Background: an optimization exercise with open tools, aiming at small area. Do not read the settings as production practice.
Function was checked by simulation only, so behaviour that the tests miss may differ from the original.
Not every run is shown, and edits may drop behaviour that the tests do not exercise.
In runs 4 to 10 the design's own scripts or RTL, not TritonCTS, make the clock network.
The flow treats the clock pin as an ideal source. Dropping or thinning the clock tree relies on that and would not hold on a real chip.
Power is estimated from default activity; no workload was simulated.

==> flow/design.v <==
`timescale 1ns / 1ps
module main(
    input CLOCK,
    input rst,
    input [15:0] sw,
    input btnC, btnU, btnD, btnR, btnL,
    output [3:0] an,
    output [6:0] seg,
    output dp,
    output [15:0] led
    );
    assign dp = 1;
    reg [12:0] v;
    wire [12:0] vn = v + 1'b1;
    wire ft = &v[2:0];    
    wire bt = &v[4:0];    
    wire mt = &v[8:0];    
    wire st = &v[11:0];   
    wire xt = &v[12:0];   
    always @(posedge CLOCK)
        v <= rst ? 13'h1fff : vn;
    reg [4:0] q0, q1;
    always @(posedge CLOCK) begin
        if (rst) q0 <= 5'b0;
        else if (bt) q0 <= {btnL, btnR, btnD, btnU, btnC};
        if (bt) q1 <= q0;
    end
    wire [4:0] pul = q0 & ~q1;
    wire pC = pul[0], pU = pul[1], pD = pul[2], pR = pul[3], pL = pul[4];
    wire E = (sw == 16'h001f);
    reg seen;
    always @(posedge CLOCK)
        seen <= rst ? 1'b0 : (seen | E);
    wire a_done = E | seen;
    reg p;
    reg [1:0] l;
    wire LOA = ~(p & (l == 2'd0));
    reg [3:0] cnt;
    reg quar, rq;
    wire inc = st & (LOA ? quar : a_done);
    wire c15 = (cnt == 4'd15);
    wire dtick = LOA & (p ? ft : xt);
    always @(posedge CLOCK) begin
        if (rst) begin
            p <= 1'b1;
            l <= 2'd0;
        end else if (inc & c15 & ~LOA) begin
            p <= 1'b0;
        end else if (dtick) begin
            p <= p | (l == 2'd3);
            l <= (l == 2'd3) ? 2'd1 : l + 1'b1;
        end
    end
    always @(posedge CLOCK) begin
        if (rst) cnt <= 4'd0;
        else if (inc) cnt <= cnt + 1'b1;
        if (rst) quar <= 1'b0;
        else if (bt) quar <= ~rq & (quar | (LOA & pC));
        if (rst) rq <= 1'b0;
        else if (st) rq <= quar & (c15 | rq);
    end
    reg [1:0] ptr, j;
    reg t;
    always @(posedge CLOCK) begin
        if (rst) ptr <= 2'd0;
        else if (bt) begin
            if (rq) ptr <= 2'd0;
            else if (pR && ptr != 2'd0) ptr <= ptr - 1'b1;
            else if (pL && ptr != 2'd3) ptr <= ptr + 1'b1;
        end
        if (rst) t <= 1'b0;
        else if (mt) t <= ~(t & (ptr == j));
        if (mt) j <= ptr;
    end
    wire m = t & (ptr == j);
    reg [15:0] ch, sq, sn;
    genvar i;
    generate for (i = 0; i < 4; i = i + 1) begin : dg
        wire [3:0] c = ch[4*i +: 4];
        wire sel = (ptr == i);
        always @(posedge CLOCK) begin
            if (rst) ch[4*i +: 4] <= 4'd10;
            else if (bt) begin
                if (rq) ch[4*i +: 4] <= 4'd10;
                else if (c == 4'd11) ch[4*i +: 4] <= 4'd0;
                else if (sel & pU) ch[4*i +: 4] <= c + 1'b1;
                else if (sel & pD) ch[4*i +: 4] <= (c == 4'd0) ? 4'd10 : c - 1'b1;
            end
            if (bt & ~rq & (c != 4'd11))
                sq[4*i +: 4] <= (sel & m) ? 4'd11 : c;
            if (bt) sn[4*i +: 4] <= sq[4*i +: 4];
        end
    end endgenerate
    wire pass = (sq[15:12] == 4'd9) & (sq[11:8] == 4'd2) &
                (sq[7:4] == 4'd8) & (sq[3:0] == 4'd6);
    reg quartz, alldone;
    always @(posedge CLOCK) begin
        if (rst) begin
            quartz <= 1'b0;
            alldone <= 1'b0;
        end else if (bt) begin
            quartz <= quartz | (pass & pC);
            alldone <= alldone | quartz;
        end
    end
    reg [3:0] disp;
    wire [1:0] k = vn[4:3];
    always @(posedge CLOCK)
        if (ft) disp <= alldone ? {2'b11, k} : sn[4*k +: 4];
    reg [6:0] seg_e;
    always @(*) begin
        case (disp)
        4'd0:  seg_e = 7'b1000000;
        4'd1:  seg_e = 7'b1111001;
        4'd2:  seg_e = 7'b0100100;
        4'd3:  seg_e = 7'b0110000;
        4'd4:  seg_e = 7'b0011001;
        4'd5:  seg_e = 7'b0010010;
        4'd6:  seg_e = 7'b0000010;
        4'd7:  seg_e = 7'b1111000;
        4'd8:  seg_e = 7'b0000000;
        4'd9:  seg_e = 7'b0010000;
        4'd10: seg_e = 7'b0110110;
        4'd11: seg_e = 7'b1111111;
        4'd12: seg_e = 7'b0001000;
        4'd13: seg_e = 7'b0101111;
        4'd14: seg_e = 7'b1001111;
        default: seg_e = 7'b1010101;
        endcase
    end
    wire [3:0] an_e = ~(4'b0001 << v[4:3]);
    reg [3:0] an_d;
    reg [6:0] seg_d;
    always @(*) begin
        case (l)
        2'd0: begin an_d = 4'b0000; seg_d = 7'b1110110; end
        2'd1: begin an_d = 4'b1011; seg_d = 7'b1000111; end
        2'd2: begin an_d = 4'b1101; seg_d = 7'b1000000; end
        default: begin an_d = 4'b1110; seg_d = 7'b0001000; end
        endcase
    end
    wire showE = alldone | (LOA & (cnt != 4'd0));
    assign an = showE ? an_e : (a_done ? an_d : 4'hf);
    assign seg = showE ? seg_e : (a_done ? seg_d : 7'h7f);
    genvar b;
    generate for (b = 0; b < 16; b = b + 1) begin : lg
        assign led[b] = ~alldone & (cnt != 4'd0) & ({1'b0, cnt} <= 5'd15 - b);
    end endgenerate
endmodule
==> flow/run.sh <==
#!/bin/bash
# synth_recipe.tcl (not shown) runs the flow's synth.tcl, then flattens the netlist and writes it again
# the make line also repeats each setting of config.mk as NAME=value (left out here)
make -C /OpenROAD-flow-scripts/flow DESIGN_CONFIG=/design/flow/config.mk WORK_HOME=/design/flow/orfs CLKGATE_MAP_FILE= SYNTH_SCRIPT=/design/flow/synth_recipe.tcl finish
==> flow/config.mk <==
export PLATFORM = sky130hd
export DESIGN_NAME = main
export DESIGN_NICKNAME = main
export VERILOG_FILES = /design/flow/design.v
export SDC_FILE = /design/flow/constraint.sdc
export NUM_CORES = 4
export LEC_CHECK = 0
export CAP_MARGIN = 20
export CORE_MARGIN = 2
export CORE_UTILIZATION = 40
export PLACE_DENSITY = 0.6
export SLEW_MARGIN = 20
==> flow/constraint.sdc <==
create_clock -name core_clock -period 10.0 [get_ports {CLOCK}]
set_input_delay 2.0000 -clock core_clock [delete_from_list [all_inputs] [get_ports {CLOCK}]]
set_output_delay 2.0000 -clock core_clock [all_outputs]
set_load 0.01 [all_outputs]
run_1/final_clocks.png
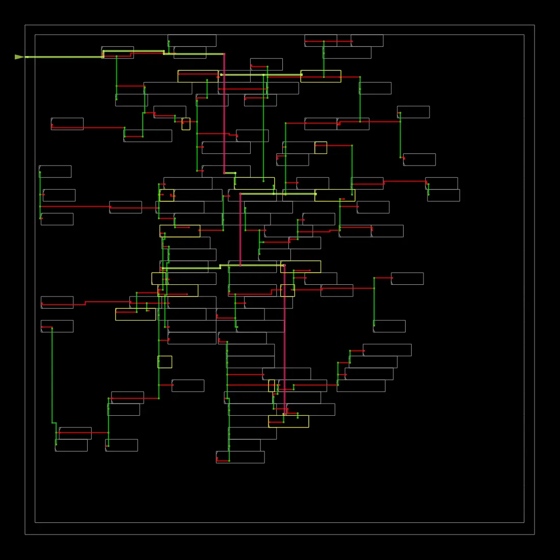
CTS buffer count: 9
skew final: 0.00921 ns
sequential cells: 92

run_1/met2.png
Scale bar: 20 um.
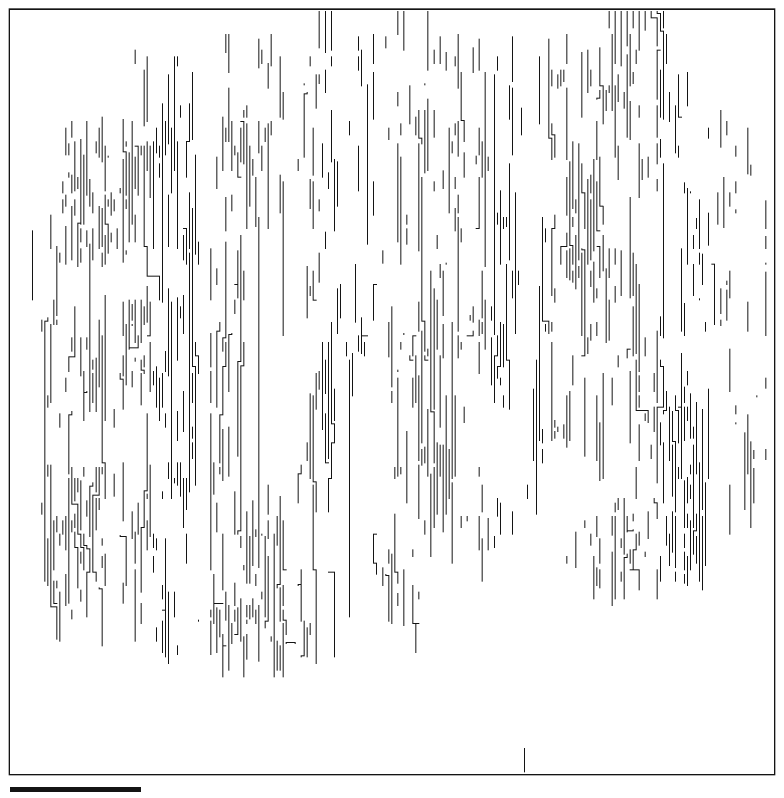
share of all routed wire: 48%
nets with wire on the layer: 501

run_1/met1.png
Scale bar: 20 um. Cells faint in the background.
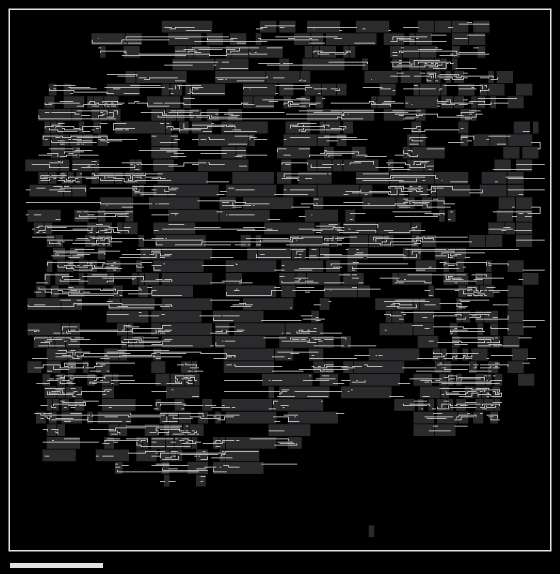
wire length on this layer: 4870 um
nets with wire on the layer: 547
share of all routed wire: 47%
main direction: horizontal

run_1/port_nets.png
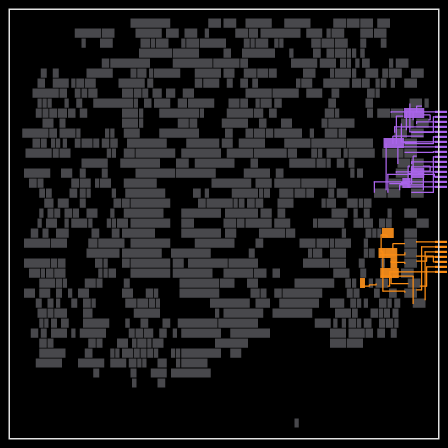
[seg] orange | direction: output | end cells: 7 | buffers: 7 | wire: 147 um
[sw] purple | direction: input | end cells: 4 | buffers: 16 | wire: 284 um

==> reports/results.tsv, run 1 <==
stage	metric	value	unit
logic_synthesis	yosysTopAreaCellShare	25.5	%
route	dr.pass1.iters	4	
hold_path	hold_depth	1	
place	numPortBuffers	48	
timing	setup_viol	0	
pwr	ir_worst_vdd	0.0780	mV
global_routing	grt.overflow.total	0	
logic_synthesis	yosysMostFrequentCell	dfxtp_1	
global_routing	grt_max_degree	56	
cts	post_cts_buffers	0	
timing	hold_viol_final	0	
setup_path	crit_family	buffers and inverters	
cts	clk_pin_slew_worst_paths	0.07	ns
final_layout	multi_input_area	2590	um^2
route	vias	3859	
setup_path	reg2regPathDepth	4	
final_layout	clock_area_share	4.66	%
final_layout	seq_share	38.3	%
logic_synthesis	synthDistinctLibCells	60	
place	gp_congestion	0.751	
logic_synthesis	syn_area	5060	um^2
final_layout	num-multi-input-gates	383	
final_layout	inverters_excl_clock	24	
cts	htreeDepth	3	
logic_synthesis	synthArstFlopShare	0	%
final_layout	n_fill_cell	1185	
timing	slew_violations	0	
logic_synthesis	netlist_instances	526	
setup_path	slowest_delay	0.57	ns
global_routing	grt_pass1_vias	3581	
hold_path	worstHoldPathType	reg -> reg	
logic_synthesis	ys_ff_latch	92	
floorplanning	die_x	116	um
floorplanning	n_tap_cell	172	
outcome	outcome	timing/DRC/antenna clean	
pwr	power.density	166	nW/um^2
final_layout	areaGrowthSynthToFinish	17.4	%
floorplanning	core_area	12500	um^2
floorplanning	start_util	40.6	%
logic_synthesis	yosysWarningCount	1	
setup_path	path_class	in -> out	
timing	rsz0062_at_grt	false	
final_layout	multi_input_area_share	43.7	%
setup_path	crit_path_top_delay_cell	clkdlybuf4s50_1	
setup_path	path_buf_inv	2	
floorplanning	rows	41	
final_layout	n_antenna_cell	0	
final_layout	n_all_buffers	50	
final_layout	final_cells	737	
route	drt-initial-drc-count	195	
cts	cts_hold_buf	0	
cts	cts_tree	built	
logic_synthesis	synth_area_leaders	edfxtp_1, dfxtp_1, ha_1	
setup_path	critPathLaunchType	primary input	
run 1: power breakdown:
part / leakage [nW] / switching, mW / internal (mW)
combinational: 1.21 / 0.105 / 0.0857
clock: 0.134 / 0.143 / 0.171
sequential: 0.757 / 0.0343 / 0.448
run 1: path summary, 6_finish.rpt:
check	from	endpoint	slack, ns
setup reg to reg	v[2]	disp[2]	7.81
hold reg to reg	v[0]	v[0]	0.43
hold / removal	v[0]	v[0]	0.43
setup / recovery	sw[7]	an[2]	3.93
run 1: through the flow:
stage / utilization [%] / setup slack [ns]
6_report: 47.6 / 3.93
3_3_place_gp: 45.3 / 3.66
5_1_grt: 47.6 / 3.77
3_5_place_dp: 45.3 / 3.55
4_1_cts: 47.6 / 3.53
2_1_floorplan: - / 4.87
run 1: state kept, by name (all words and copies together), names as in the netlist:
signal and cells:
disp 4, cnt 4, v 13, q1 5, quar 1, p 1, t 1, ptr 2
sn 16, ch 16, sq 16, j 2, rq 1, alldone 1, quartz 1, l 2
seen 1, q0 5
run 1: cell families after synthesis:
| family | count (synthesis) | synth area share (%) |
|---|---|---|
| flip-flops | 92 | 44.9 |
| AO/OA/AOI/OAI | 113 | 14.9 |
| multiplexers | 15 | 3.56 |
| AND/OR/NAND/NOR | 205 | 21.8 |
| other | 2 | 0.148 |
| XOR/XNOR | 16 | 2.77 |
| adder cells (fa/ha/maj) | 32 | 7.91 |
| buffers and inverters | 51 | 3.98 |
run 1: cell usage in the layout, fill, tap and decap left out, types with 3 or more instances in the layout:
cell type        count
dfxtp_1             49
clkdlybuf4s50_1     47
nor2_1              43
edfxtp_1            43
nand2_1             42
ha_1                32
a21oi_1             29
inv_1               24
o21ai_0             21
a31oi_1             19
nand2b_1            17
nand3_1             16
nor3_1              16
and2_1              10
xor2_1               9
mux2i_1              9
clkbuf_16            9
or2_2                8
a211oi_1             8
nand4_1              8
and3_1               7
nor2b_1              7
xnor2_1              7
or3_1                6
nor3b_1              5
o31ai_1              5
o311ai_0             5
a21oi_2              4
a31o_2               4
nand3b_1             4
mux2_2               3
a2111oi_0            3
inv_6                3
run 1: metal layers:
metal | GRT usage [%] | wire length [um]
met4 | 4.92 | 126
met5 | 0 | 0
met2 | 25.7 | 4930
met1 | 21.0 | 4870
met3 | 2.91 | 416
run_1/wire_density.png
Scale bar: 20 um. The die is cut into 23 by 23 equal tiles; white is low, dark blue is high, scaled to the fullest tile. Values are wire area over tile area, all layers added.
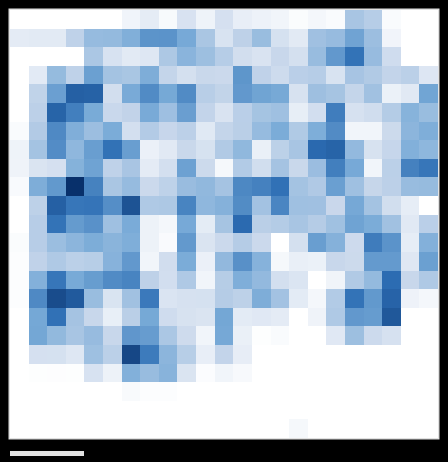

==> run 2, diff against run 1 <==
--- a/flow/config.mk
+++ b/flow/config.mk
@@ -10,2 +10,5 @@
 export CORE_UTILIZATION = 40
+export CTS_BUF_LIST = sky130_fd_sc_hd__clkbuf_8
+export CTS_CLUSTER_DIAMETER = 200
+export CTS_CLUSTER_SIZE = 50
 export PLACE_DENSITY = 0.6
run_2/wire_density.png
Scale bar: 20 um. The die is cut into 23 by 23 equal tiles; white is low, dark blue is high, scaled to the fullest tile. Values are wire area over tile area, all layers added.
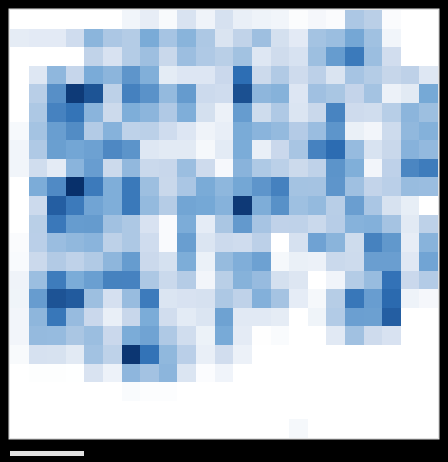
tiles over half the peak: 15%
nearly empty tiles: 24%
mean over tiles: 0.12
densest ninth of the die: west
fullest tile: 0.46

run_2/port_nets.png
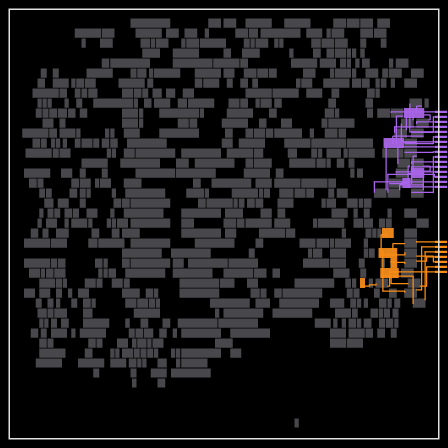
[seg] orange | direction: output | end cells: 7 | buffers: 7 | wire: 147 um
[sw] purple | direction: input | end cells: 4 | buffers: 16 | wire: 284 um

run_2/met1.png
Scale bar: 20 um. Cells faint in the background.
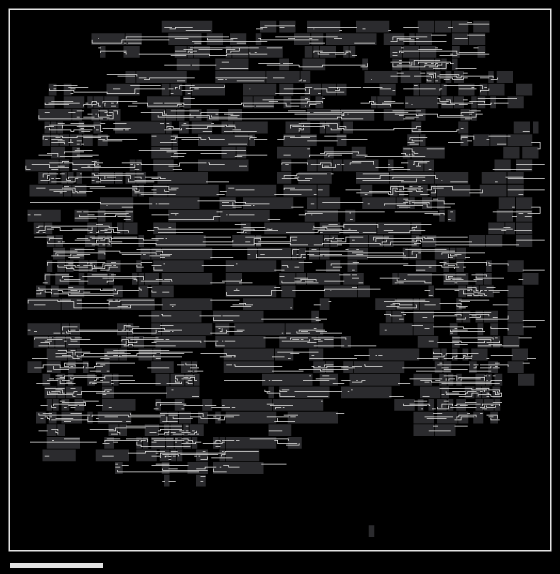
nets with wire on the layer: 546
share of all routed wire: 47%
main direction: horizontal
longest straight run: 31.3 um
wire length on this layer: 4880 um

run_2/final_clocks.png
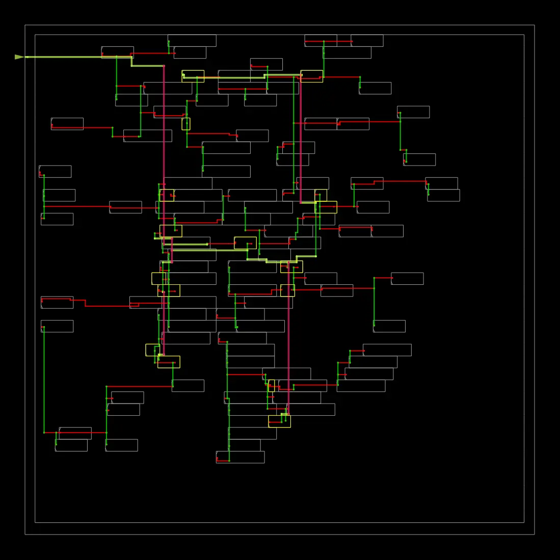
clock network power consumption: 0.226 mW
Skew-Pair Late Insertion Delay: 0.37 ns
TritonCTS Sinks: 92
clock buffers: 9
skew final: 0.0164 ns

==> reports/results.tsv, run 2 <==
stage	metric	value	unit
hold_path	worstHoldPathType	reg -> reg	
logic_synthesis	synth_area_leaders	edfxtp_1, dfxtp_1, ha_1	
global_routing	grt_pass1_vias	3582	
cts	clk_pin_slew_worst_paths	0.10	ns
logic_synthesis	yosysWarningCount	1	
timing	rsz0062_at_grt	false	
hold_path	hold_depth	1	
cts	htreeDepth	3	
timing	finalCriticalPeriod	6.07	ns
floorplanning	io_pins	51	
logic_synthesis	synthDistinctLibCells	60	
place	numPortBuffers	48	
logic_synthesis	synthArstFlopShare	0	%
place	gp_congestion	0.751	
outcome	outcome	timing/DRC/antenna clean	
cts	cts_hold_buf	0	
hold_path	worstHoldEndpoint	v[0]	
cts	numCtsBuffers	9	
logic_synthesis	ys_ff_latch	92	
final_layout	n_antenna_cell	0	
route	vias	3872	
cts	cts_tree	built	
floorplanning	core_area	12500	um^2
setup_path	startpoint	sw[7]	
pwr	power.density	154	nW/um^2
final_layout	final_common_cell	dfxtp_1	
cts	clockBufferDepth	2	
route	drt-initial-drc-count	236	
setup_path	reg2reg_from	v[2]	
route	dr.pass1.iters	5	
global_routing	grt.overflow.total	0	
timing	hold_viol_final	0	
setup_path	r2r_end	disp[2]	
timing	setup_viol	0	
floorplanning	start_util	40.6	%
cts	post_cts_buffers	0	
hold_path	worstHoldStart	v[0]	
logic_synthesis	netlist_instances	526	
route	wire_per_inst	14.1	um
floorplanning	rows	41	
place	dp_hpwl	7480	um
logic_synthesis	syn_area	5060	um^2
final_layout	reg.largest.list	ch (16), sn (16), sq (16)	
final_layout	layout_common_cells	dfxtp_1, clkdlybuf4s50_1, nor2_1, edfxtp_1, nand2_1	
setup_path	critPathLaunchType	primary input	
setup_path	reg2reg_slack	7.81	ns
setup_path	reg2regPathDepth	4	
logic_synthesis	yosysTopAreaCellShare	25.5	%
-- run 2: final cells by class --
cell class	instances	area, um^2
inverters	24	90.1
fillers	1198	6630
multi-input cells	383	2590
flip-flops and latches	92	2270
repair buffers	50	490
clock buffers	9	124
clock inverters	7	51.3
well taps	172	215
-- run 2: where the power goes --
part / switching [mW] / leakage (nW) / internal, mW / total [mW]
Clock: 0.133 / 0.0918 / 0.0920 / 0.226
Combinational: 0.105 / 1.21 / 0.0857 / 0.191
Sequential: 0.0342 / 0.757 / 0.447 / 0.482
-- run 2: worst max-delay path, stage by stage --
cell             delay, ns
clkdlybuf4s50_1       0.44
and4b_1               0.20
a41oi_2               0.53
nor2_1                0.15
a21oi_1               0.18
clkdlybuf4s50_1       0.57
-- run 2: metal layers --
metal  global-route usage, %  part of all wire [%]  vias up
met3                    2.59                   4.2       14
met2                    25.5                    47       80
met5                       0                     0        -
met1                    21.0                    47     1816
met4                    5.87                   1.6        0
li1                        -                     -     1962
-- run 2: metrics by stage --
stage          cells  setup WS, ns  power [mW]  hold slack (ns)
2_1_floorplan    526          4.87       0.632            0.388
3_3_place_gp     721          3.66       0.676            0.401
3_5_place_dp     721          3.55       0.683            0.408
4_1_cts          737          3.53       0.909            0.439
5_1_grt          737          3.77       0.953            0.456
6_report         737          3.93       0.898            0.436
-- run 2: worst max-delay path by stage --
stage / to / slack [ns] / depth (start not counted)
floorplan: seg[3] / 4.87 / 5
global placement: seg[3] / 3.66 / 6
detailed placement: an[2] / 3.55 / 6
CTS: an[2] / 3.53 / 6
global route: seg[4] / 3.77 / 6
finish: an[2] / 3.93 / 6
-- run 2: cells by family after synthesis --
kind of cell | synth area share, %
fa+ha+maj | 7.91
flops | 44.9
other cells | 0.148
simple gates | 21.8
buf+inv | 3.98
compound gates | 14.9
mux | 3.56
xor+xnor | 2.77
run_2/met2.png
Scale bar: 20 um.
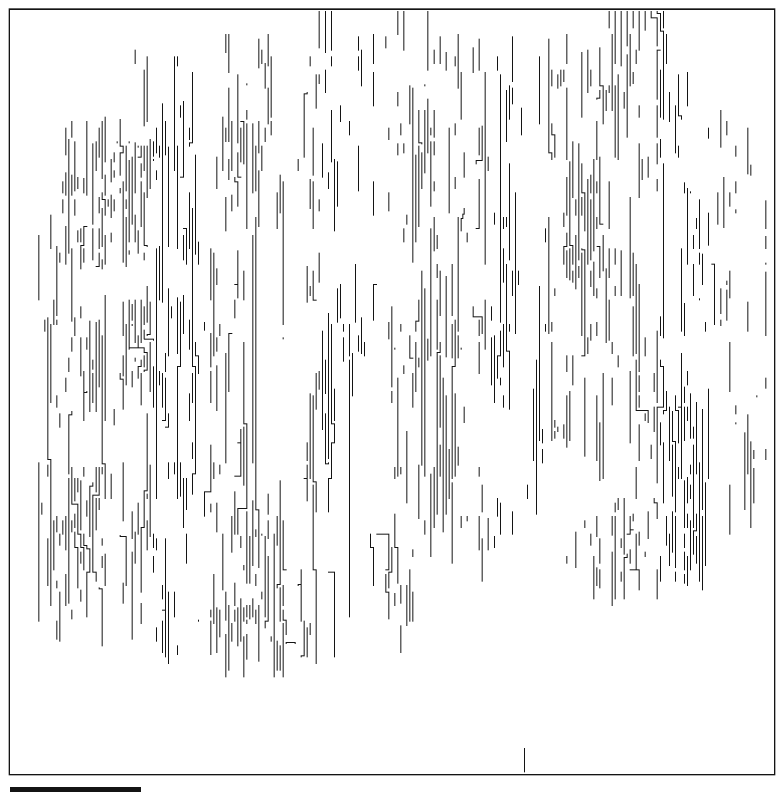

==> run 3, diff against run 2 <==
==> flow/flow/run.sh (new file) <==
#!/bin/bash
# Own layout flow: the standard synthesis, then the combinational logic
# between the (unchanged) registers is re-mapped by ABC for area, then the
# standard ORFS layout with port buffers of the smallest buffer and a small
# clock tree. Each tool's output goes to a log_*.txt file in the work folder.
set -euo pipefail
W=$(pwd)
F=$W/flow
R=$W/orfs/results/$FLOW_PLATFORM/main/base
LIB=$FLOW_HOME/platforms/$FLOW_PLATFORM/lib/sky130_fd_sc_hd__tt_025C_1v80.lib

# 1. standard synthesis
bash standard.sh synth > $W/log_synth.txt 2>&1
cp $R/1_2_yosys.v $W/std_synth.v

# 2. re-map the combinational logic
DU=$(make -s -C $FLOW_HOME DESIGN_CONFIG=$W/config.mk print-DONT_USE_CELLS 2>/dev/null | sed 's/^DONT_USE_CELLS: //')
DARGS=""
for c in $DU; do DARGS="$DARGS -dont_use $c"; done
FFS=$(grep -oE "sky130_fd_sc_hd__[a-z]*df[a-z]*_[0-9]+" $W/std_synth.v | sort -u | tr '\n' ' ')
cat > $W/resynth.ys <<EOS
read_liberty -ignore_miss_func $LIB
read_verilog $W/std_synth.v
hierarchy -top $FLOW_TOP
setattr -mod -set keep_hierarchy 1 $FFS
flatten
opt -purge
abc -liberty $LIB $DARGS -script $F/area.abc
opt -purge
splitnets
opt_clean -purge
hilomap -singleton -hicell sky130_fd_sc_hd__conb_1 HI -locell sky130_fd_sc_hd__conb_1 LO
insbuf -buf sky130_fd_sc_hd__buf_1 A X
opt_clean -purge
select $FLOW_TOP
write_verilog -noattr -noexpr -nohex -nodec -selected $W/resynth.v
select -clear
tee -o $W/resynth_stat.txt stat -liberty $LIB
EOS
yosys -l $W/log_resynth.txt -s $W/resynth.ys > /dev/null 2>&1
cp $W/resynth.v $R/1_2_yosys.v
rm -f $R/1_synth.odb $R/1_synth.sdc

# 3. layout
export BUFFER_PORTS_ARGS="-buffer_cell sky130_fd_sc_hd__buf_1"
export CTS_ARGS="-sink_clustering_enable -repair_clock_nets -buf_list sky130_fd_sc_hd__clkbuf_8 -sink_clustering_size 50 -sink_clustering_max_diameter 200 -dont_use_dummy_load"
bash standard.sh finish > $W/log_layout.txt 2>&1
==> flow/flow/area.abc (new file) <==
strash
ifraig
scorr
dc2
strash
&get -n
&st
&dch -f
&nf
&put
==> flow/standard.sh (new file) <==
#!/bin/bash
# synth_recipe.tcl (not shown) runs the flow's synth.tcl, then flattens the netlist and writes it again
# the make line also repeats each setting of config.mk as NAME=value (left out here)
make -C /OpenROAD-flow-scripts/flow DESIGN_CONFIG=/design/flow/config.mk WORK_HOME=/design/flow/orfs CLKGATE_MAP_FILE= SYNTH_SCRIPT=/design/flow/synth_recipe.tcl "${@:-finish}"
--- a/flow/config.mk
+++ b/flow/config.mk
@@ -10,5 +10,2 @@
 export CORE_UTILIZATION = 40
-export CTS_BUF_LIST = sky130_fd_sc_hd__clkbuf_8
-export CTS_CLUSTER_DIAMETER = 200
-export CTS_CLUSTER_SIZE = 50
 export PLACE_DENSITY = 0.6
removed: flow/run.sh
run_3/met2.png
Scale bar: 20 um.
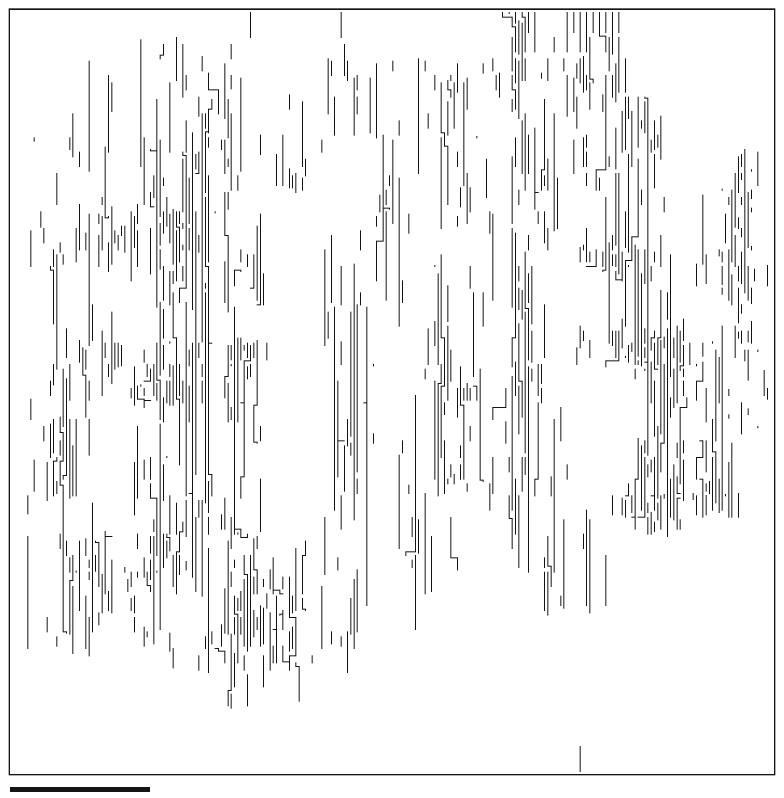
wire length on this layer: 4280 um
main direction: vertical
share of all routed wire: 47%
nets with wire on the layer: 462
longest straight run: 50.8 um

run_3/port_nets.png
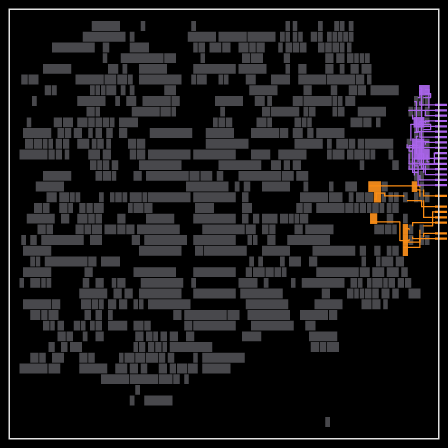
[seg] orange | direction: output | end cells: 7 | buffers: 7 | wire: 98.7 um
[sw] purple | direction: input | end cells: 4 | buffers: 16 | wire: 196 um

==> reports/results.tsv, run 3 <==
stage	metric	value	unit
outcome	outcome	timing/DRC/antenna clean	
global_routing	grt_pass1_vias	3237	
pwr	p_int	0.565	mW
cts	cts_hold_buf	0	
floorplanning	start_util	40.7	%
route	drc	0	
cts	cts_num_sinks	92	
hold_path	worstHoldPathType	reg -> reg	
timing	rsz0062_at_grt	false	
floorplanning	rows	38	
pwr	clkPwrFrac	24.4	%
final_layout	areaGrowthSynthToFinish	11.1	%
cts	numCtsBuffers	9	
route	wire_per_inst	13.4	um
place	numPortBuffers	48	
setup_path	reg2regPathDepth	7	
pwr	power.density	160	nW/um^2
cts	clockBufferDepth	2	
logic_synthesis	yosysWarningCount	1	
timing	setup_viol	0	
floorplanning	core_area	10800	um^2
setup_path	r2r_end	cnt[3]	
global_routing	grt.overflow.total	0	
timing	hold_viol_final	0	
setup_path	critPathLaunchType	primary input	
route	vias	3648	
final_layout	final_common_cell	nor2_1	
pwr	comb_power_share	16.4	%
floorplanning	io_pins	51	
final_layout	layout_common_cells	nor2_1, dfxtp_1, a21oi_1, buf_1, nand2_1	
global_routing	grt_max_degree	49	
logic_synthesis	netlist_instances	478	
pwr	ir_worst_vdd	0.0813	mV
pwr	switching_share	27.6	%
cts	clk_pin_slew_worst_paths	0.08	ns
final_layout	final_cells	675	
place	dp_hpwl	6460	um
hold_path	hold_depth	0	
setup_path	crit_path_max_fanout	5	
place	gp_congestion	0.795	
hold_path	worstHoldStart	sq[13]	
final_layout	n_fill_cell	1036	
final_layout	reg.largest.list	ch (16), sn (16), sq (16)	
route	drt-initial-drc-count	246	
cts	post_cts_buffers	0	
setup_path	reg2reg_slack	6.98	ns
logic_synthesis	syn_area	4390	um^2
timing	hold_ws	0.426	ns
route	dr.pass1.iters	5	
timing	finalCriticalPeriod	5.71	ns
final_layout	fin_util	45.2	%
pwr	switching_power	0.215	mW
cts	htreeDepth	3	
pwr	seqPwrFrac	59.2	%
global_routing	antenna_found_initial	0	
setup_path	path_class	in -> out	
final_layout	n_antenna_cell	0	
hold_path	worstHoldEndpoint	sn[13]	
run_3/wire_density.png
Scale bar: 20 um. The die is cut into 22 by 22 equal tiles; white is low, dark blue is high, scaled to the fullest tile. Values are wire area over tile area, all layers added.
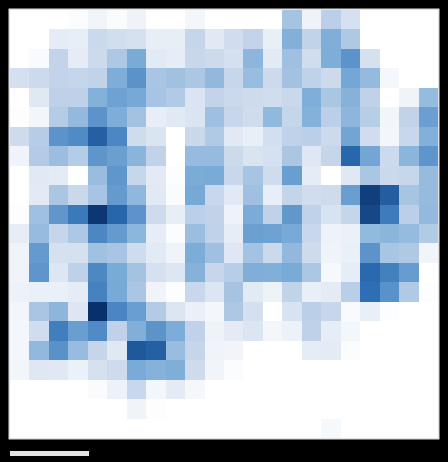
emptiest ninth of the die: south-east
tiles over half the peak: 12%
nearly empty tiles: 26%

run_3/final_clocks.png
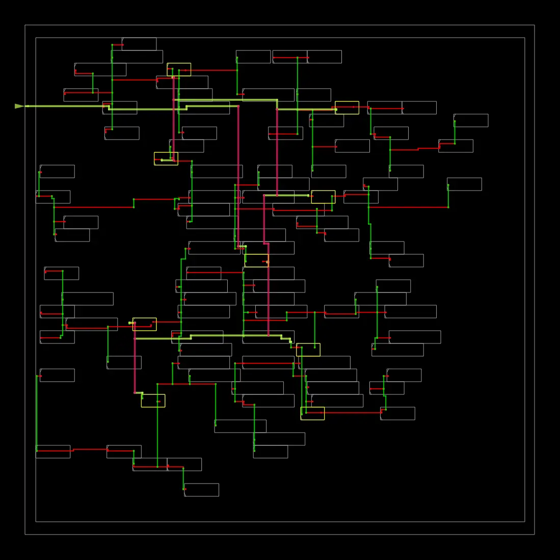
clock network power consumption: 0.190 mW
skew final: 0.0147 ns
Skew-Pair Late Insertion Delay: 0.35 ns

## run 3: cell count changes in the layout (fill, tap and decap cells not counted), sizes merged, moves of 8 or more
cell           previous run  this run
mux2i                     9         1
buf                       3        49
nor2                     43        62
inv                      28         0
clkdlybuf4s50            47         0
ha                       32         0
clkinv                    2        12
a21oi                    33        47
## run 3: worst max-delay path: stages
cell	delay, ns
buf_1	0.06
or4_1	0.50
nor4_1	0.37
nor2_1	0.17
nor3_1	0.32
a31oi_1	0.14
buf_1	0.15
## run 3: cell type report
type | count | area, um^2 | share of cell area [%]
tap | 140 | 175 | 3.59
timing repair buffer | 50 | 196 | 4.02
sequential | 92 | 2270 | 46.6
multi-input combinational | 372 | 2070 | 42.4
inverter | 12 | 45.0 | 0.923
clock buffer | 9 | 124 | 2.54
## run 3: per-layer routing
layer  track usage [%]  routed length, um  vias up
met5                 0                  0        -
met4              6.50                139        0
met3              3.23                388       15
met2              25.7               4280       81
met1              21.8               4250     1682
li1                  -                  -     1870
## run 3: per-stage QoR
| step | total power, mW | setup slack [ns] | cell area [um^2] |
|---|---|---|---|
| floorplan | 0.561 | 4.62 | 4390 |
| global placement | 0.595 | 4.35 | 4760 |
| detailed placement | 0.599 | 4.25 | 4760 |
| CTS | 0.792 | 4.25 | 4880 |
| global route | 0.828 | 4.07 | 4880 |
| finish | 0.781 | 4.29 | 4880 |
## run 3: power by group through the flow
stage | sequential, mW | combinational, mW | clock [mW]
after CTS | 0.462 | 0.129 | 0.201
after global placement | 0.470 | 0.125 | 0
after detailed placement | 0.471 | 0.128 | 0
final | 0.463 | 0.128 | 0.190
after global routing | 0.468 | 0.147 | 0.213
after floorplan | 0.464 | 0.0970 | 0
## run 3: how the worst max path moves through the flow
stage	cells past startpoint	end	from
after floorplan	5	an[0]	sw[11]
after global placement	7	an[0]	sw[11]
after detailed placement	7	an[0]	sw[11]
after CTS	7	an[0]	sw[11]
after global routing	7	an[0]	sw[11]
final	7	an[0]	sw[11]
run_3/met1.png
Scale bar: 20 um. Cells faint in the background.
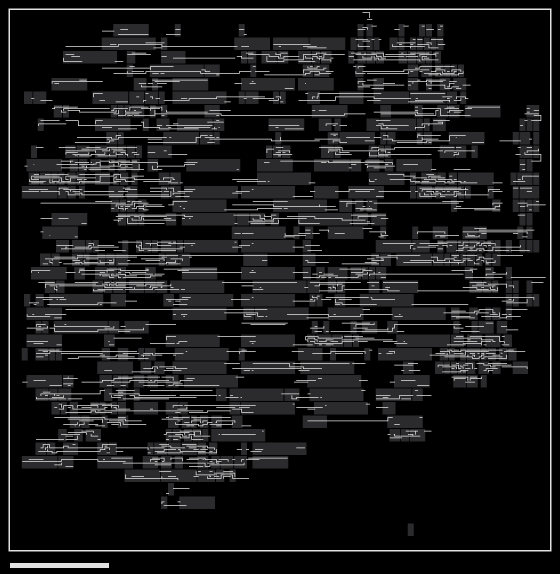

==> run 4: a larger rewrite; changed files in full <==
==> flow/design.v <==
`timescale 1ns / 1ps
module main(
    input CLOCK,
    input rst,
    input [15:0] sw,
    input btnC, btnU, btnD, btnR, btnL,
    output [3:0] an,
    output [6:0] seg,
    output dp,
    output [15:0] led
    );
    assign dp = 1;
    reg [12:0] v;
    wire [12:0] vn = v + 1'b1;
    wire ft = &v[2:0];    
    wire bt = &v[4:0];    
    wire mt = &v[8:0];    
    wire st = &v[11:0];   
    wire xt = &v[12:0];   
    always @(posedge CLOCK)
        v <= rst ? 13'h1fff : vn;
    reg [4:0] q0, q1;
    always @(posedge CLOCK) begin
        if (rst) q0 <= 5'b0;
        else if (bt) q0 <= {btnL, btnR, btnD, btnU, btnC};
        if (bt) q1 <= q0;
    end
    wire [4:0] pul = q0 & ~q1;
    wire pC = pul[0], pU = pul[1], pD = pul[2], pR = pul[3], pL = pul[4];
    wire E = (sw == 16'h001f);
    reg seen;
    always @(posedge CLOCK)
        seen <= rst ? 1'b0 : (seen | E);
    wire a_done = E | seen;
    reg p;
    reg [1:0] l;
    wire LOA = ~(p & (l == 2'd0));
    reg [3:0] cnt;
    reg quar, rq;
    wire inc = st & (LOA ? quar : a_done);
    wire c15 = (cnt == 4'd15);
    wire dtick = LOA & (p ? ft : xt);
    always @(posedge CLOCK) begin
        if (rst) begin
            p <= 1'b1;
            l <= 2'd0;
        end else if (inc & c15 & ~LOA) begin
            p <= 1'b0;
        end else if (dtick) begin
            p <= p | (l == 2'd3);
            l <= (l == 2'd3) ? 2'd1 : l + 1'b1;
        end
    end
    always @(posedge CLOCK) begin
        if (rst) cnt <= 4'd0;
        else if (inc) cnt <= cnt + 1'b1;
        if (rst) quar <= 1'b0;
        else if (bt) quar <= ~rq & (quar | (LOA & pC));
        if (rst) rq <= 1'b0;
        else if (st) rq <= quar & (c15 | rq);
    end
    reg [1:0] ptr, j;
    reg t;
    always @(posedge CLOCK) begin
        if (rst) ptr <= 2'd0;
        else if (bt) begin
            if (rq) ptr <= 2'd0;
            else if (pR && ptr != 2'd0) ptr <= ptr - 1'b1;
            else if (pL && ptr != 2'd3) ptr <= ptr + 1'b1;
        end
        if (rst) t <= 1'b0;
        else if (mt) t <= ~(t & (ptr == j));
        if (mt) j <= ptr;
    end
    wire m = t & (ptr == j);
    localparam [3:0] C0 = 4'd0;
    localparam [3:0] C1 = 4'd1;
    localparam [3:0] C2 = 4'd2;
    localparam [3:0] C3 = 4'd3;
    localparam [3:0] C4 = 4'd4;
    localparam [3:0] C5 = 4'd5;
    localparam [3:0] C6 = 4'd6;
    localparam [3:0] C7 = 4'd7;
    localparam [3:0] C8 = 4'd8;
    localparam [3:0] C9 = 4'd9;
    localparam [3:0] CB = 4'd10;
    localparam [3:0] CE = 4'd11;
    function [3:0] up(input [3:0] c);
        reg [15:0] oh;
        begin
            oh = 16'd1 << c;
            up[0] = |(oh & 16'h0555);
            up[1] = |(oh & 16'h0666);
            up[2] = |(oh & 16'h0078);
            up[3] = |(oh & 16'h0780);
        end
    endfunction
    function [3:0] dn(input [3:0] c);
        reg [15:0] oh;
        begin
            oh = 16'd1 << c;
            dn[0] = |(oh & 16'h0554);
            dn[1] = |(oh & 16'h0199);
            dn[2] = |(oh & 16'h01e0);
            dn[3] = |(oh & 16'h0601);
        end
    endfunction
    function [3:0] letter(input [1:0] k);
        case (k)
        2'd0: letter = 4'd12;
        2'd1: letter = 4'd13;
        2'd2: letter = 4'd14;
        2'd3: letter = 4'd15;
        endcase
    endfunction
    reg [15:0] ch, sq, sn;
    wire [3:0] csel = ch[4*ptr +: 4];
    wire [3:0] cup = up(csel), cdn = dn(csel);
    wire pud = pU | pD;
    wire [3:0] nsel = pU ? cup : cdn;
    genvar i;
    generate for (i = 0; i < 4; i = i + 1) begin : dg
        wire [3:0] c = ch[4*i +: 4];
        wire sel = (ptr == i);
        wire ce = (c == CE);
        always @(posedge CLOCK) begin
            if (rst | (bt & rq)) ch[4*i +: 4] <= CB;
            else if (bt & (ce | (sel & pud))) ch[4*i +: 4] <= (sel & pud) ? nsel : C0;
            if (bt & ~rq & ~ce)
                sq[4*i +: 4] <= (sel & m) ? CE : c;
            if (bt) sn[4*i +: 4] <= sq[4*i +: 4];
        end
    end endgenerate
    wire pass = (sq[15:12] == C9) & (sq[11:8] == C2) &
                (sq[7:4] == C8) & (sq[3:0] == C6);
    reg quartz, alldone;
    always @(posedge CLOCK) begin
        if (rst) begin
            quartz <= 1'b0;
            alldone <= 1'b0;
        end else if (bt) begin
            quartz <= quartz | (pass & pC);
            alldone <= alldone | quartz;
        end
    end
    reg [3:0] disp;
    wire [1:0] k = vn[4:3];
    wire [3:0] lk = letter(k);
    always @(posedge CLOCK)
        if (ft) disp <= alldone ? lk : sn[4*k +: 4];
    wire [15:0] dsel = 16'd1 << disp;
    wire [6:0] seg_e;
    assign seg_e[0] = |(dsel & 16'he812);
    assign seg_e[1] = |(dsel & 16'h6c60);
    assign seg_e[2] = |(dsel & 16'hec04);
    assign seg_e[3] = |(dsel & 16'h7892);
    assign seg_e[4] = |(dsel & 16'h8eba);
    assign seg_e[5] = |(dsel & 16'h2c8e);
    assign seg_e[6] = |(dsel & 16'hc883);
    wire [3:0] an_e = ~(4'b0001 << v[4:3]);
    reg [3:0] an_d;
    reg [6:0] seg_d;
    always @(*) begin
        case (l)
        2'd0: begin an_d = 4'b0000; seg_d = 7'b1110110; end
        2'd1: begin an_d = 4'b1011; seg_d = 7'b1000111; end
        2'd2: begin an_d = 4'b1101; seg_d = 7'b1000000; end
        default: begin an_d = 4'b1110; seg_d = 7'b0001000; end
        endcase
    end
    wire showE = alldone | (LOA & (cnt != 4'd0));
    assign an = showE ? an_e : (a_done ? an_d : 4'hf);
    assign seg = showE ? seg_e : (a_done ? seg_d : 7'h7f);
    genvar b;
    generate for (b = 0; b < 16; b = b + 1) begin : lg
        assign led[b] = ~alldone & (cnt != 4'd0) & ({1'b0, cnt} <= 5'd15 - b);
    end endgenerate
endmodule
==> flow/flow/run.sh <==
#!/bin/bash
# Own layout flow: the standard synthesis, then the combinational logic
# between the (unchanged) registers is re-mapped by ABC for area, then the
# standard ORFS layout with port buffers of the smallest buffer and a small
# clock tree. Each tool's output goes to a log_*.txt file in the work folder.
set -euo pipefail
W=$(pwd)
F=$W/flow
R=$W/orfs/results/$FLOW_PLATFORM/main/base
LIB=$FLOW_HOME/platforms/$FLOW_PLATFORM/lib/sky130_fd_sc_hd__tt_025C_1v80.lib

# 1. standard synthesis
bash standard.sh synth > $W/log_synth.txt 2>&1
cp $R/1_2_yosys.v $W/std_synth.v

# 2. re-map the combinational logic
DU=$(make -s -C $FLOW_HOME DESIGN_CONFIG=$W/config.mk print-DONT_USE_CELLS 2>/dev/null | sed 's/^DONT_USE_CELLS: //')
DARGS=""
for c in $DU; do DARGS="$DARGS -dont_use $c"; done
FFS=$(grep -oE "sky130_fd_sc_hd__[a-z]*df[a-z]*_[0-9]+" $W/std_synth.v | sort -u | tr '\n' ' ')
cat > $W/resynth.ys <<EOS
read_liberty -ignore_miss_func $LIB
read_verilog $W/std_synth.v
hierarchy -top $FLOW_TOP
setattr -mod -set keep_hierarchy 1 $FFS
flatten
opt -purge
abc -liberty $LIB $DARGS -script $F/area.abc
opt -purge
splitnets
opt_clean -purge
hilomap -singleton -hicell sky130_fd_sc_hd__conb_1 HI -locell sky130_fd_sc_hd__conb_1 LO
insbuf -buf sky130_fd_sc_hd__buf_1 A X
opt_clean -purge
select $FLOW_TOP
write_verilog -noattr -noexpr -nohex -nodec -selected $W/resynth.v
select -clear
tee -o $W/resynth_stat.txt stat -liberty $LIB
EOS
yosys -l $W/log_resynth.txt -s $W/resynth.ys > /dev/null 2>&1
cp $W/resynth.v $R/1_2_yosys.v
rm -f $R/1_synth.odb $R/1_synth.sdc

# 3. layout
export BUFFER_PORTS_ARGS="-buffer_cell sky130_fd_sc_hd__buf_1"
bash standard.sh place > $W/log_place.txt 2>&1
# own clock tree in place of ORFS's CTS step
R=$R OUTDIR=$R LIB=$LIB CLKPORT=CLOCK CLK_K=4 CLK_SLEW_TARGET=0.105 \
  CLKBUFS="sky130_fd_sc_hd__buf_8 sky130_fd_sc_hd__buf_12 sky130_fd_sc_hd__buf_16" \
  openroad -no_init -exit $F/cts.tcl > $W/log_cts.txt 2>&1
bash standard.sh finish > $W/log_layout.txt 2>&1
==> flow/flow/area.abc <==
strash
&get -n
&st
&deepsyn -T 20 -S 7
&dch -f
&nf -R 1000 -p
&put
==> flow/flow/cts.tcl <==
set R $::env(R)
read_liberty $::env(LIB)
read_db $R/3_place.odb
read_sdc $R/3_place.sdc
source $::env(FLOW_HOME)/platforms/sky130hd/setRC.tcl
set K $::env(CLK_K)
set block [ord::get_db_block]
set clk [$block findNet $::env(CLKPORT)]
set master [[ord::get_db] findMaster [lindex $::env(CLKBUFS) 0]]
set sinks {}
foreach it [$clk getITerms] {
  set bb [[$it getInst] getBBox]
  lappend sinks [list $it [expr {([$bb xMin] + [$bb xMax]) / 2.0}] [expr {([$bb yMin] + [$bb yMax]) / 2.0}]]
}
set n [llength $sinks]
# initial centres: sinks spread along x order
set sorted [lsort -real -index 1 $sinks]
set cx {}; set cy {}
for {set k 0} {$k < $K} {incr k} {
  set s [lindex $sorted [expr {int(($k + 0.5) * $n / $K)}]]
  lappend cx [lindex $s 1]; lappend cy [lindex $s 2]
}
set cap [expr {int(ceil(double($n) / $K)) + 2}]
for {set iter 0} {$iter < 50} {incr iter} {
  # balanced assignment: each sink to its nearest centre with room left
  set cnt [lrepeat $K 0]
  set asg {}
  set order {}
  foreach s $sinks {
    set best 1e30
    for {set k 0} {$k < $K} {incr k} {
      set d [expr {abs([lindex $s 1] - [lindex $cx $k]) + abs([lindex $s 2] - [lindex $cy $k])}]
      if {$d < $best} {set best $d}
    }
    lappend order [list $s $best]
  }
  foreach e [lsort -real -index 1 $order] {
    set s [lindex $e 0]
    set bk -1; set best 1e30
    for {set k 0} {$k < $K} {incr k} {
      if {[lindex $cnt $k] >= $cap} continue
      set d [expr {abs([lindex $s 1] - [lindex $cx $k]) + abs([lindex $s 2] - [lindex $cy $k])}]
      if {$d < $best} {set best $d; set bk $k}
    }
    lset cnt $bk [expr {[lindex $cnt $bk] + 1}]
    lappend asg [list $s $bk]
  }
  set nx [lrepeat $K 0.0]; set ny [lrepeat $K 0.0]
  foreach a $asg {
    set k [lindex $a 1]; set s [lindex $a 0]
    lset nx $k [expr {[lindex $nx $k] + [lindex $s 1]}]
    lset ny $k [expr {[lindex $ny $k] + [lindex $s 2]}]
  }
  for {set k 0} {$k < $K} {incr k} {
    if {[lindex $cnt $k] > 0} {
      lset cx $k [expr {[lindex $nx $k] / [lindex $cnt $k]}]
      lset cy $k [expr {[lindex $ny $k] / [lindex $cnt $k]}]
    }
  }
}
for {set k 0} {$k < $K} {incr k} {
  set b [odb::dbInst_create $block $master clkbuf_$k]
  set nn [odb::dbNet_create $block clknet_$k]
  $nn setSigType CLOCK
  [$b findITerm A] connect $clk
  [$b findITerm X] connect $nn
  $b setLocation [expr {int([lindex $cx $k])}] [expr {int([lindex $cy $k])}]
  $b setPlacementStatus PLACED
  set bufs($k) $b; set nets($k) $nn
}
foreach a $asg {
  set it [lindex [lindex $a 0] 0]
  $it disconnect
  $it connect $nets([lindex $a 1])
}
puts "clock sinks: $n in $K clusters of at most $cap"
detailed_placement
set_propagated_clock [all_clocks]
# upsize each cluster's buffer until its flip-flops' clock slew is under target
set sizes $::env(CLKBUFS)
set target $::env(CLK_SLEW_TARGET)
for {set k 0} {$k < $K} {incr k} { set lvl($k) 0 }
for {set pass 0} {$pass < [llength $sizes]} {incr pass} {
  estimate_parasitics -placement
  set changed 0
  for {set k 0} {$k < $K} {incr k} {
    set w 0
    foreach it [$nets($k) getITerms] {
      if {[$it isOutputSignal]} continue
      set p [get_pins -of_objects [get_cells [[$it getInst] getName]] -filter "direction == input"]
      set pin [get_pins "[[$it getInst] getName]/[[$it getMTerm] getName]"]
      set s [get_property $pin slew_max]
      if {$s > $w} {set w $s}
    }
    puts "cluster $k buffer [[$bufs($k) getMaster] getName] worst slew $w"
    if {$w > $target && $lvl($k) + 1 < [llength $sizes]} {
      incr lvl($k)
      replace_cell [$bufs($k) getName] [lindex $sizes $lvl($k)]
      set changed 1
    }
  }
  if {!$changed} break
}
detailed_placement
check_placement -verbose
estimate_parasitics -placement
report_clock_skew
set worst 0
foreach p [get_pins -hierarchical */CLK] { set s [get_property $p slew_max]; if {$s > $worst} {set worst $s} }
puts "WORST CLK SLEW $worst"
report_worst_slack -max
report_worst_slack -min
if {[info exists ::env(OUTDIR)]} {
  write_db $::env(OUTDIR)/4_1_cts.odb
  write_sdc $::env(OUTDIR)/4_cts.sdc
}
run_4/met1.png
Scale bar: 20 um. Cells faint in the background.
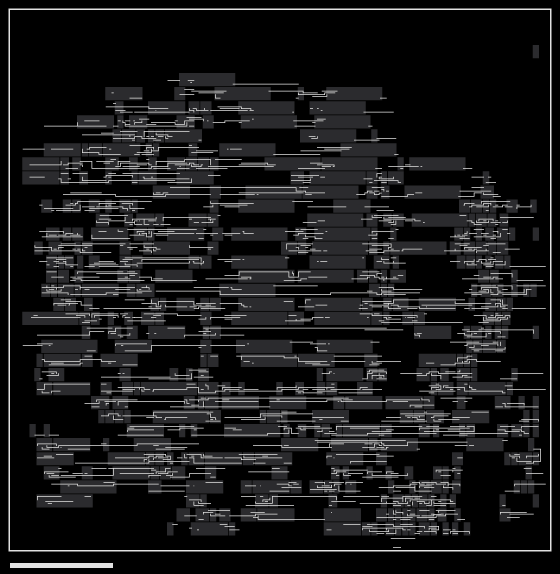
wire length on this layer: 3800 um
main direction: horizontal
nets with wire on the layer: 448

run_4/wire_density.png
Scale bar: 20 um. The die is cut into 21 by 21 equal tiles; white is low, dark blue is high, scaled to the fullest tile. Values are wire area over tile area, all layers added.
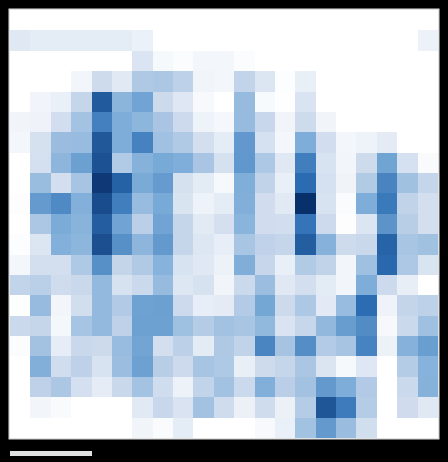
tiles over half the peak: 12%
fullest tile: 0.50
mean over tiles: 0.12
nearly empty tiles: 24%

run_4/final_clocks.png
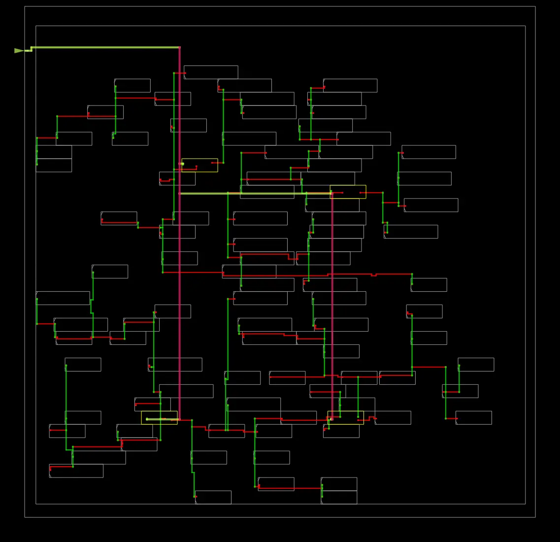
skew final: 0.00842 ns
Skew-Pair Late Insertion Delay: 0.13 ns
clock network power consumption: 0.156 mW

run_4/met2.png
Scale bar: 20 um.
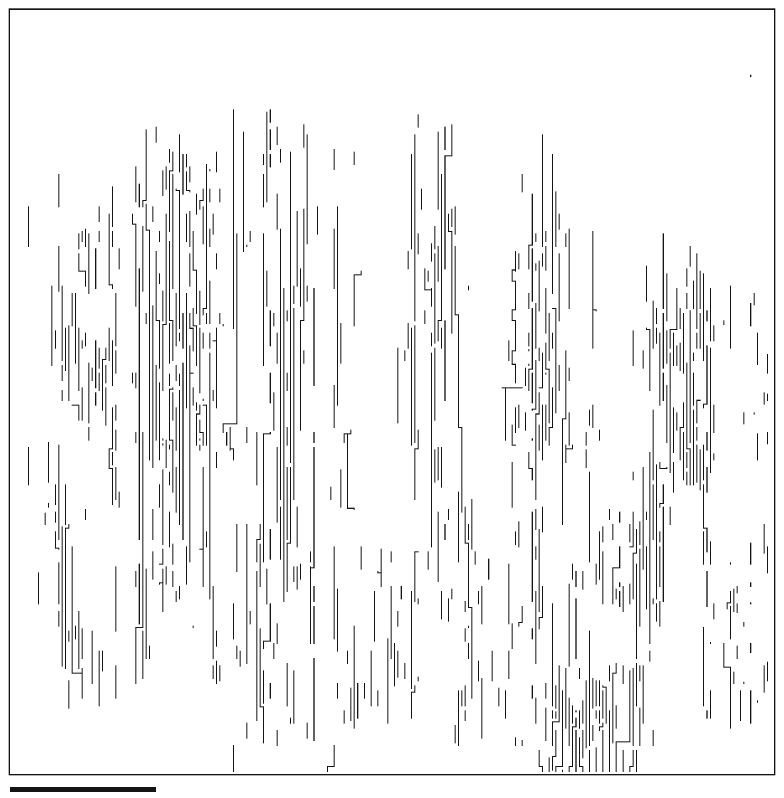
wire length on this layer: 3890 um
share of all routed wire: 48%
longest straight run: 42.8 um
main direction: vertical
nets with wire on the layer: 404

==> reports/results.tsv, run 4 <==
stage	metric	value	unit
setup_path	reg2reg_from	v[0]	
hold_path	worstHoldPathType	reg -> reg	
timing	setup_viol	0	
final_layout	finalInstanceArea	4480	um^2
route	vias	3229	
route	dr.pass1.iters	4	
global_routing	antenna_found_initial	0	
setup_path	path_class	in -> out	
timing	rsz0062_at_grt	false	
global_routing	use_met2	26.5	%
logic_synthesis	yosysWarningCount	1	
global_routing	grt_pass1_vias	2954	
floorplanning	die_x	105	um
pwr	ir_worst_vdd	0.0974	mV
final_layout	final_common_cell	nor2_1	
route	drc	0	
place	numPortBuffers	48	
floorplanning	core_area	9820	um^2
hold_path	worstHoldStart	v[0]	
setup_path	crit_family	simple AND/OR/NAND/NOR gates	
final_layout	areaGrowthSynthToFinish	10.7	%
setup_path	path_buf_inv	2	
place	gp_congestion	0.843	
global_routing	grt.overflow.total	0	
pwr	power.density	178	nW/um^2
global_routing	gr-usage-met3	0.811	%
place	detailed_place.area	4400	um^2
setup_path	crit_path_max_fanout	6	
global_routing	gr-usage-met1	18.6	%
logic_synthesis	netlist_instances	410	
setup_path	startpoint	sw[12]	
setup_path	critPathLaunchType	primary input	
route	wire_per_inst	13.7	um
outcome	outcome	timing/DRC/antenna clean	
place	dp_hpwl	6130	um
==> run 4: final cells by class <==
class / instances / area, um^2
Multi-Input combinational cell: 307 / 1740
Sequential cell: 92 / 2270
Tap cell: 133 / 166
Buffer: 4 / 80.1
Inverter: 9 / 33.8
Fill cell: 985 / 5340
Timing Repair Buffer: 50 / 195
==> run 4: layer usage <==
layer | up-vias | wire (um)
met1 | 1512 | 3800
met2 | 65 | 3890
met4 | 0 | 224
met5 | - | 0
met3 | 16 | 232
li1 | 1636 | -
==> run 4: per-stage QoR <==
| stage | setup slack (ns) | utilization (%) | power [mW] | hold WS [ns] |
|---|---|---|---|---|
| after floorplan | 4.43 | - | 0.601 | 0.404 |
| after global placement | 4.15 | 44.9 | 0.645 | 0.417 |
| after detailed placement | 4.06 | 44.9 | 0.650 | 0.422 |
| after global routing | 3.95 | 45.7 | 0.842 | 0.476 |
| final | 4.04 | 45.7 | 0.797 | 0.444 |
==> run 4: path summary, 6_finish.rpt <==
check	cells past startpoint	endpoint	slack, ns
setup / recovery	9	an[0]	4.04
hold / removal	1	v[0]	0.44
setup reg to reg	12	cnt[3]	6.27
hold reg to reg	1	v[0]	0.44
==> run 4: power breakdown <==
part	internal [mW]	leakage (nW)	switching, mW	total (mW)
Combinational	0.0586	0.676	0.106	0.164
Sequential	0.446	0.761	0.0305	0.477
Clock	0.0651	0.0376	0.0908	0.156
Total	0.570	1.47	0.227	0.797
run_4/port_nets.png
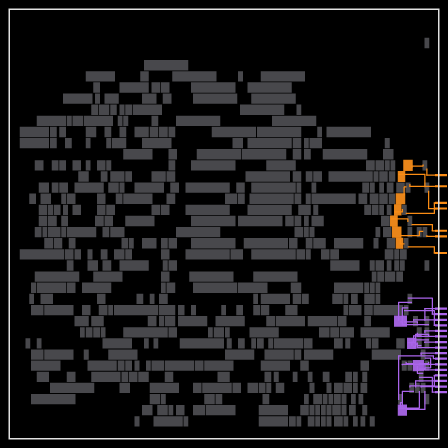

==> run 5, diff against run 4 <==
--- a/flow/design.v
+++ b/flow/design.v
@@ -75,14 +75,14 @@
     wire m = t & (ptr == j);
-    localparam [3:0] C0 = 4'd0;
-    localparam [3:0] C1 = 4'd1;
-    localparam [3:0] C2 = 4'd2;
-    localparam [3:0] C3 = 4'd3;
-    localparam [3:0] C4 = 4'd4;
-    localparam [3:0] C5 = 4'd5;
-    localparam [3:0] C6 = 4'd6;
-    localparam [3:0] C7 = 4'd7;
-    localparam [3:0] C8 = 4'd8;
-    localparam [3:0] C9 = 4'd9;
-    localparam [3:0] CB = 4'd10;
-    localparam [3:0] CE = 4'd11;
+    localparam [3:0] C0 = 4'd2;
+    localparam [3:0] C1 = 4'd3;
+    localparam [3:0] C2 = 4'd4;
+    localparam [3:0] C3 = 4'd5;
+    localparam [3:0] C4 = 4'd6;
+    localparam [3:0] C5 = 4'd7;
+    localparam [3:0] C6 = 4'd8;
+    localparam [3:0] C7 = 4'd9;
+    localparam [3:0] C8 = 4'd10;
+    localparam [3:0] C9 = 4'd11;
+    localparam [3:0] CB = 4'd0;
+    localparam [3:0] CE = 4'd1;
     function [3:0] up(input [3:0] c);
@@ -101,6 +101,6 @@
             oh = 16'd1 << c;
-            dn[0] = |(oh & 16'h0554);
-            dn[1] = |(oh & 16'h0199);
+            dn[0] = |(oh & 16'h0551);
+            dn[1] = |(oh & 16'h099b);
             dn[2] = |(oh & 16'h01e0);
-            dn[3] = |(oh & 16'h0601);
+            dn[3] = |(oh & 16'h0e01);
         end
@@ -152,9 +152,9 @@
     wire [6:0] seg_e;
-    assign seg_e[0] = |(dsel & 16'he812);
-    assign seg_e[1] = |(dsel & 16'h6c60);
-    assign seg_e[2] = |(dsel & 16'hec04);
-    assign seg_e[3] = |(dsel & 16'h7892);
-    assign seg_e[4] = |(dsel & 16'h8eba);
-    assign seg_e[5] = |(dsel & 16'h2c8e);
-    assign seg_e[6] = |(dsel & 16'hc883);
+    assign seg_e[0] = |(dsel & 16'he04a);
+    assign seg_e[1] = |(dsel & 16'h6183);
+    assign seg_e[2] = |(dsel & 16'he013);
+    assign seg_e[3] = |(dsel & 16'h724a);
+    assign seg_e[4] = |(dsel & 16'h8aeb);
+    assign seg_e[5] = |(dsel & 16'h223b);
+    assign seg_e[6] = |(dsel & 16'hc20e);
     wire [3:0] an_e = ~(4'b0001 << v[4:3]);
--- a/flow/flow/run.sh
+++ b/flow/flow/run.sh
@@ -39,3 +39,17 @@
 EOS
-yosys -l $W/log_resynth.txt -s $W/resynth.ys > /dev/null 2>&1
+# deepsyn is a randomised search: run it with four seeds, keep the smallest
+for S in 1 2 3 7; do
+  sed -e "s/@SEED@/$S/" $F/area.abc > $W/area_$S.abc
+  sed -e "s#$F/area.abc#$W/area_$S.abc#; s#$W/resynth.v#$W/resynth_$S.v#; s#$W/resynth_stat.txt#$W/resynth_stat_$S.txt#" $W/resynth.ys > $W/resynth_$S.ys
+  yosys -l $W/log_resynth_$S.txt -s $W/resynth_$S.ys > /dev/null 2>&1 &
+done
+wait
+best=""; besta=""
+for S in 1 2 3 7; do
+  a=$(grep "Chip area for top module" $W/resynth_stat_$S.txt | grep -oE "[0-9.]+$" || true)
+  echo "seed $S area $a" >> $W/log_resynth_pick.txt
+  if [[ -n "$a" ]] && { [[ -z "$besta" ]] || awk "BEGIN{exit !($a < $besta)}"; }; then best=$S; besta=$a; fi
+done
+echo "picked seed $best area $besta" >> $W/log_resynth_pick.txt
+cp $W/resynth_$best.v $W/resynth.v
 cp $W/resynth.v $R/1_2_yosys.v
==> flow/flow/area.abc (replaced) <==
strash
&get -n
&st
&deepsyn -T 30 -S @SEED@
&dch -f
&nf -R 1000 -p
&put
run_5/port_nets.png
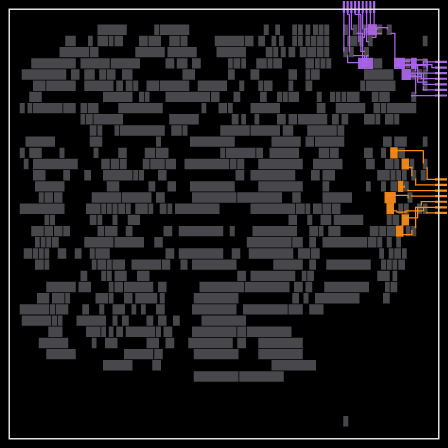
[seg] orange | direction: output | end cells: 7 | buffers: 7 | wire: 82.9 um
[sw] purple | direction: input | end cells: 5 | buffers: 16 | wire: 190 um

run_5/met2.png
Scale bar: 20 um.
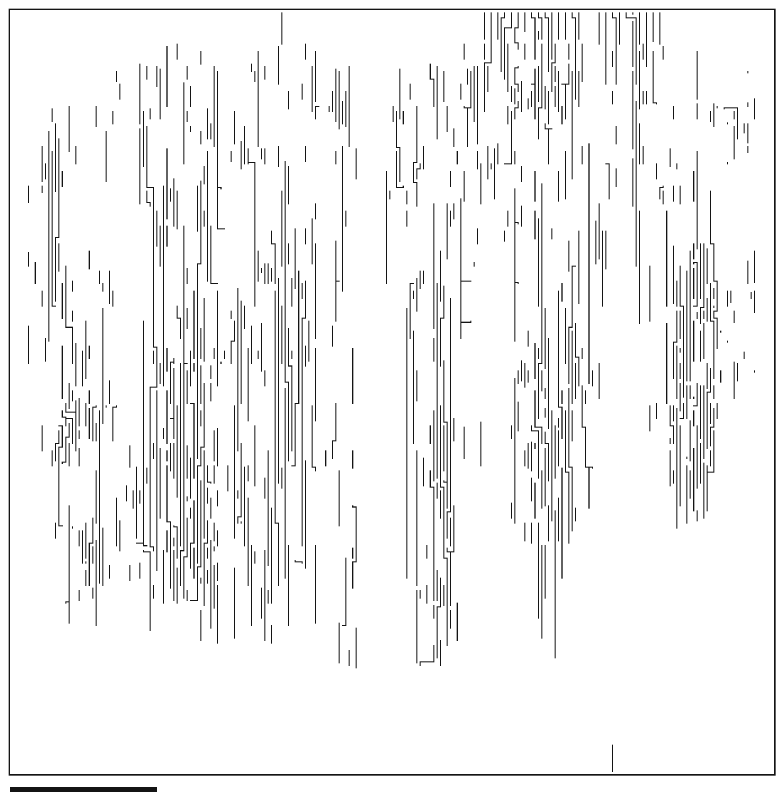
nets with wire on the layer: 401
longest straight run: 44.2 um
share of all routed wire: 49%
wire length on this layer: 4060 um
main direction: vertical

==> reports/results.tsv, run 5 <==
stage	metric	value	unit
outcome	outcome	timing/DRC/antenna clean	
hold_path	worstHoldStart	v[0]	
timing	hold_viol_final	0	
route	drt-initial-drc-count	124	
timing	setup_viol	0	
final_layout	finalInstanceArea	4440	um^2
cts	clk_latency	0.13	ns
hold_path	worstHoldPathType	reg -> reg	
place	detailed_place.area	4360	um^2
final_layout	final_common_cell	nor2_1	
final_layout	layout_common_cells	nor2_1, dfxtp_1, buf_1	
route	drc	0	
setup_path	reg2reg_from	v[0]	
final_layout	reg.largest.list	ch (16), sn (16), sq (16)	
setup_path	startpoint	sw[8]	
place	dp_slack	4.19	ns
logic_synthesis	yosysWarningCount	1	
timing	timing.final.ws_setup	4.20	ns
place	gp_congestion	0.839	
global_routing	grt_max_degree	37	
floorplanning	rows	36	
setup_path	r2r_end	cnt[3]	
global_routing	grt.overflow.total	0	
setup_path	reg2reg_slack	6.54	ns
floorplanning	start_util	41.2	%
timing	hold_ws	0.444	ns
setup_path	path_class	in -> out	
timing	finalCriticalPeriod	5.80	ns
run_5/final_clocks.png
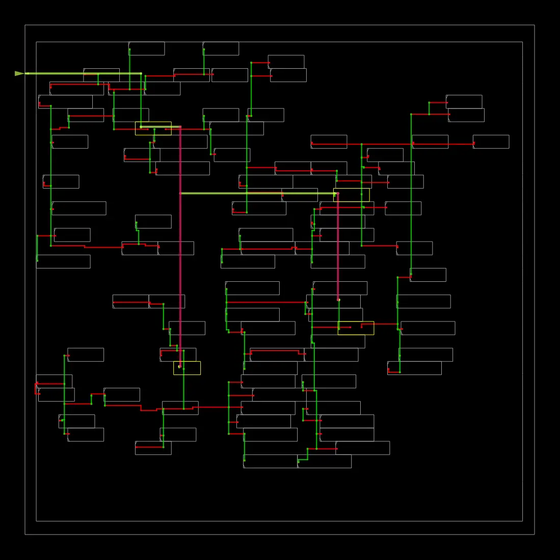
clock network power consumption: 0.151 mW
skew final: 0.00368 ns

run_5/wire_density.png
Scale bar: 20 um. The die is cut into 21 by 21 equal tiles; white is low, dark blue is high, scaled to the fullest tile. Values are wire area over tile area, all layers added.
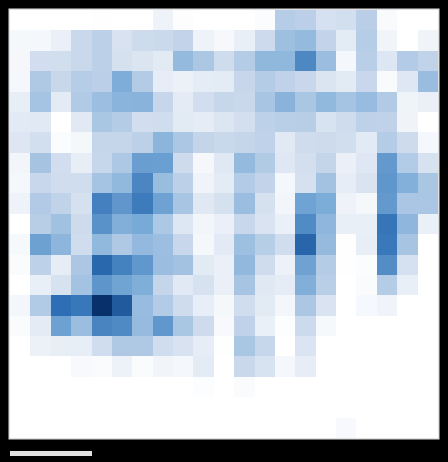
nearly empty tiles: 26%
fullest tile: 0.61
tiles over half the peak: 7.5%

## run 5: power by group
group	leakage, nW	internal (mW)	switching, mW
registers	0.810	0.453	0.0324
clock network	0.0356	0.0603	0.0908
logic	0.701	0.0566	0.102
## run 5: cell type report
type / count / area [um^2]
plain buffers: 4 / 75.1
well taps: 133 / 166
repair buffers: 50 / 195
fillers: 979 / 5290
multi-input cells: 297 / 1670
flip-flops and latches: 92 / 2270
inverters: 15 / 56.3
## run 5: per-layer routing
layer / GRT usage, % / wire length [um] / share of wire (%)
met2: 27.1 / 4060 / 49
met5: 0 / 0 / 0
met3: 0.877 / 286 / 3.5
met4: 2.32 / 119 / 1.4
met1: 19.4 / 3770 / 46
## run 5: stage by stage
stage / power (mW) / util [%]
floorplan: 0.602 / -
global placement: 0.645 / 44.8
detailed placement: 0.650 / 44.8
global route: 0.834 / 45.6
finish: 0.794 / 45.6
## run 5: worst min-delay path by stage
stage | to | slack, ns
global route | v[0] | 0.46
global placement | v[0] | 0.41
floorplan | v[0] | 0.40
finish | v[0] | 0.44
detailed placement | v[0] | 0.43
## run 5: critical path, stage by stage
cell and delay (ns):
buf_1 0.07, or4_1 0.50, nor4_1 0.19, a31oi_1 0.21, or3_1 0.41, nor2_1 0.20
nor3_1 0.09, buf_1 0.13
run_5/met1.png
Scale bar: 20 um. Cells faint in the background.
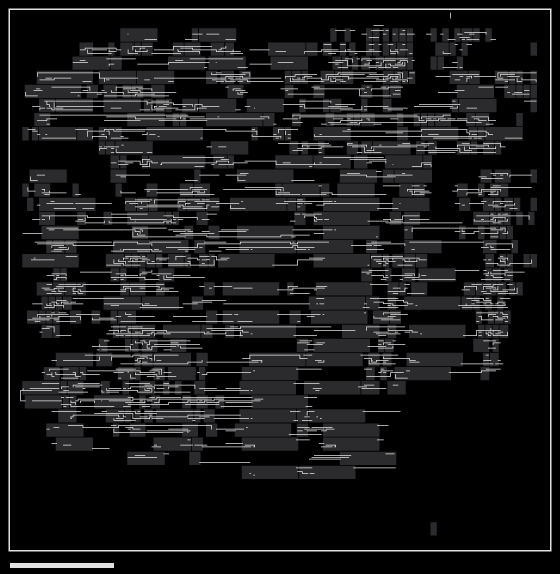

==> run 6, diff against run 5 <==
--- a/flow/design.v
+++ b/flow/design.v
@@ -115,17 +115,33 @@
     endfunction
-    reg [15:0] ch, sq, sn;
-    wire [3:0] csel = ch[4*ptr +: 4];
+    reg [15:0] chd, sn;
+    reg pdU, pdD, pdRq, pdM;
+    reg [1:0] pdPtr;
+    always @(posedge CLOCK) begin
+        if (rst) begin
+            pdU <= 1'b0;
+            pdD <= 1'b0;
+            pdRq <= 1'b0;
+            pdM <= 1'b0;
+        end else if (bt) begin
+            pdU <= pU;
+            pdD <= pD;
+            pdRq <= rq;
+            pdM <= m;
+        end
+        if (bt) pdPtr <= ptr;
+    end
+    wire [3:0] csel = chd[4*pdPtr +: 4];
     wire [3:0] cup = up(csel), cdn = dn(csel);
-    wire pud = pU | pD;
-    wire [3:0] nsel = pU ? cup : cdn;
+    wire pud = pdU | pdD;
+    wire [3:0] nsel = pdU ? cup : cdn;
+    wire [15:0] sq;
     genvar i;
     generate for (i = 0; i < 4; i = i + 1) begin : dg
-        wire [3:0] c = ch[4*i +: 4];
-        wire sel = (ptr == i);
+        wire [3:0] c = chd[4*i +: 4];
+        wire sel = (pdPtr == i);
         wire ce = (c == CE);
+        assign sq[4*i +: 4] = (pdRq | ce) ? sn[4*i +: 4] : ((sel & pdM) ? CE : c);
         always @(posedge CLOCK) begin
-            if (rst | (bt & rq)) ch[4*i +: 4] <= CB;
-            else if (bt & (ce | (sel & pud))) ch[4*i +: 4] <= (sel & pud) ? nsel : C0;
-            if (bt & ~rq & ~ce)
-                sq[4*i +: 4] <= (sel & m) ? CE : c;
+            if (rst | (bt & pdRq)) chd[4*i +: 4] <= CB;
+            else if (bt & (ce | (sel & pud))) chd[4*i +: 4] <= (sel & pud) ? nsel : C0;
             if (bt) sn[4*i +: 4] <= sq[4*i +: 4];
run_6/met1.png
Scale bar: 20 um. Cells faint in the background.
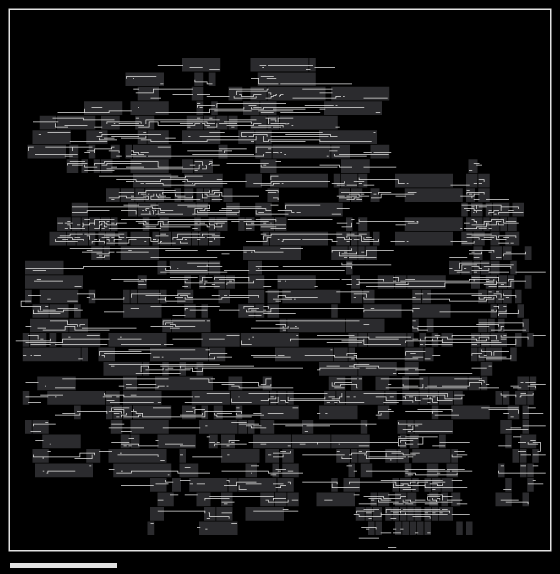
main direction: horizontal
longest straight run: 28.1 um
nets with wire on the layer: 428

run_6/port_nets.png
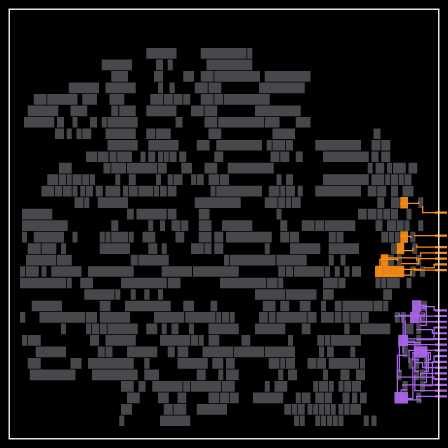
[seg] orange | direction: output | end cells: 7 | buffers: 7 | wire: 80.5 um
[sw] purple | direction: input | end cells: 5 | buffers: 16 | wire: 215 um

run_6/final_clocks.png
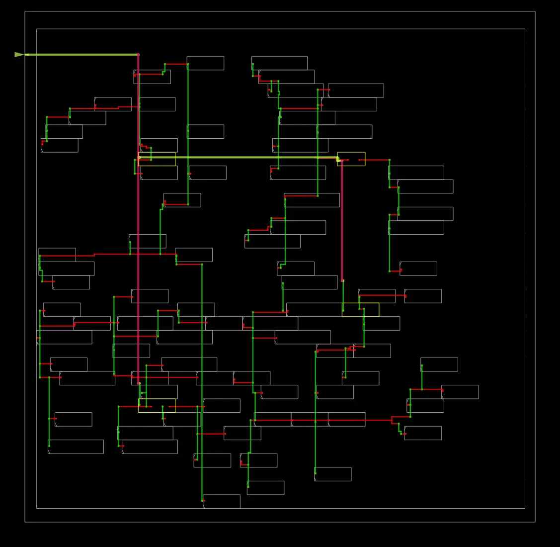
clock network power consumption: 0.141 mW
sequential cells: 82
skew final: 0.0102 ns

run_6/met2.png
Scale bar: 20 um.
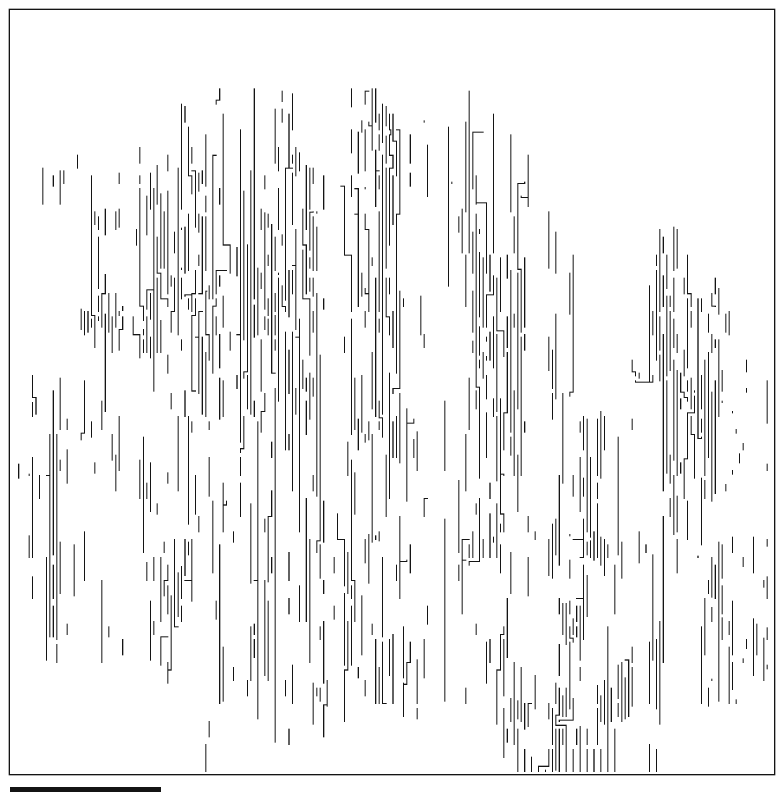
wire length on this layer: 4130 um
longest straight run: 46.9 um
share of all routed wire: 49%

==> reports/results.tsv, run 6 <==
stage	metric	value	unit
outcome	outcome	timing/DRC/antenna clean	
pwr	ir_worst_vdd	0.0990	mV
route	vias	3228	
cts	clk_latency	0.13	ns
floorplanning	rows	35	
global_routing	antenna_found_initial	0	
route	drc	0	
global_routing	grt_pass1_vias	2857	
pwr	comb_power_share	23.8	%
final_layout	final_common_cell	dfxtp_1	
setup_path	reg2reg_slack	6.79	ns
pwr	seqPwrFrac	57.9	%
timing	tightest_slew	0.774	ns
pwr	total_power	0.771	mW
logic_synthesis	syn_area	3790	um^2
place	numPortBuffers	48	
floorplanning	io_pins	51	
timing	timing.final.ws_setup	4.45	ns
hold_path	worstHoldPathType	reg -> reg	
cts	clk_pin_slew_worst_paths	0.09	ns
final_layout	fin_util	45.7	%
timing	setup_viol	0	
timing	hold_viol_final	0	
final_layout	reg.largest.list	chd (16), sn (16), v (13)	
logic_synthesis	netlist_instances	399	
global_routing	grt_max_degree	39	
final_layout	areaGrowthSynthToFinish	11.2	%
pwr	power.density	183	nW/um^2
place	dp_hpwl	6200	um
final_layout	layout_common_cells	dfxtp_1, buf_1, nor2_1	
place	dp_slack	4.46	ns
setup_path	crit_path_top_delay_cell	or3_1	
timing	slew_violations	0	
route	dr.pass1.iters	5	
route	drt-initial-drc-count	176	
timing	rsz0062_at_grt	false	
setup_path	path_class	in -> out	
setup_path	crit_path_max_fanout	6	
route	wire_per_inst	14.6	um
timing	finalCriticalPeriod	5.55	ns
setup_path	critPathLaunchType	primary input	
final_layout	finalInstanceArea	4220	um^2
floorplanning	die_x	101	um
pwr	switching_share	30.2	%
place	gp_congestion	0.837	
place	detailed_place.area	4140	um^2
setup_path	cp_cell_sequence	buf_1 > nand4b_1 > nor4_1 > a31oi_1 > or3_1 > nor3_1 > a31oi_1 > buf_1	
global_routing	grt.overflow.total	0	
[run 6: power groups by stage]
stage	Sequential (mW)	Clock, mW	Combinational, mW
6_report	0.446	0.141	0.183
5_1_grt	0.452	0.159	0.205
3_5_place_dp	0.453	0	0.183
3_3_place_gp	0.452	0	0.180
2_1_floorplan	0.440	0	0.142
[run 6: worst max-delay path, delay by kind of cell]
kind | cells | cell delay, ns
buf+inv | 2 | 0.23
simple gates | 4 | 1.03
compound gates | 2 | 0.29
[run 6: area by class of cell]
cell class	instances	area, um^2
Sequential cell	82	1930
Fill cell	920	5020
Timing Repair Buffer	50	195
Multi-Input combinational cell	299	1800
Tap cell	129	161
Buffer	4	75.1
Inverter	16	60.1
[run 6: routing by layer]
layer	GRT usage (%)	share of wire, %
met1	22.8	46
met2	28.4	49
met3	0.621	3.8
met4	1.46	1.1
met5	0	0
[run 6: path summary, 6_finish.rpt]
path                             from     end  cells after the start
worst min-delay path             v[0]    v[0]                      1
worst min register to register   v[0]    v[0]                      1
worst max-delay path            sw[7]   an[3]                      8
worst max register to register   v[0]  cnt[3]                     11
[run 6: stage by stage]
stage,instances,hold WS [ns]
2_1_floorplan,399,0.403
3_3_place_gp,576,0.419
3_5_place_dp,576,0.427
5_1_grt,580,0.493
6_report,580,0.448
run_6/wire_density.png
Scale bar: 20 um. The die is cut into 20 by 20 equal tiles; white is low, dark blue is high, scaled to the fullest tile. Values are wire area over tile area, all layers added.
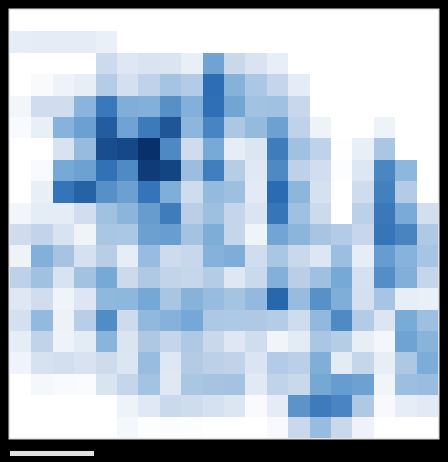

==> run 7, diff against run 6 <==
--- a/flow/design.v
+++ b/flow/design.v
@@ -137,2 +137,3 @@
     wire [15:0] sq;
+    wire [3:0] pd;    
     genvar i;
@@ -142,3 +143,6 @@
         wire ce = (c == CE);
-        assign sq[4*i +: 4] = (pdRq | ce) ? sn[4*i +: 4] : ((sel & pdM) ? CE : c);
+        wire hold = pdRq | ce;
+        wire [3:0] pc = (i == 0) ? C6 : (i == 1) ? C8 : (i == 2) ? C2 : C9;
+        assign sq[4*i +: 4] = hold ? sn[4*i +: 4] : ((sel & pdM) ? CE : c);
+        assign pd[i] = hold ? (sn[4*i +: 4] == pc) : (~(sel & pdM) & (c == pc));
         always @(posedge CLOCK) begin
@@ -149,4 +153,3 @@
     end endgenerate
-    wire pass = (sq[15:12] == C9) & (sq[11:8] == C2) &
-                (sq[7:4] == C8) & (sq[3:0] == C6);
+    wire pass = &pd;
     reg quartz, alldone;
--- a/flow/config.mk
+++ b/flow/config.mk
@@ -9,4 +9,4 @@
 export CORE_MARGIN = 2
-export CORE_UTILIZATION = 40
-export PLACE_DENSITY = 0.6
+export CORE_UTILIZATION = 70
+export PLACE_DENSITY = 0.9
 export SLEW_MARGIN = 20
run_7/wire_density.png
Scale bar: 20 um. The die is cut into 16 by 16 equal tiles; white is low, dark blue is high, scaled to the fullest tile. Values are wire area over tile area, all layers added.
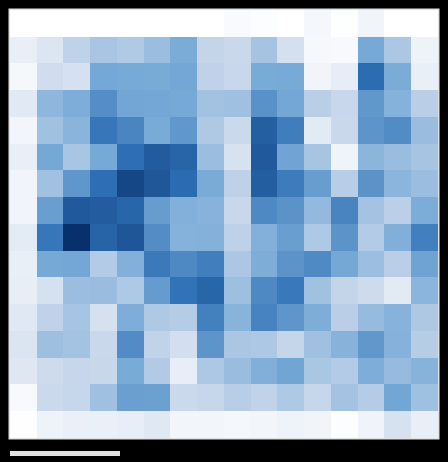
tiles over half the peak: 30%
fullest tile: 0.58
nearly empty tiles: 5.9%
mean over tiles: 0.22

run_7/port_nets.png
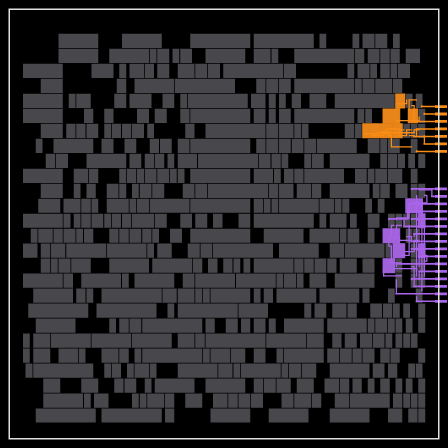
[seg] orange | direction: output | end cells: 7 | buffers: 7 | wire: 69.3 um
[sw] purple | direction: input | end cells: 6 | buffers: 16 | wire: 189 um

run_7/final_clocks.png
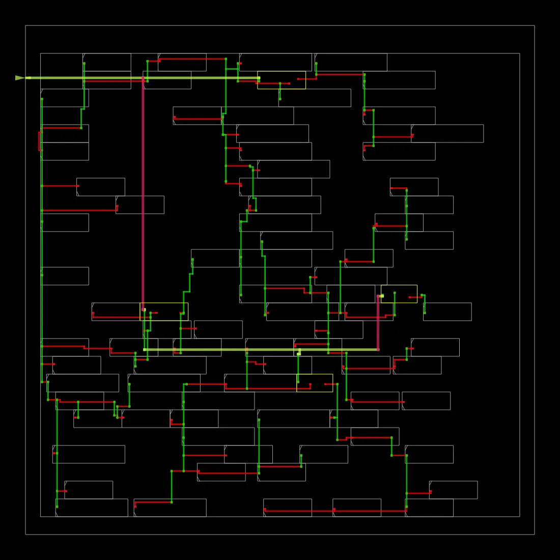
clock network power consumption: 0.135 mW
skew final: 0.0109 ns

run_7/met2.png
Scale bar: 20 um.
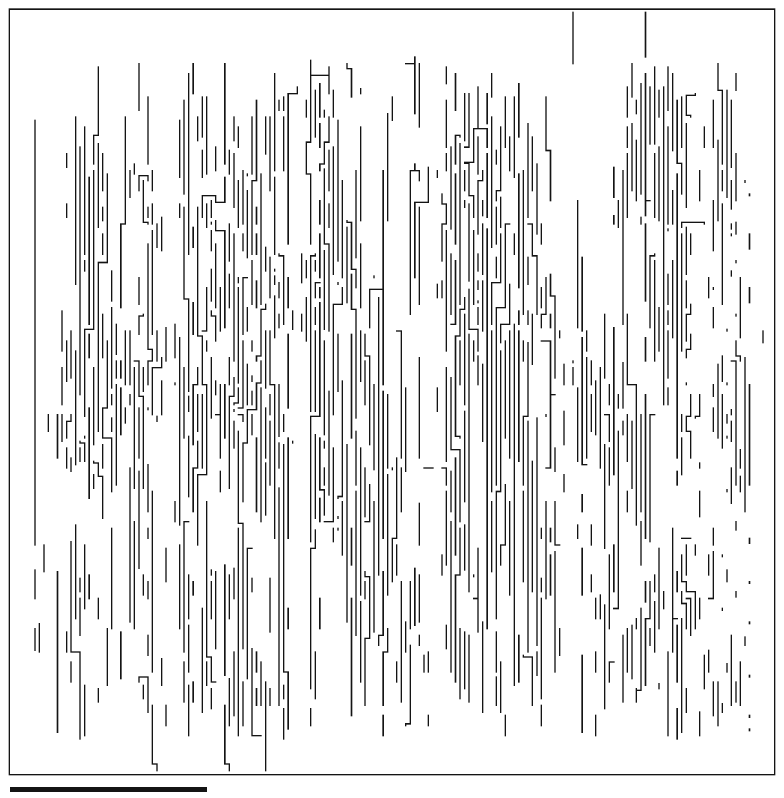
wire length on this layer: 4280 um
share of all routed wire: 52%
longest straight run: 43.2 um

==> reports/results.tsv, run 7 <==
stage	metric	value	unit
setup_path	crit_path_top_delay_cell	nor4b_1	
setup_path	slowest_delay	0.32	ns
setup_path	reg2reg_slack	5.98	ns
logic_synthesis	syn_avg_cell_area	9.21	um^2
global_routing	grt_max_degree	32	
final_layout	areaGrowthSynthToFinish	8.88	%
hold_path	worstHoldPathType	reg -> reg	
setup_path	path_buf_inv	2	
setup_path	cp_cell_sequence	buf_1 > nor4b_1 > nand2_1 > nor4_1 > a41oi_1 > nand2b_1 > nor2b_1 > and2_0 > a211oi_1 > buf_1	
setup_path	critPathLaunchType	primary input	
global_routing	grt_first_pass_wirelength	13800	um
setup_path	r2r_end	cnt[3]	
timing	finalCriticalPeriod	5.79	ns
setup_path	crit_path_frequent_cell	buf_1	
floorplanning	core_area	5170	um^2
pwr	power.density	208	nW/um^2
final_layout	fin_util	80.0	%
route	drt-initial-drc-count	188	
setup_path	reg2regPathDepth	12	
setup_path	crit_path_max_fanout	5	
setup_path	crit_cells	10	
setup_path	endpoint	an[0]	
final_layout	n_fill_cell	353	
timing	setup_viol	0	
place	numPortBuffers	48	
global_routing	antenna_found_initial	0	
route	vias	3316	
place	dp_hpwl	6040	um
logic_synthesis	syn_area	3800	um^2
timing	hold_viol_final	0	
final_layout	layout_common_cells	dfxtp_1, nor2_1, buf_1	
timing	slew_violations	0	
pwr	ir_worst_vdd	0.173	mV
cts	clk_pin_slew_worst_paths	0.10	ns
place	gp_congestion	0.884	
timing	rsz0062_at_grt	false	
logic_synthesis	netlist_instances	413	
timing	tightest_slew	0.716	ns
outcome	outcome	timing/DRC/antenna clean	
setup_path	path_class	in -> out	
cts	clk_latency	0.13	ns
route	wire_per_inst	15.3	um
setup_path	reg2reg_from	v[0]	
route	drc	0	
floorplanning	rows	26	
final_layout	reg.largest.list	chd (16), sn (16), v (13)	
floorplanning	die_x	77.7	um
final_layout	final_common_cell	dfxtp_1	
floorplanning	io_pins	51	
logic_synthesis	yosysWarningCount	1	
setup_path	crit_family	simple AND/OR/NAND/NOR gates	
global_routing	grt.overflow.total	0	
floorplanning	start_util	73.5	%
setup_path	startpoint	sw[15]	
global_routing	grt_pass1_vias	3128	
final_layout	n_antenna_cell	0	
route	dr.pass1.iters	5	
## run 7: layout make-up
type	instances	area [um^2]	share of cell area, %
Buffer	4	70.1	1.69
Inverter	16	60.1	1.45
Multi-Input combinational cell	313	1800	43.5
Sequential cell	82	1930	46.7
Tap cell	70	87.6	2.12
Timing Repair Buffer	49	188	4.53
## run 7: per-stage QoR
step	total power, mW	hold WS, ns	setup slack, ns	instance area, um^2	cells
detailed placement	0.726	0.443	4.22	4070	530
floorplan	0.654	0.403	4.64	3800	413
global route	0.911	0.501	3.88	4140	534
finish	0.861	0.469	4.21	4140	534
global placement	0.710	0.415	4.32	4070	530
## run 7: per-layer routing
layer	global-route usage, %	vias up	share of wire (%)
met2	50.7	122	52
met3	1.98	10	5.8
li1	-	1627	-
met4	6.25	0	1.2
met1	34.6	1557	41
met5	0	-	0
## run 7: power breakdown
group | internal, mW | leakage (nW) | switching, mW
Combinational | 0.0902 | 0.694 | 0.144
Clock | 0.0555 | 0.0336 | 0.0792
Sequential | 0.428 | 0.712 | 0.0647
Total | 0.574 | 1.44 | 0.287
## run 7: worst reg2reg max path: stages, from the launching register on
cell,delay (ns)
dfxtp_1,0.40
and3_1,0.41
nand3_1,0.46
clkinv_1,0.58
and3_1,0.25
and2_0,0.19
and2_0,0.41
and4_1,0.39
o211ai_1,0.14
nor2b_1,0.29
and3_1,0.25
o21bai_1,0.07
a21oi_1,0.11
## run 7: how the worst min path moves through the flow
stage               startpoint  endpoint  slack, ns  cells past startpoint
floorplan                 v[0]      v[0]       0.40                      1
global placement          v[0]      v[0]       0.42                      1
detailed placement        v[0]      v[0]       0.44                      1
global route              v[0]      v[0]       0.50                      1
finish                    v[0]      v[0]       0.47                      1
run_7/met1.png
Scale bar: 20 um. Cells faint in the background.
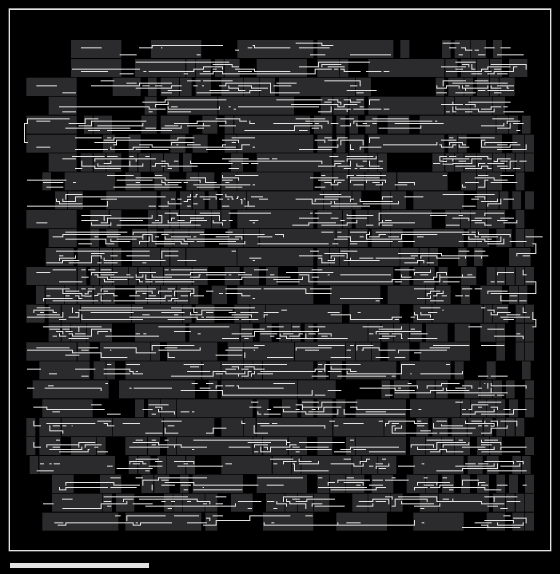

==> run 8, diff against run 7 <==
--- a/flow/design.v
+++ b/flow/design.v
@@ -75,14 +75,14 @@
     wire m = t & (ptr == j);
-    localparam [3:0] C0 = 4'd2;
-    localparam [3:0] C1 = 4'd3;
-    localparam [3:0] C2 = 4'd4;
-    localparam [3:0] C3 = 4'd5;
-    localparam [3:0] C4 = 4'd6;
-    localparam [3:0] C5 = 4'd7;
-    localparam [3:0] C6 = 4'd8;
-    localparam [3:0] C7 = 4'd9;
-    localparam [3:0] C8 = 4'd10;
-    localparam [3:0] C9 = 4'd11;
-    localparam [3:0] CB = 4'd0;
-    localparam [3:0] CE = 4'd1;
+    localparam [3:0] C0 = 4'd1;
+    localparam [3:0] C1 = 4'd2;
+    localparam [3:0] C2 = 4'd3;
+    localparam [3:0] C3 = 4'd4;
+    localparam [3:0] C4 = 4'd5;
+    localparam [3:0] C5 = 4'd6;
+    localparam [3:0] C6 = 4'd7;
+    localparam [3:0] C7 = 4'd8;
+    localparam [3:0] C8 = 4'd9;
+    localparam [3:0] C9 = 4'd10;
+    localparam [3:0] CB = 4'd11;
+    localparam [3:0] CE = 4'd0;
     function [3:0] up(input [3:0] c);
@@ -101,6 +101,6 @@
             oh = 16'd1 << c;
-            dn[0] = |(oh & 16'h0551);
-            dn[1] = |(oh & 16'h099b);
+            dn[0] = |(oh & 16'h0557);
+            dn[1] = |(oh & 16'h099a);
             dn[2] = |(oh & 16'h01e0);
-            dn[3] = |(oh & 16'h0e01);
+            dn[3] = |(oh & 16'h0e02);
         end
@@ -171,9 +171,9 @@
     wire [6:0] seg_e;
-    assign seg_e[0] = |(dsel & 16'he04a);
-    assign seg_e[1] = |(dsel & 16'h6183);
-    assign seg_e[2] = |(dsel & 16'he013);
-    assign seg_e[3] = |(dsel & 16'h724a);
-    assign seg_e[4] = |(dsel & 16'h8aeb);
-    assign seg_e[5] = |(dsel & 16'h223b);
-    assign seg_e[6] = |(dsel & 16'hc20e);
+    assign seg_e[0] = |(dsel & 16'he025);
+    assign seg_e[1] = |(dsel & 16'h68c1);
+    assign seg_e[2] = |(dsel & 16'he809);
+    assign seg_e[3] = |(dsel & 16'h7125);
+    assign seg_e[4] = |(dsel & 16'h8d75);
+    assign seg_e[5] = |(dsel & 16'h291d);
+    assign seg_e[6] = |(dsel & 16'hc107);
     wire [3:0] an_e = ~(4'b0001 << v[4:3]);
--- a/flow/flow/run.sh
+++ b/flow/flow/run.sh
@@ -39,4 +39,7 @@
 EOS
-# deepsyn is a randomised search: run it with four seeds, keep the smallest
-for S in 1 2 3 7; do
+# deepsyn is a randomised search: run it with eight seeds (four at a time),
+# keep the smallest
+SEEDS="1 2 3 7 4 5 6 8"
+n=0
+for S in $SEEDS; do
   sed -e "s/@SEED@/$S/" $F/area.abc > $W/area_$S.abc
@@ -44,2 +47,4 @@
   yosys -l $W/log_resynth_$S.txt -s $W/resynth_$S.ys > /dev/null 2>&1 &
+  n=$((n + 1))
+  if (( n % 4 == 0 )); then wait; fi
 done
@@ -47,3 +52,3 @@
 best=""; besta=""
-for S in 1 2 3 7; do
+for S in $SEEDS; do
   a=$(grep "Chip area for top module" $W/resynth_stat_$S.txt | grep -oE "[0-9.]+$" || true)
run_8/met1.png
Scale bar: 20 um. Cells faint in the background.
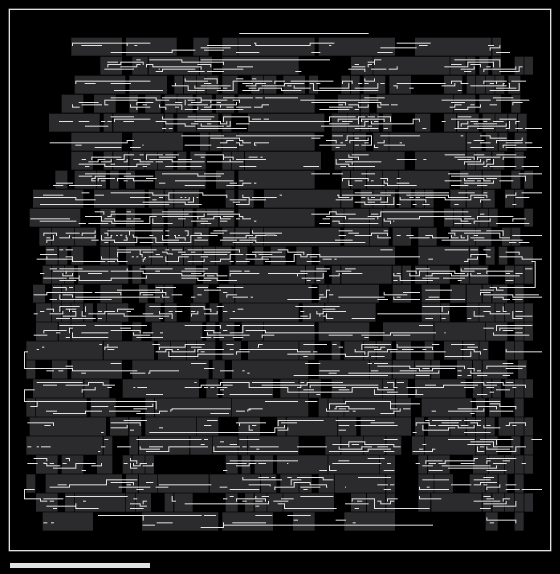
longest straight run: 29.9 um
wire length on this layer: 3330 um
main direction: horizontal
nets with wire on the layer: 438
share of all routed wire: 42%

run_8/port_nets.png
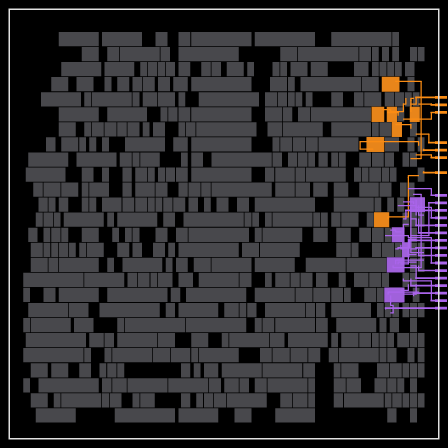
[sw] purple | direction: input | end cells: 5 | buffers: 16 | wire: 193 um
[seg] orange | direction: output | end cells: 7 | buffers: 7 | wire: 93.3 um

run_8/final_clocks.png
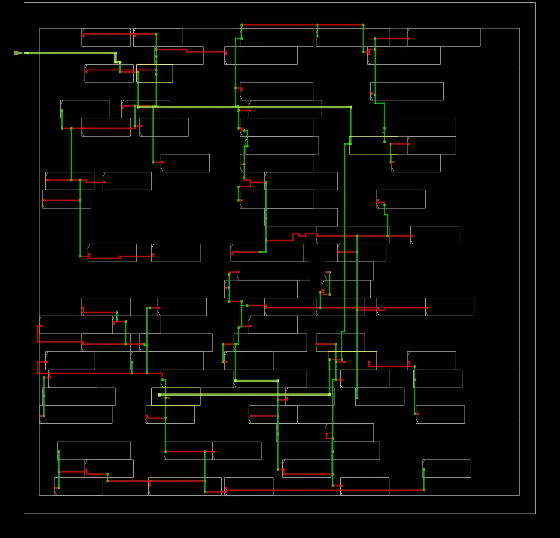
skew final: 0.0133 ns
clock network power consumption: 0.140 mW

run_8/wire_density.png
Scale bar: 20 um. The die is cut into 15 by 15 equal tiles; white is low, dark blue is high, scaled to the fullest tile. Values are wire area over tile area, all layers added.
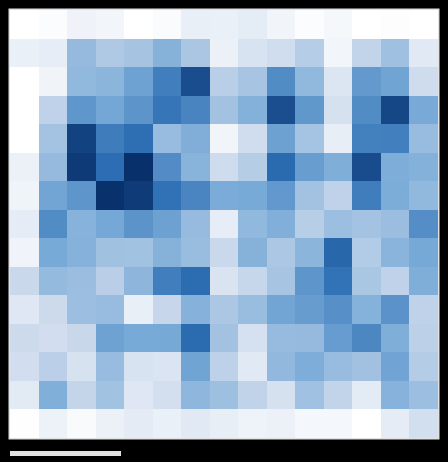
mean over tiles: 0.22
nearly empty tiles: 5.3%
emptiest ninth of the die: south-west

==> reports/results.tsv, run 8 <==
stage	metric	value	unit
outcome	outcome	timing/DRC/antenna clean	
place	gp_congestion	0.908	
final_layout	areaGrowthSynthToFinish	9.11	%
final_layout	reg.largest.list	chd (16), sn (16), v (13)	
place	dp_hpwl	5850	um
pwr	power.density	168	nW/um^2
global_routing	grt_first_pass_wirelength	13400	um
floorplanning	rows	26	
final_layout	layout_common_cells	dfxtp_1, buf_1, nor2_1	
place	numPortBuffers	48	
route	vias	3306	
route	dr.pass1.iters	5	
logic_synthesis	yosysWarningCount	1	
final_layout	final_common_cell	dfxtp_1	
cts	clk_latency	0.13	ns
final_layout	final_cells	526	
global_routing	grt_pass1_vias	3010	
setup_path	critPathLaunchType	primary input	
global_routing	antenna_found_initial	0	
place	dpl.cell_count	522	
logic_synthesis	syn_area	3760	um^2
timing	hold_viol_final	0	
timing	slew_violations	0	
timing	rsz0062_at_grt	false	
floorplanning	die_x	77.3	um
run 8: worst max-delay path: cells and delay by family:
| family | cells | cell delay [ns] |
|---|---|---|
| simple gates | 4 | 1.39 |
| compound gates | 2 | 0.30 |
| buf+inv | 2 | 0.20 |
run 8: path summary, 6_finish.rpt:
| path | depth (start not counted) | slack [ns] | end | from |
|---|---|---|---|---|
| worst min register to register | 1 | 0.45 | v[0] | v[0] |
| worst max register to register | 9 | 6.15 | cnt[3] | v[0] |
| worst max-delay path | 8 | 4.10 | an[0] | sw[9] |
| worst min-delay path | 1 | 0.45 | v[0] | v[0] |
run 8: report_power, final:
group	total (mW)	switching [mW]	internal, mW	leakage [nW]
Combinational	0.144	0.0932	0.0503	0.660
Sequential	0.408	0.0270	0.381	0.668
Clock	0.140	0.0794	0.0601	0.0356
Total	0.691	0.200	0.491	1.36
run 8: final cells by class:
type | count | area (um^2)
plain buffers | 4 | 75.1
flip-flops and latches | 82 | 1930
multi-input cells | 304 | 1760
well taps | 70 | 87.6
fillers | 375 | 1030
inverters | 17 | 63.8
repair buffers | 49 | 188
run 8: per-layer routing:
metal	GRT usage, %	vias up	routed length [um]
li1	-	1632	-
met1	34.2	1518	3330
met2	48.9	148	4060
met3	1.74	8	519
met4	5.00	0	81
met5	0	-	0
run 8: through the flow:
stage                     util [%]  total power, mW  worst slack [ns]  hold slack (ns)  instance area [um^2]
final                         79.9            0.691              4.10            0.450                  4110
after global routing          79.9            0.725              3.89            0.485                  4110
after detailed placement      78.5            0.556              4.14            0.426                  4030
after global placement        78.5            0.547              4.17            0.419                  4030
after floorplan                  -            0.515              4.44            0.404                  3760
run_8/met2.png
Scale bar: 20 um.
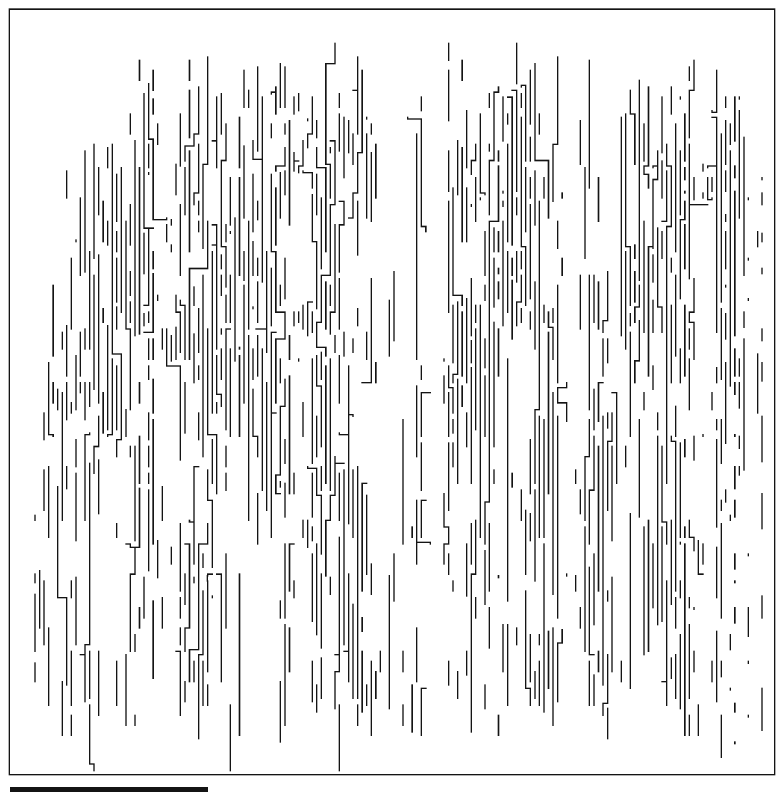

==> run 9, diff against run 8 <==
--- a/flow/config.mk
+++ b/flow/config.mk
@@ -10,2 +10,3 @@
 export CORE_UTILIZATION = 70
+export GPL_TIMING_DRIVEN = 0
 export PLACE_DENSITY = 0.9
run_9/met2.png
Scale bar: 20 um.
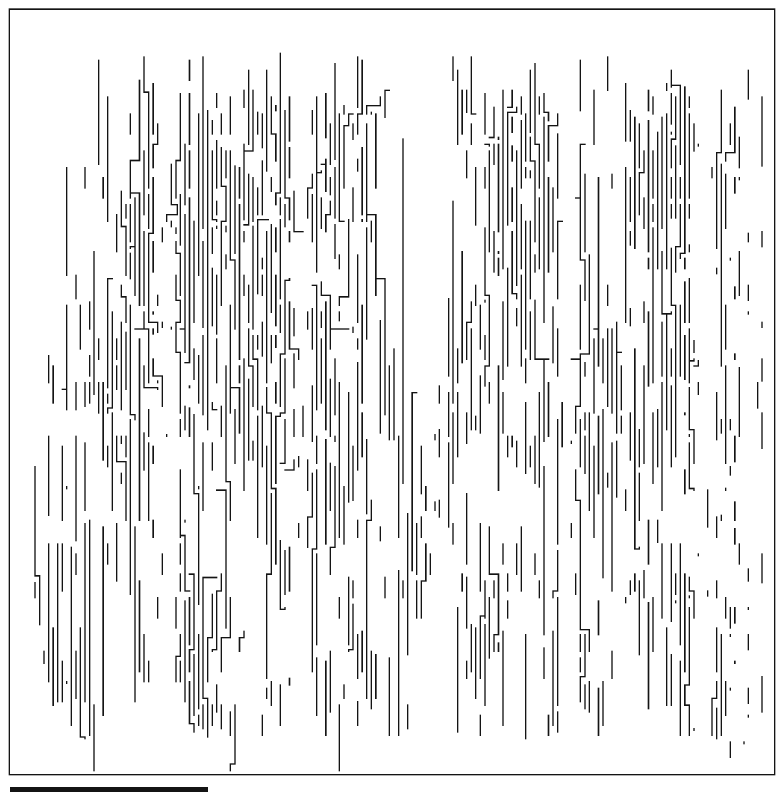
wire length on this layer: 3880 um
longest straight run: 34.8 um
share of all routed wire: 50%
nets with wire on the layer: 406

run_9/final_clocks.png
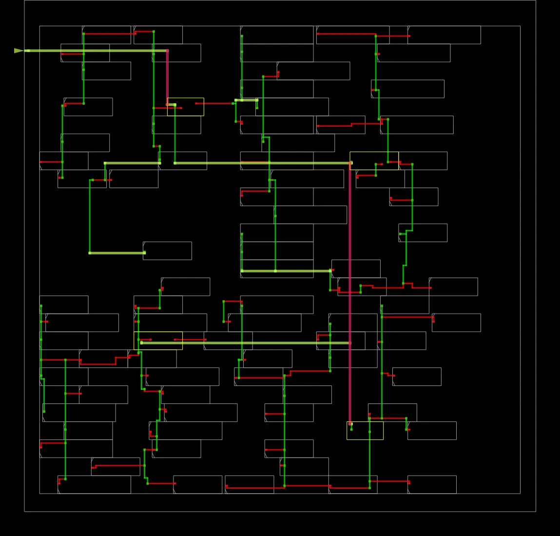
skew final: 0.0149 ns
clock network power consumption: 0.132 mW

run_9/met1.png
Scale bar: 20 um. Cells faint in the background.
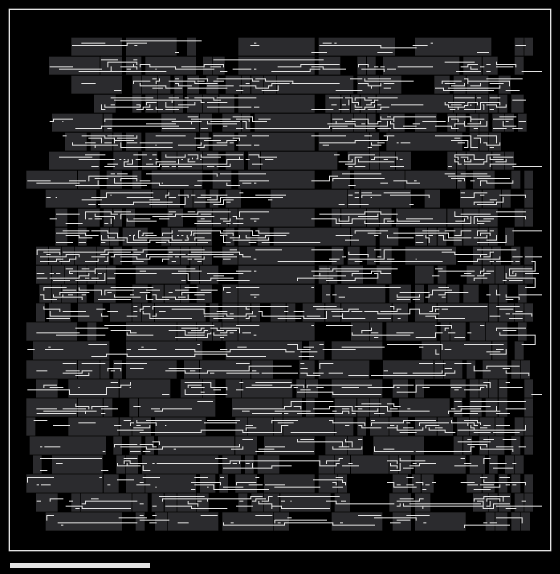
nets with wire on the layer: 433
longest straight run: 19.3 um
wire length on this layer: 3290 um

run_9/port_nets.png
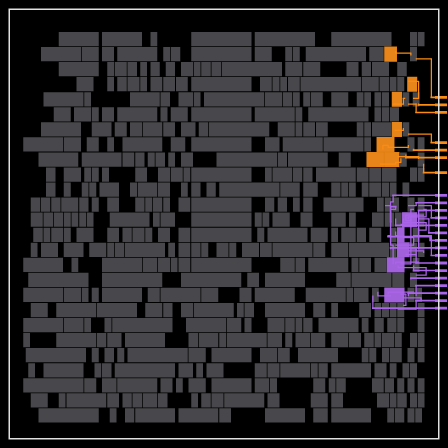
[seg] orange | direction: output | end cells: 7 | buffers: 7 | wire: 68.4 um
[sw] purple | direction: input | end cells: 5 | buffers: 16 | wire: 205 um

==> reports/results.tsv, run 9 <==
stage	metric	value	unit
route	vias	3278	
setup_path	slowest_delay	0.52	ns
route	drt-initial-drc-count	328	
global_routing	antenna_found_initial	0	
pwr	power.density	166	nW/um^2
setup_path	end_kind	primary output	
global_routing	grt_pass1_vias	2943	
final_layout	areaGrowthSynthToFinish	9.01	%
setup_path	path_class	in -> out	
setup_path	crit_path_top_delay_cell	or4_1	
floorplanning	rows	26	
logic_synthesis	syn_avg_cell_area	9.30	um^2
floorplanning	io_pins	51	
final_layout	final_cells	527	
place	dpl.cell_count	523	
cts	clk_latency	0.13	ns
place	numPortBuffers	48	
outcome	outcome	timing/DRC/antenna clean	
final_layout	final_common_cell	dfxtp_1	
setup_path	cp_cell_sequence	buf_1 > or4_1 > nor4_1 > a31oi_1 > or2_0 > nor2b_1 > a211oi_1 > buf_1	
setup_path	crit_family	simple AND/OR/NAND/NOR gates	
timing	tightest_slew	0.783	ns
global_routing	grt.overflow.total	0	
place	dp_hpwl	5730	um
place	gp_congestion	0.854	
floorplanning	start_util	73.2	%
floorplanning	die_h	77.3	um
route	wl	7790	um
timing	finalCriticalPeriod	5.99	ns
floorplanning	die_x	77.3	um
setup_path	crit_path_max_fanout	5	
final_layout	layout_common_cells	dfxtp_1, buf_1, nor2_1	
logic_synthesis	netlist_instances	405	
final_layout	n_antenna_cell	0	
setup_path	critPathLaunchType	primary input	
floorplanning	core_area	5140	um^2
timing	setup_viol	0	
route	drc	0	
route	wire_per_inst	14.8	um
hold_path	worstHoldPathType	reg -> reg	
timing	rsz0062_at_grt	false	
final_layout	reg.largest.list	chd (16), sn (16), v (13)	
setup_path	crit_path_frequent_cell	buf_1	
setup_path	path_buf_inv	2	
route	dr.pass1.iters	5	
global_routing	grt_max_degree	30	
timing	hold_viol_final	0	
cts	clk_pin_slew_worst_paths	0.10	ns
logic_synthesis	yosysWarningCount	1	
logic_synthesis	syn_area	3760	um^2
global_routing	grt_first_pass_wirelength	13200	um
pwr	ir_worst_vdd	0.140	mV
timing	slew_violations	0	
run 9: metrics by stage:
stage | hold slack, ns | util (%) | cell area (um^2) | worst slack [ns] | power [mW]
3_3_place_gp | 0.420 | 78.5 | 4030 | 4.05 | 0.545
3_5_place_dp | 0.446 | 78.5 | 4030 | 4.00 | 0.554
2_1_floorplan | 0.404 | - | 3760 | 4.44 | 0.515
6_report | 0.467 | 79.8 | 4100 | 4.01 | 0.681
5_1_grt | 0.496 | 79.8 | 4100 | 3.85 | 0.717
run 9: power by group:
part | switching (mW) | internal, mW
logic | 0.0915 | 0.0503
clock network | 0.0768 | 0.0554
registers | 0.0270 | 0.381
run 9: routing by layer:
layer  GRT usage, %  vias to the layer above  share of wire (%)
li1               -                     1640                  -
met1           33.3                     1478                 42
met2           47.6                      151                 50
met3           2.09                        9                6.9
met4           5.54                        0                1.1
met5              0                        -                  0
run 9: layout make-up:
class	instances	area [um^2]
fill	362	1040
timing repair buffer	48	181
tap	70	87.6
buffer	6	77.6
multi-input combinational	304	1760
sequential	82	1930
inverter	17	63.8
run 9: final timing paths:
| kind | cells after the start | slack [ns] | end | startpoint |
|---|---|---|---|---|
| max | 8 | 4.01 | an[0] | sw[9] |
| min | 1 | 0.47 | v[0] | v[0] |
| max reg2reg | 9 | 6.34 | cnt[3] | v[0] |
| min reg2reg | 1 | 0.47 | v[0] | v[0] |
run 9: worst reg2reg max path, cell delays in order, from the launching register on:
cell	delay [ns]
dfxtp_1	0.40
and3_1	0.42
nand3_1	0.45
clkinv_1	0.51
and3_1	0.31
and3_1	0.39
nand4_1	0.16
a211oi_1	0.54
a41oi_1	0.18
a211oi_1	0.22
==> run 10, diff against run 9 <==
--- a/flow/flow/run.sh
+++ b/flow/flow/run.sh
@@ -39,5 +39,5 @@
 EOS
-# deepsyn is a randomised search: run it with eight seeds (four at a time),
+# deepsyn is a randomised search: run it with sixteen seeds (four at a time),
 # keep the smallest
-SEEDS="1 2 3 7 4 5 6 8"
+SEEDS="1 2 3 7 4 5 6 8 9 10 11 12 13 14 15 16"
 n=0
run_10/wire_density.png
Scale bar: 20 um. The die is cut into 15 by 15 equal tiles; white is low, dark blue is high, scaled to the fullest tile. Values are wire area over tile area, all layers added.
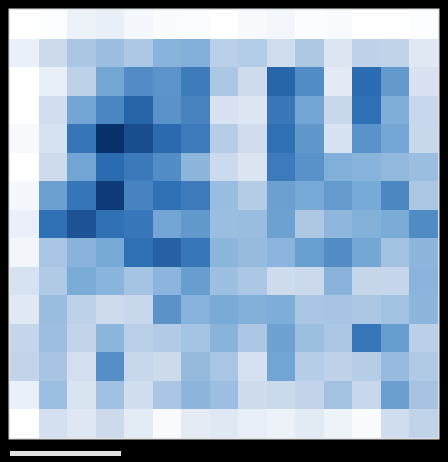
tiles over half the peak: 28%
mean over tiles: 0.21
nearly empty tiles: 4.9%
fullest tile: 0.57
emptiest ninth of the die: south-west

==> reports/results.tsv, run 10 <==
stage	metric	value	unit
global_routing	grt_pass1_vias	2943	
global_routing	grt.overflow.total	0	
setup_path	crit_path_max_fanout	5	
place	dp_slack	4.00	ns
setup_path	path_class	in -> out	
timing	clock_skew	0.0149	ns
hold_path	hold_depth	1	
setup_path	reg2reg_from	v[0]	
final_layout	n_antenna_cell	0	
final_layout	reg.largest.list	chd (16), sn (16), v (13)	
hold_path	worstHoldStart	v[0]	
pwr	power.density	166	nW/um^2
setup_path	crit_path_frequent_cell	buf_1	
timing	setup_viol	0	
timing	finalCriticalPeriod	5.99	ns
global_routing	grt_max_degree	30	
setup_path	end_kind	primary output	
setup_path	slowest_delay	0.52	ns
route	drt-initial-drc-count	328	
route	drc	0	
final_layout	areaGrowthSynthToFinish	9.01	%
timing	hold_ws	0.467	ns
timing	rsz0062_at_grt	false	
cts	clk_latency	0.13	ns
setup_path	startpoint	sw[9]	
hold_path	worstHoldPathType	reg -> reg	
final_layout	layout_common_cells	dfxtp_1, buf_1, nor2_1	
route	wire_per_inst	14.8	um
pwr	total_power	0.681	mW
setup_path	reg2regPathDepth	9	
timing	hold_viol_final	0	
place	dp_hpwl	5730	um
setup_path	crit_path_top_delay_cell	or4_1	
final_layout	final_common_cell	dfxtp_1	
setup_path	r2r_end	cnt[3]	
timing	slew_violations	0	
hold_path	worstHoldEndpoint	v[0]	
floorplanning	start_util	73.2	%
setup_path	reg2reg_slack	6.34	ns
global_routing	grt_first_pass_wirelength	13200	um
outcome	outcome	timing/DRC/antenna clean	
setup_path	cp_cell_sequence	buf_1 > or4_1 > nor4_1 > a31oi_1 > or2_0 > nor2b_1 > a211oi_1 > buf_1	
route	wl	7790	um
logic_synthesis	syn_avg_cell_area	9.30	um^2
global_routing	antenna_found_initial	0	
logic_synthesis	netlist_instances	405	
cts	clk_pin_slew_worst_paths	0.10	ns
place	numPortBuffers	48	
timing	tightest_slew	0.783	ns
logic_synthesis	yosysWarningCount	1	
setup_path	critPathLaunchType	primary input	
run 10: where the power goes:
part | switching (mW) | internal, mW | total [mW]
registers | 0.0270 | 0.381 | 0.408
logic | 0.0915 | 0.0503 | 0.142
clock network | 0.0768 | 0.0554 | 0.132
run 10: stage by stage:
stage                     cell area, um^2  instances  utilization (%)
final                                4100        527             79.8
after global routing                 4100        527             79.8
after detailed placement             4030        523             78.5
after global placement               4030        523             78.5
after floorplan                      3760        405                -
run 10: layer usage:
layer / vias up / global-route usage, % / routed length, um
met5: - / 0 / 0
met4: 0 / 5.54 / 85
met3: 9 / 2.09 / 539
met2: 151 / 47.6 / 3880
met1: 1478 / 33.3 / 3290
li1: 1640 / - / -
run 10: worst max-delay path, delay by kind of cell:
family	cells	cell delay (ns)
simple gates	4	1.45
compound gates	2	0.35
buf+inv	2	0.21
run 10: layout make-up:
class                      count  area (um^2)
sequential                    82         1930
multi-input combinational    304         1760
fill                         362         1040
timing repair buffer          48          181
tap                           70         87.6
buffer                         6         77.6
inverter                      17         63.8
run 10: worst max path at each step:
| stage | end | cells after the start |
|---|---|---|
| 3_3_place_gp | an[0] | 8 |
| 6_report | an[0] | 8 |
| 2_1_floorplan | an[0] | 6 |
| 5_1_grt | an[0] | 8 |
| 3_5_place_dp | an[0] | 8 |

==> afterwards: timing with drivers on the ports <==
No port has a modelled driver above. Below, the same layouts with a new extraction and two added sets of constraints.
Step 1 (the two cells are an assumption about what drives the block):
set clk [get_ports {CLOCK}]
set_driving_cell -lib_cell sky130_fd_sc_hd__clkbuf_16 $clk
set_driving_cell -lib_cell sky130_fd_sc_hd__buf_2 [delete_from_list [all_inputs] $clk]
Step 2 times the ports against the registers' clock, not the clock port: input delays grow and output delays shrink by t, the midpoint of the rising clock arrivals with the driver on.
Three values: ideal ports, drivers, drivers and shift; two values: the first two.
run | shift t [ns] | slack for setup (ns) | worst hold slack (ns) | latest minus earliest clock arrival (ns)
run 1 | 0.367 | 3.930 / 3.897 / 3.897 | 0.427 / 0.427 / 0.427 | 0.009 / 0.010
run 2 | 0.393 | 3.932 / 3.898 / 3.898 | 0.436 / 0.436 / 0.436 | 0.017 / 0.016
run 3 | 0.375 | 4.286 / 4.266 / 4.266 | 0.426 / 0.426 / 0.426 | 0.016 / 0.016
run 4 | 0.211 | 4.038 / 4.018 / 4.018 | 0.444 / 0.444 / 0.444 | 0.008 / 0.008
run 5 | 0.207 | 4.197 / 4.176 / 4.176 | 0.444 / 0.444 / 0.444 | 0.004 / 0.004
run 6 | 0.204 | 4.453 / 4.429 / 4.429 | 0.448 / 0.448 / 0.448 | 0.011 / 0.011
run 7 | 0.199 | 4.211 / 4.191 / 4.191 | 0.469 / 0.469 / 0.469 | 0.011 / 0.011
run 8 | 0.199 | 4.102 / 4.080 / 4.080 | 0.450 / 0.450 / 0.450 | 0.014 / 0.014
run 9 | 0.200 | 4.006 / 3.984 / 3.984 | 0.467 / 0.467 / 0.467 | 0.015 / 0.015
run 10 | 0.200 | 4.006 / 3.984 / 3.984 | 0.467 / 0.467 / 0.467 | 0.015 / 0.015
After both steps every run listed still meets setup and hold. For run 2, which loses most, drivers alone change the setup slack by -0.034 ns; drivers and shift together by -0.034 ns.
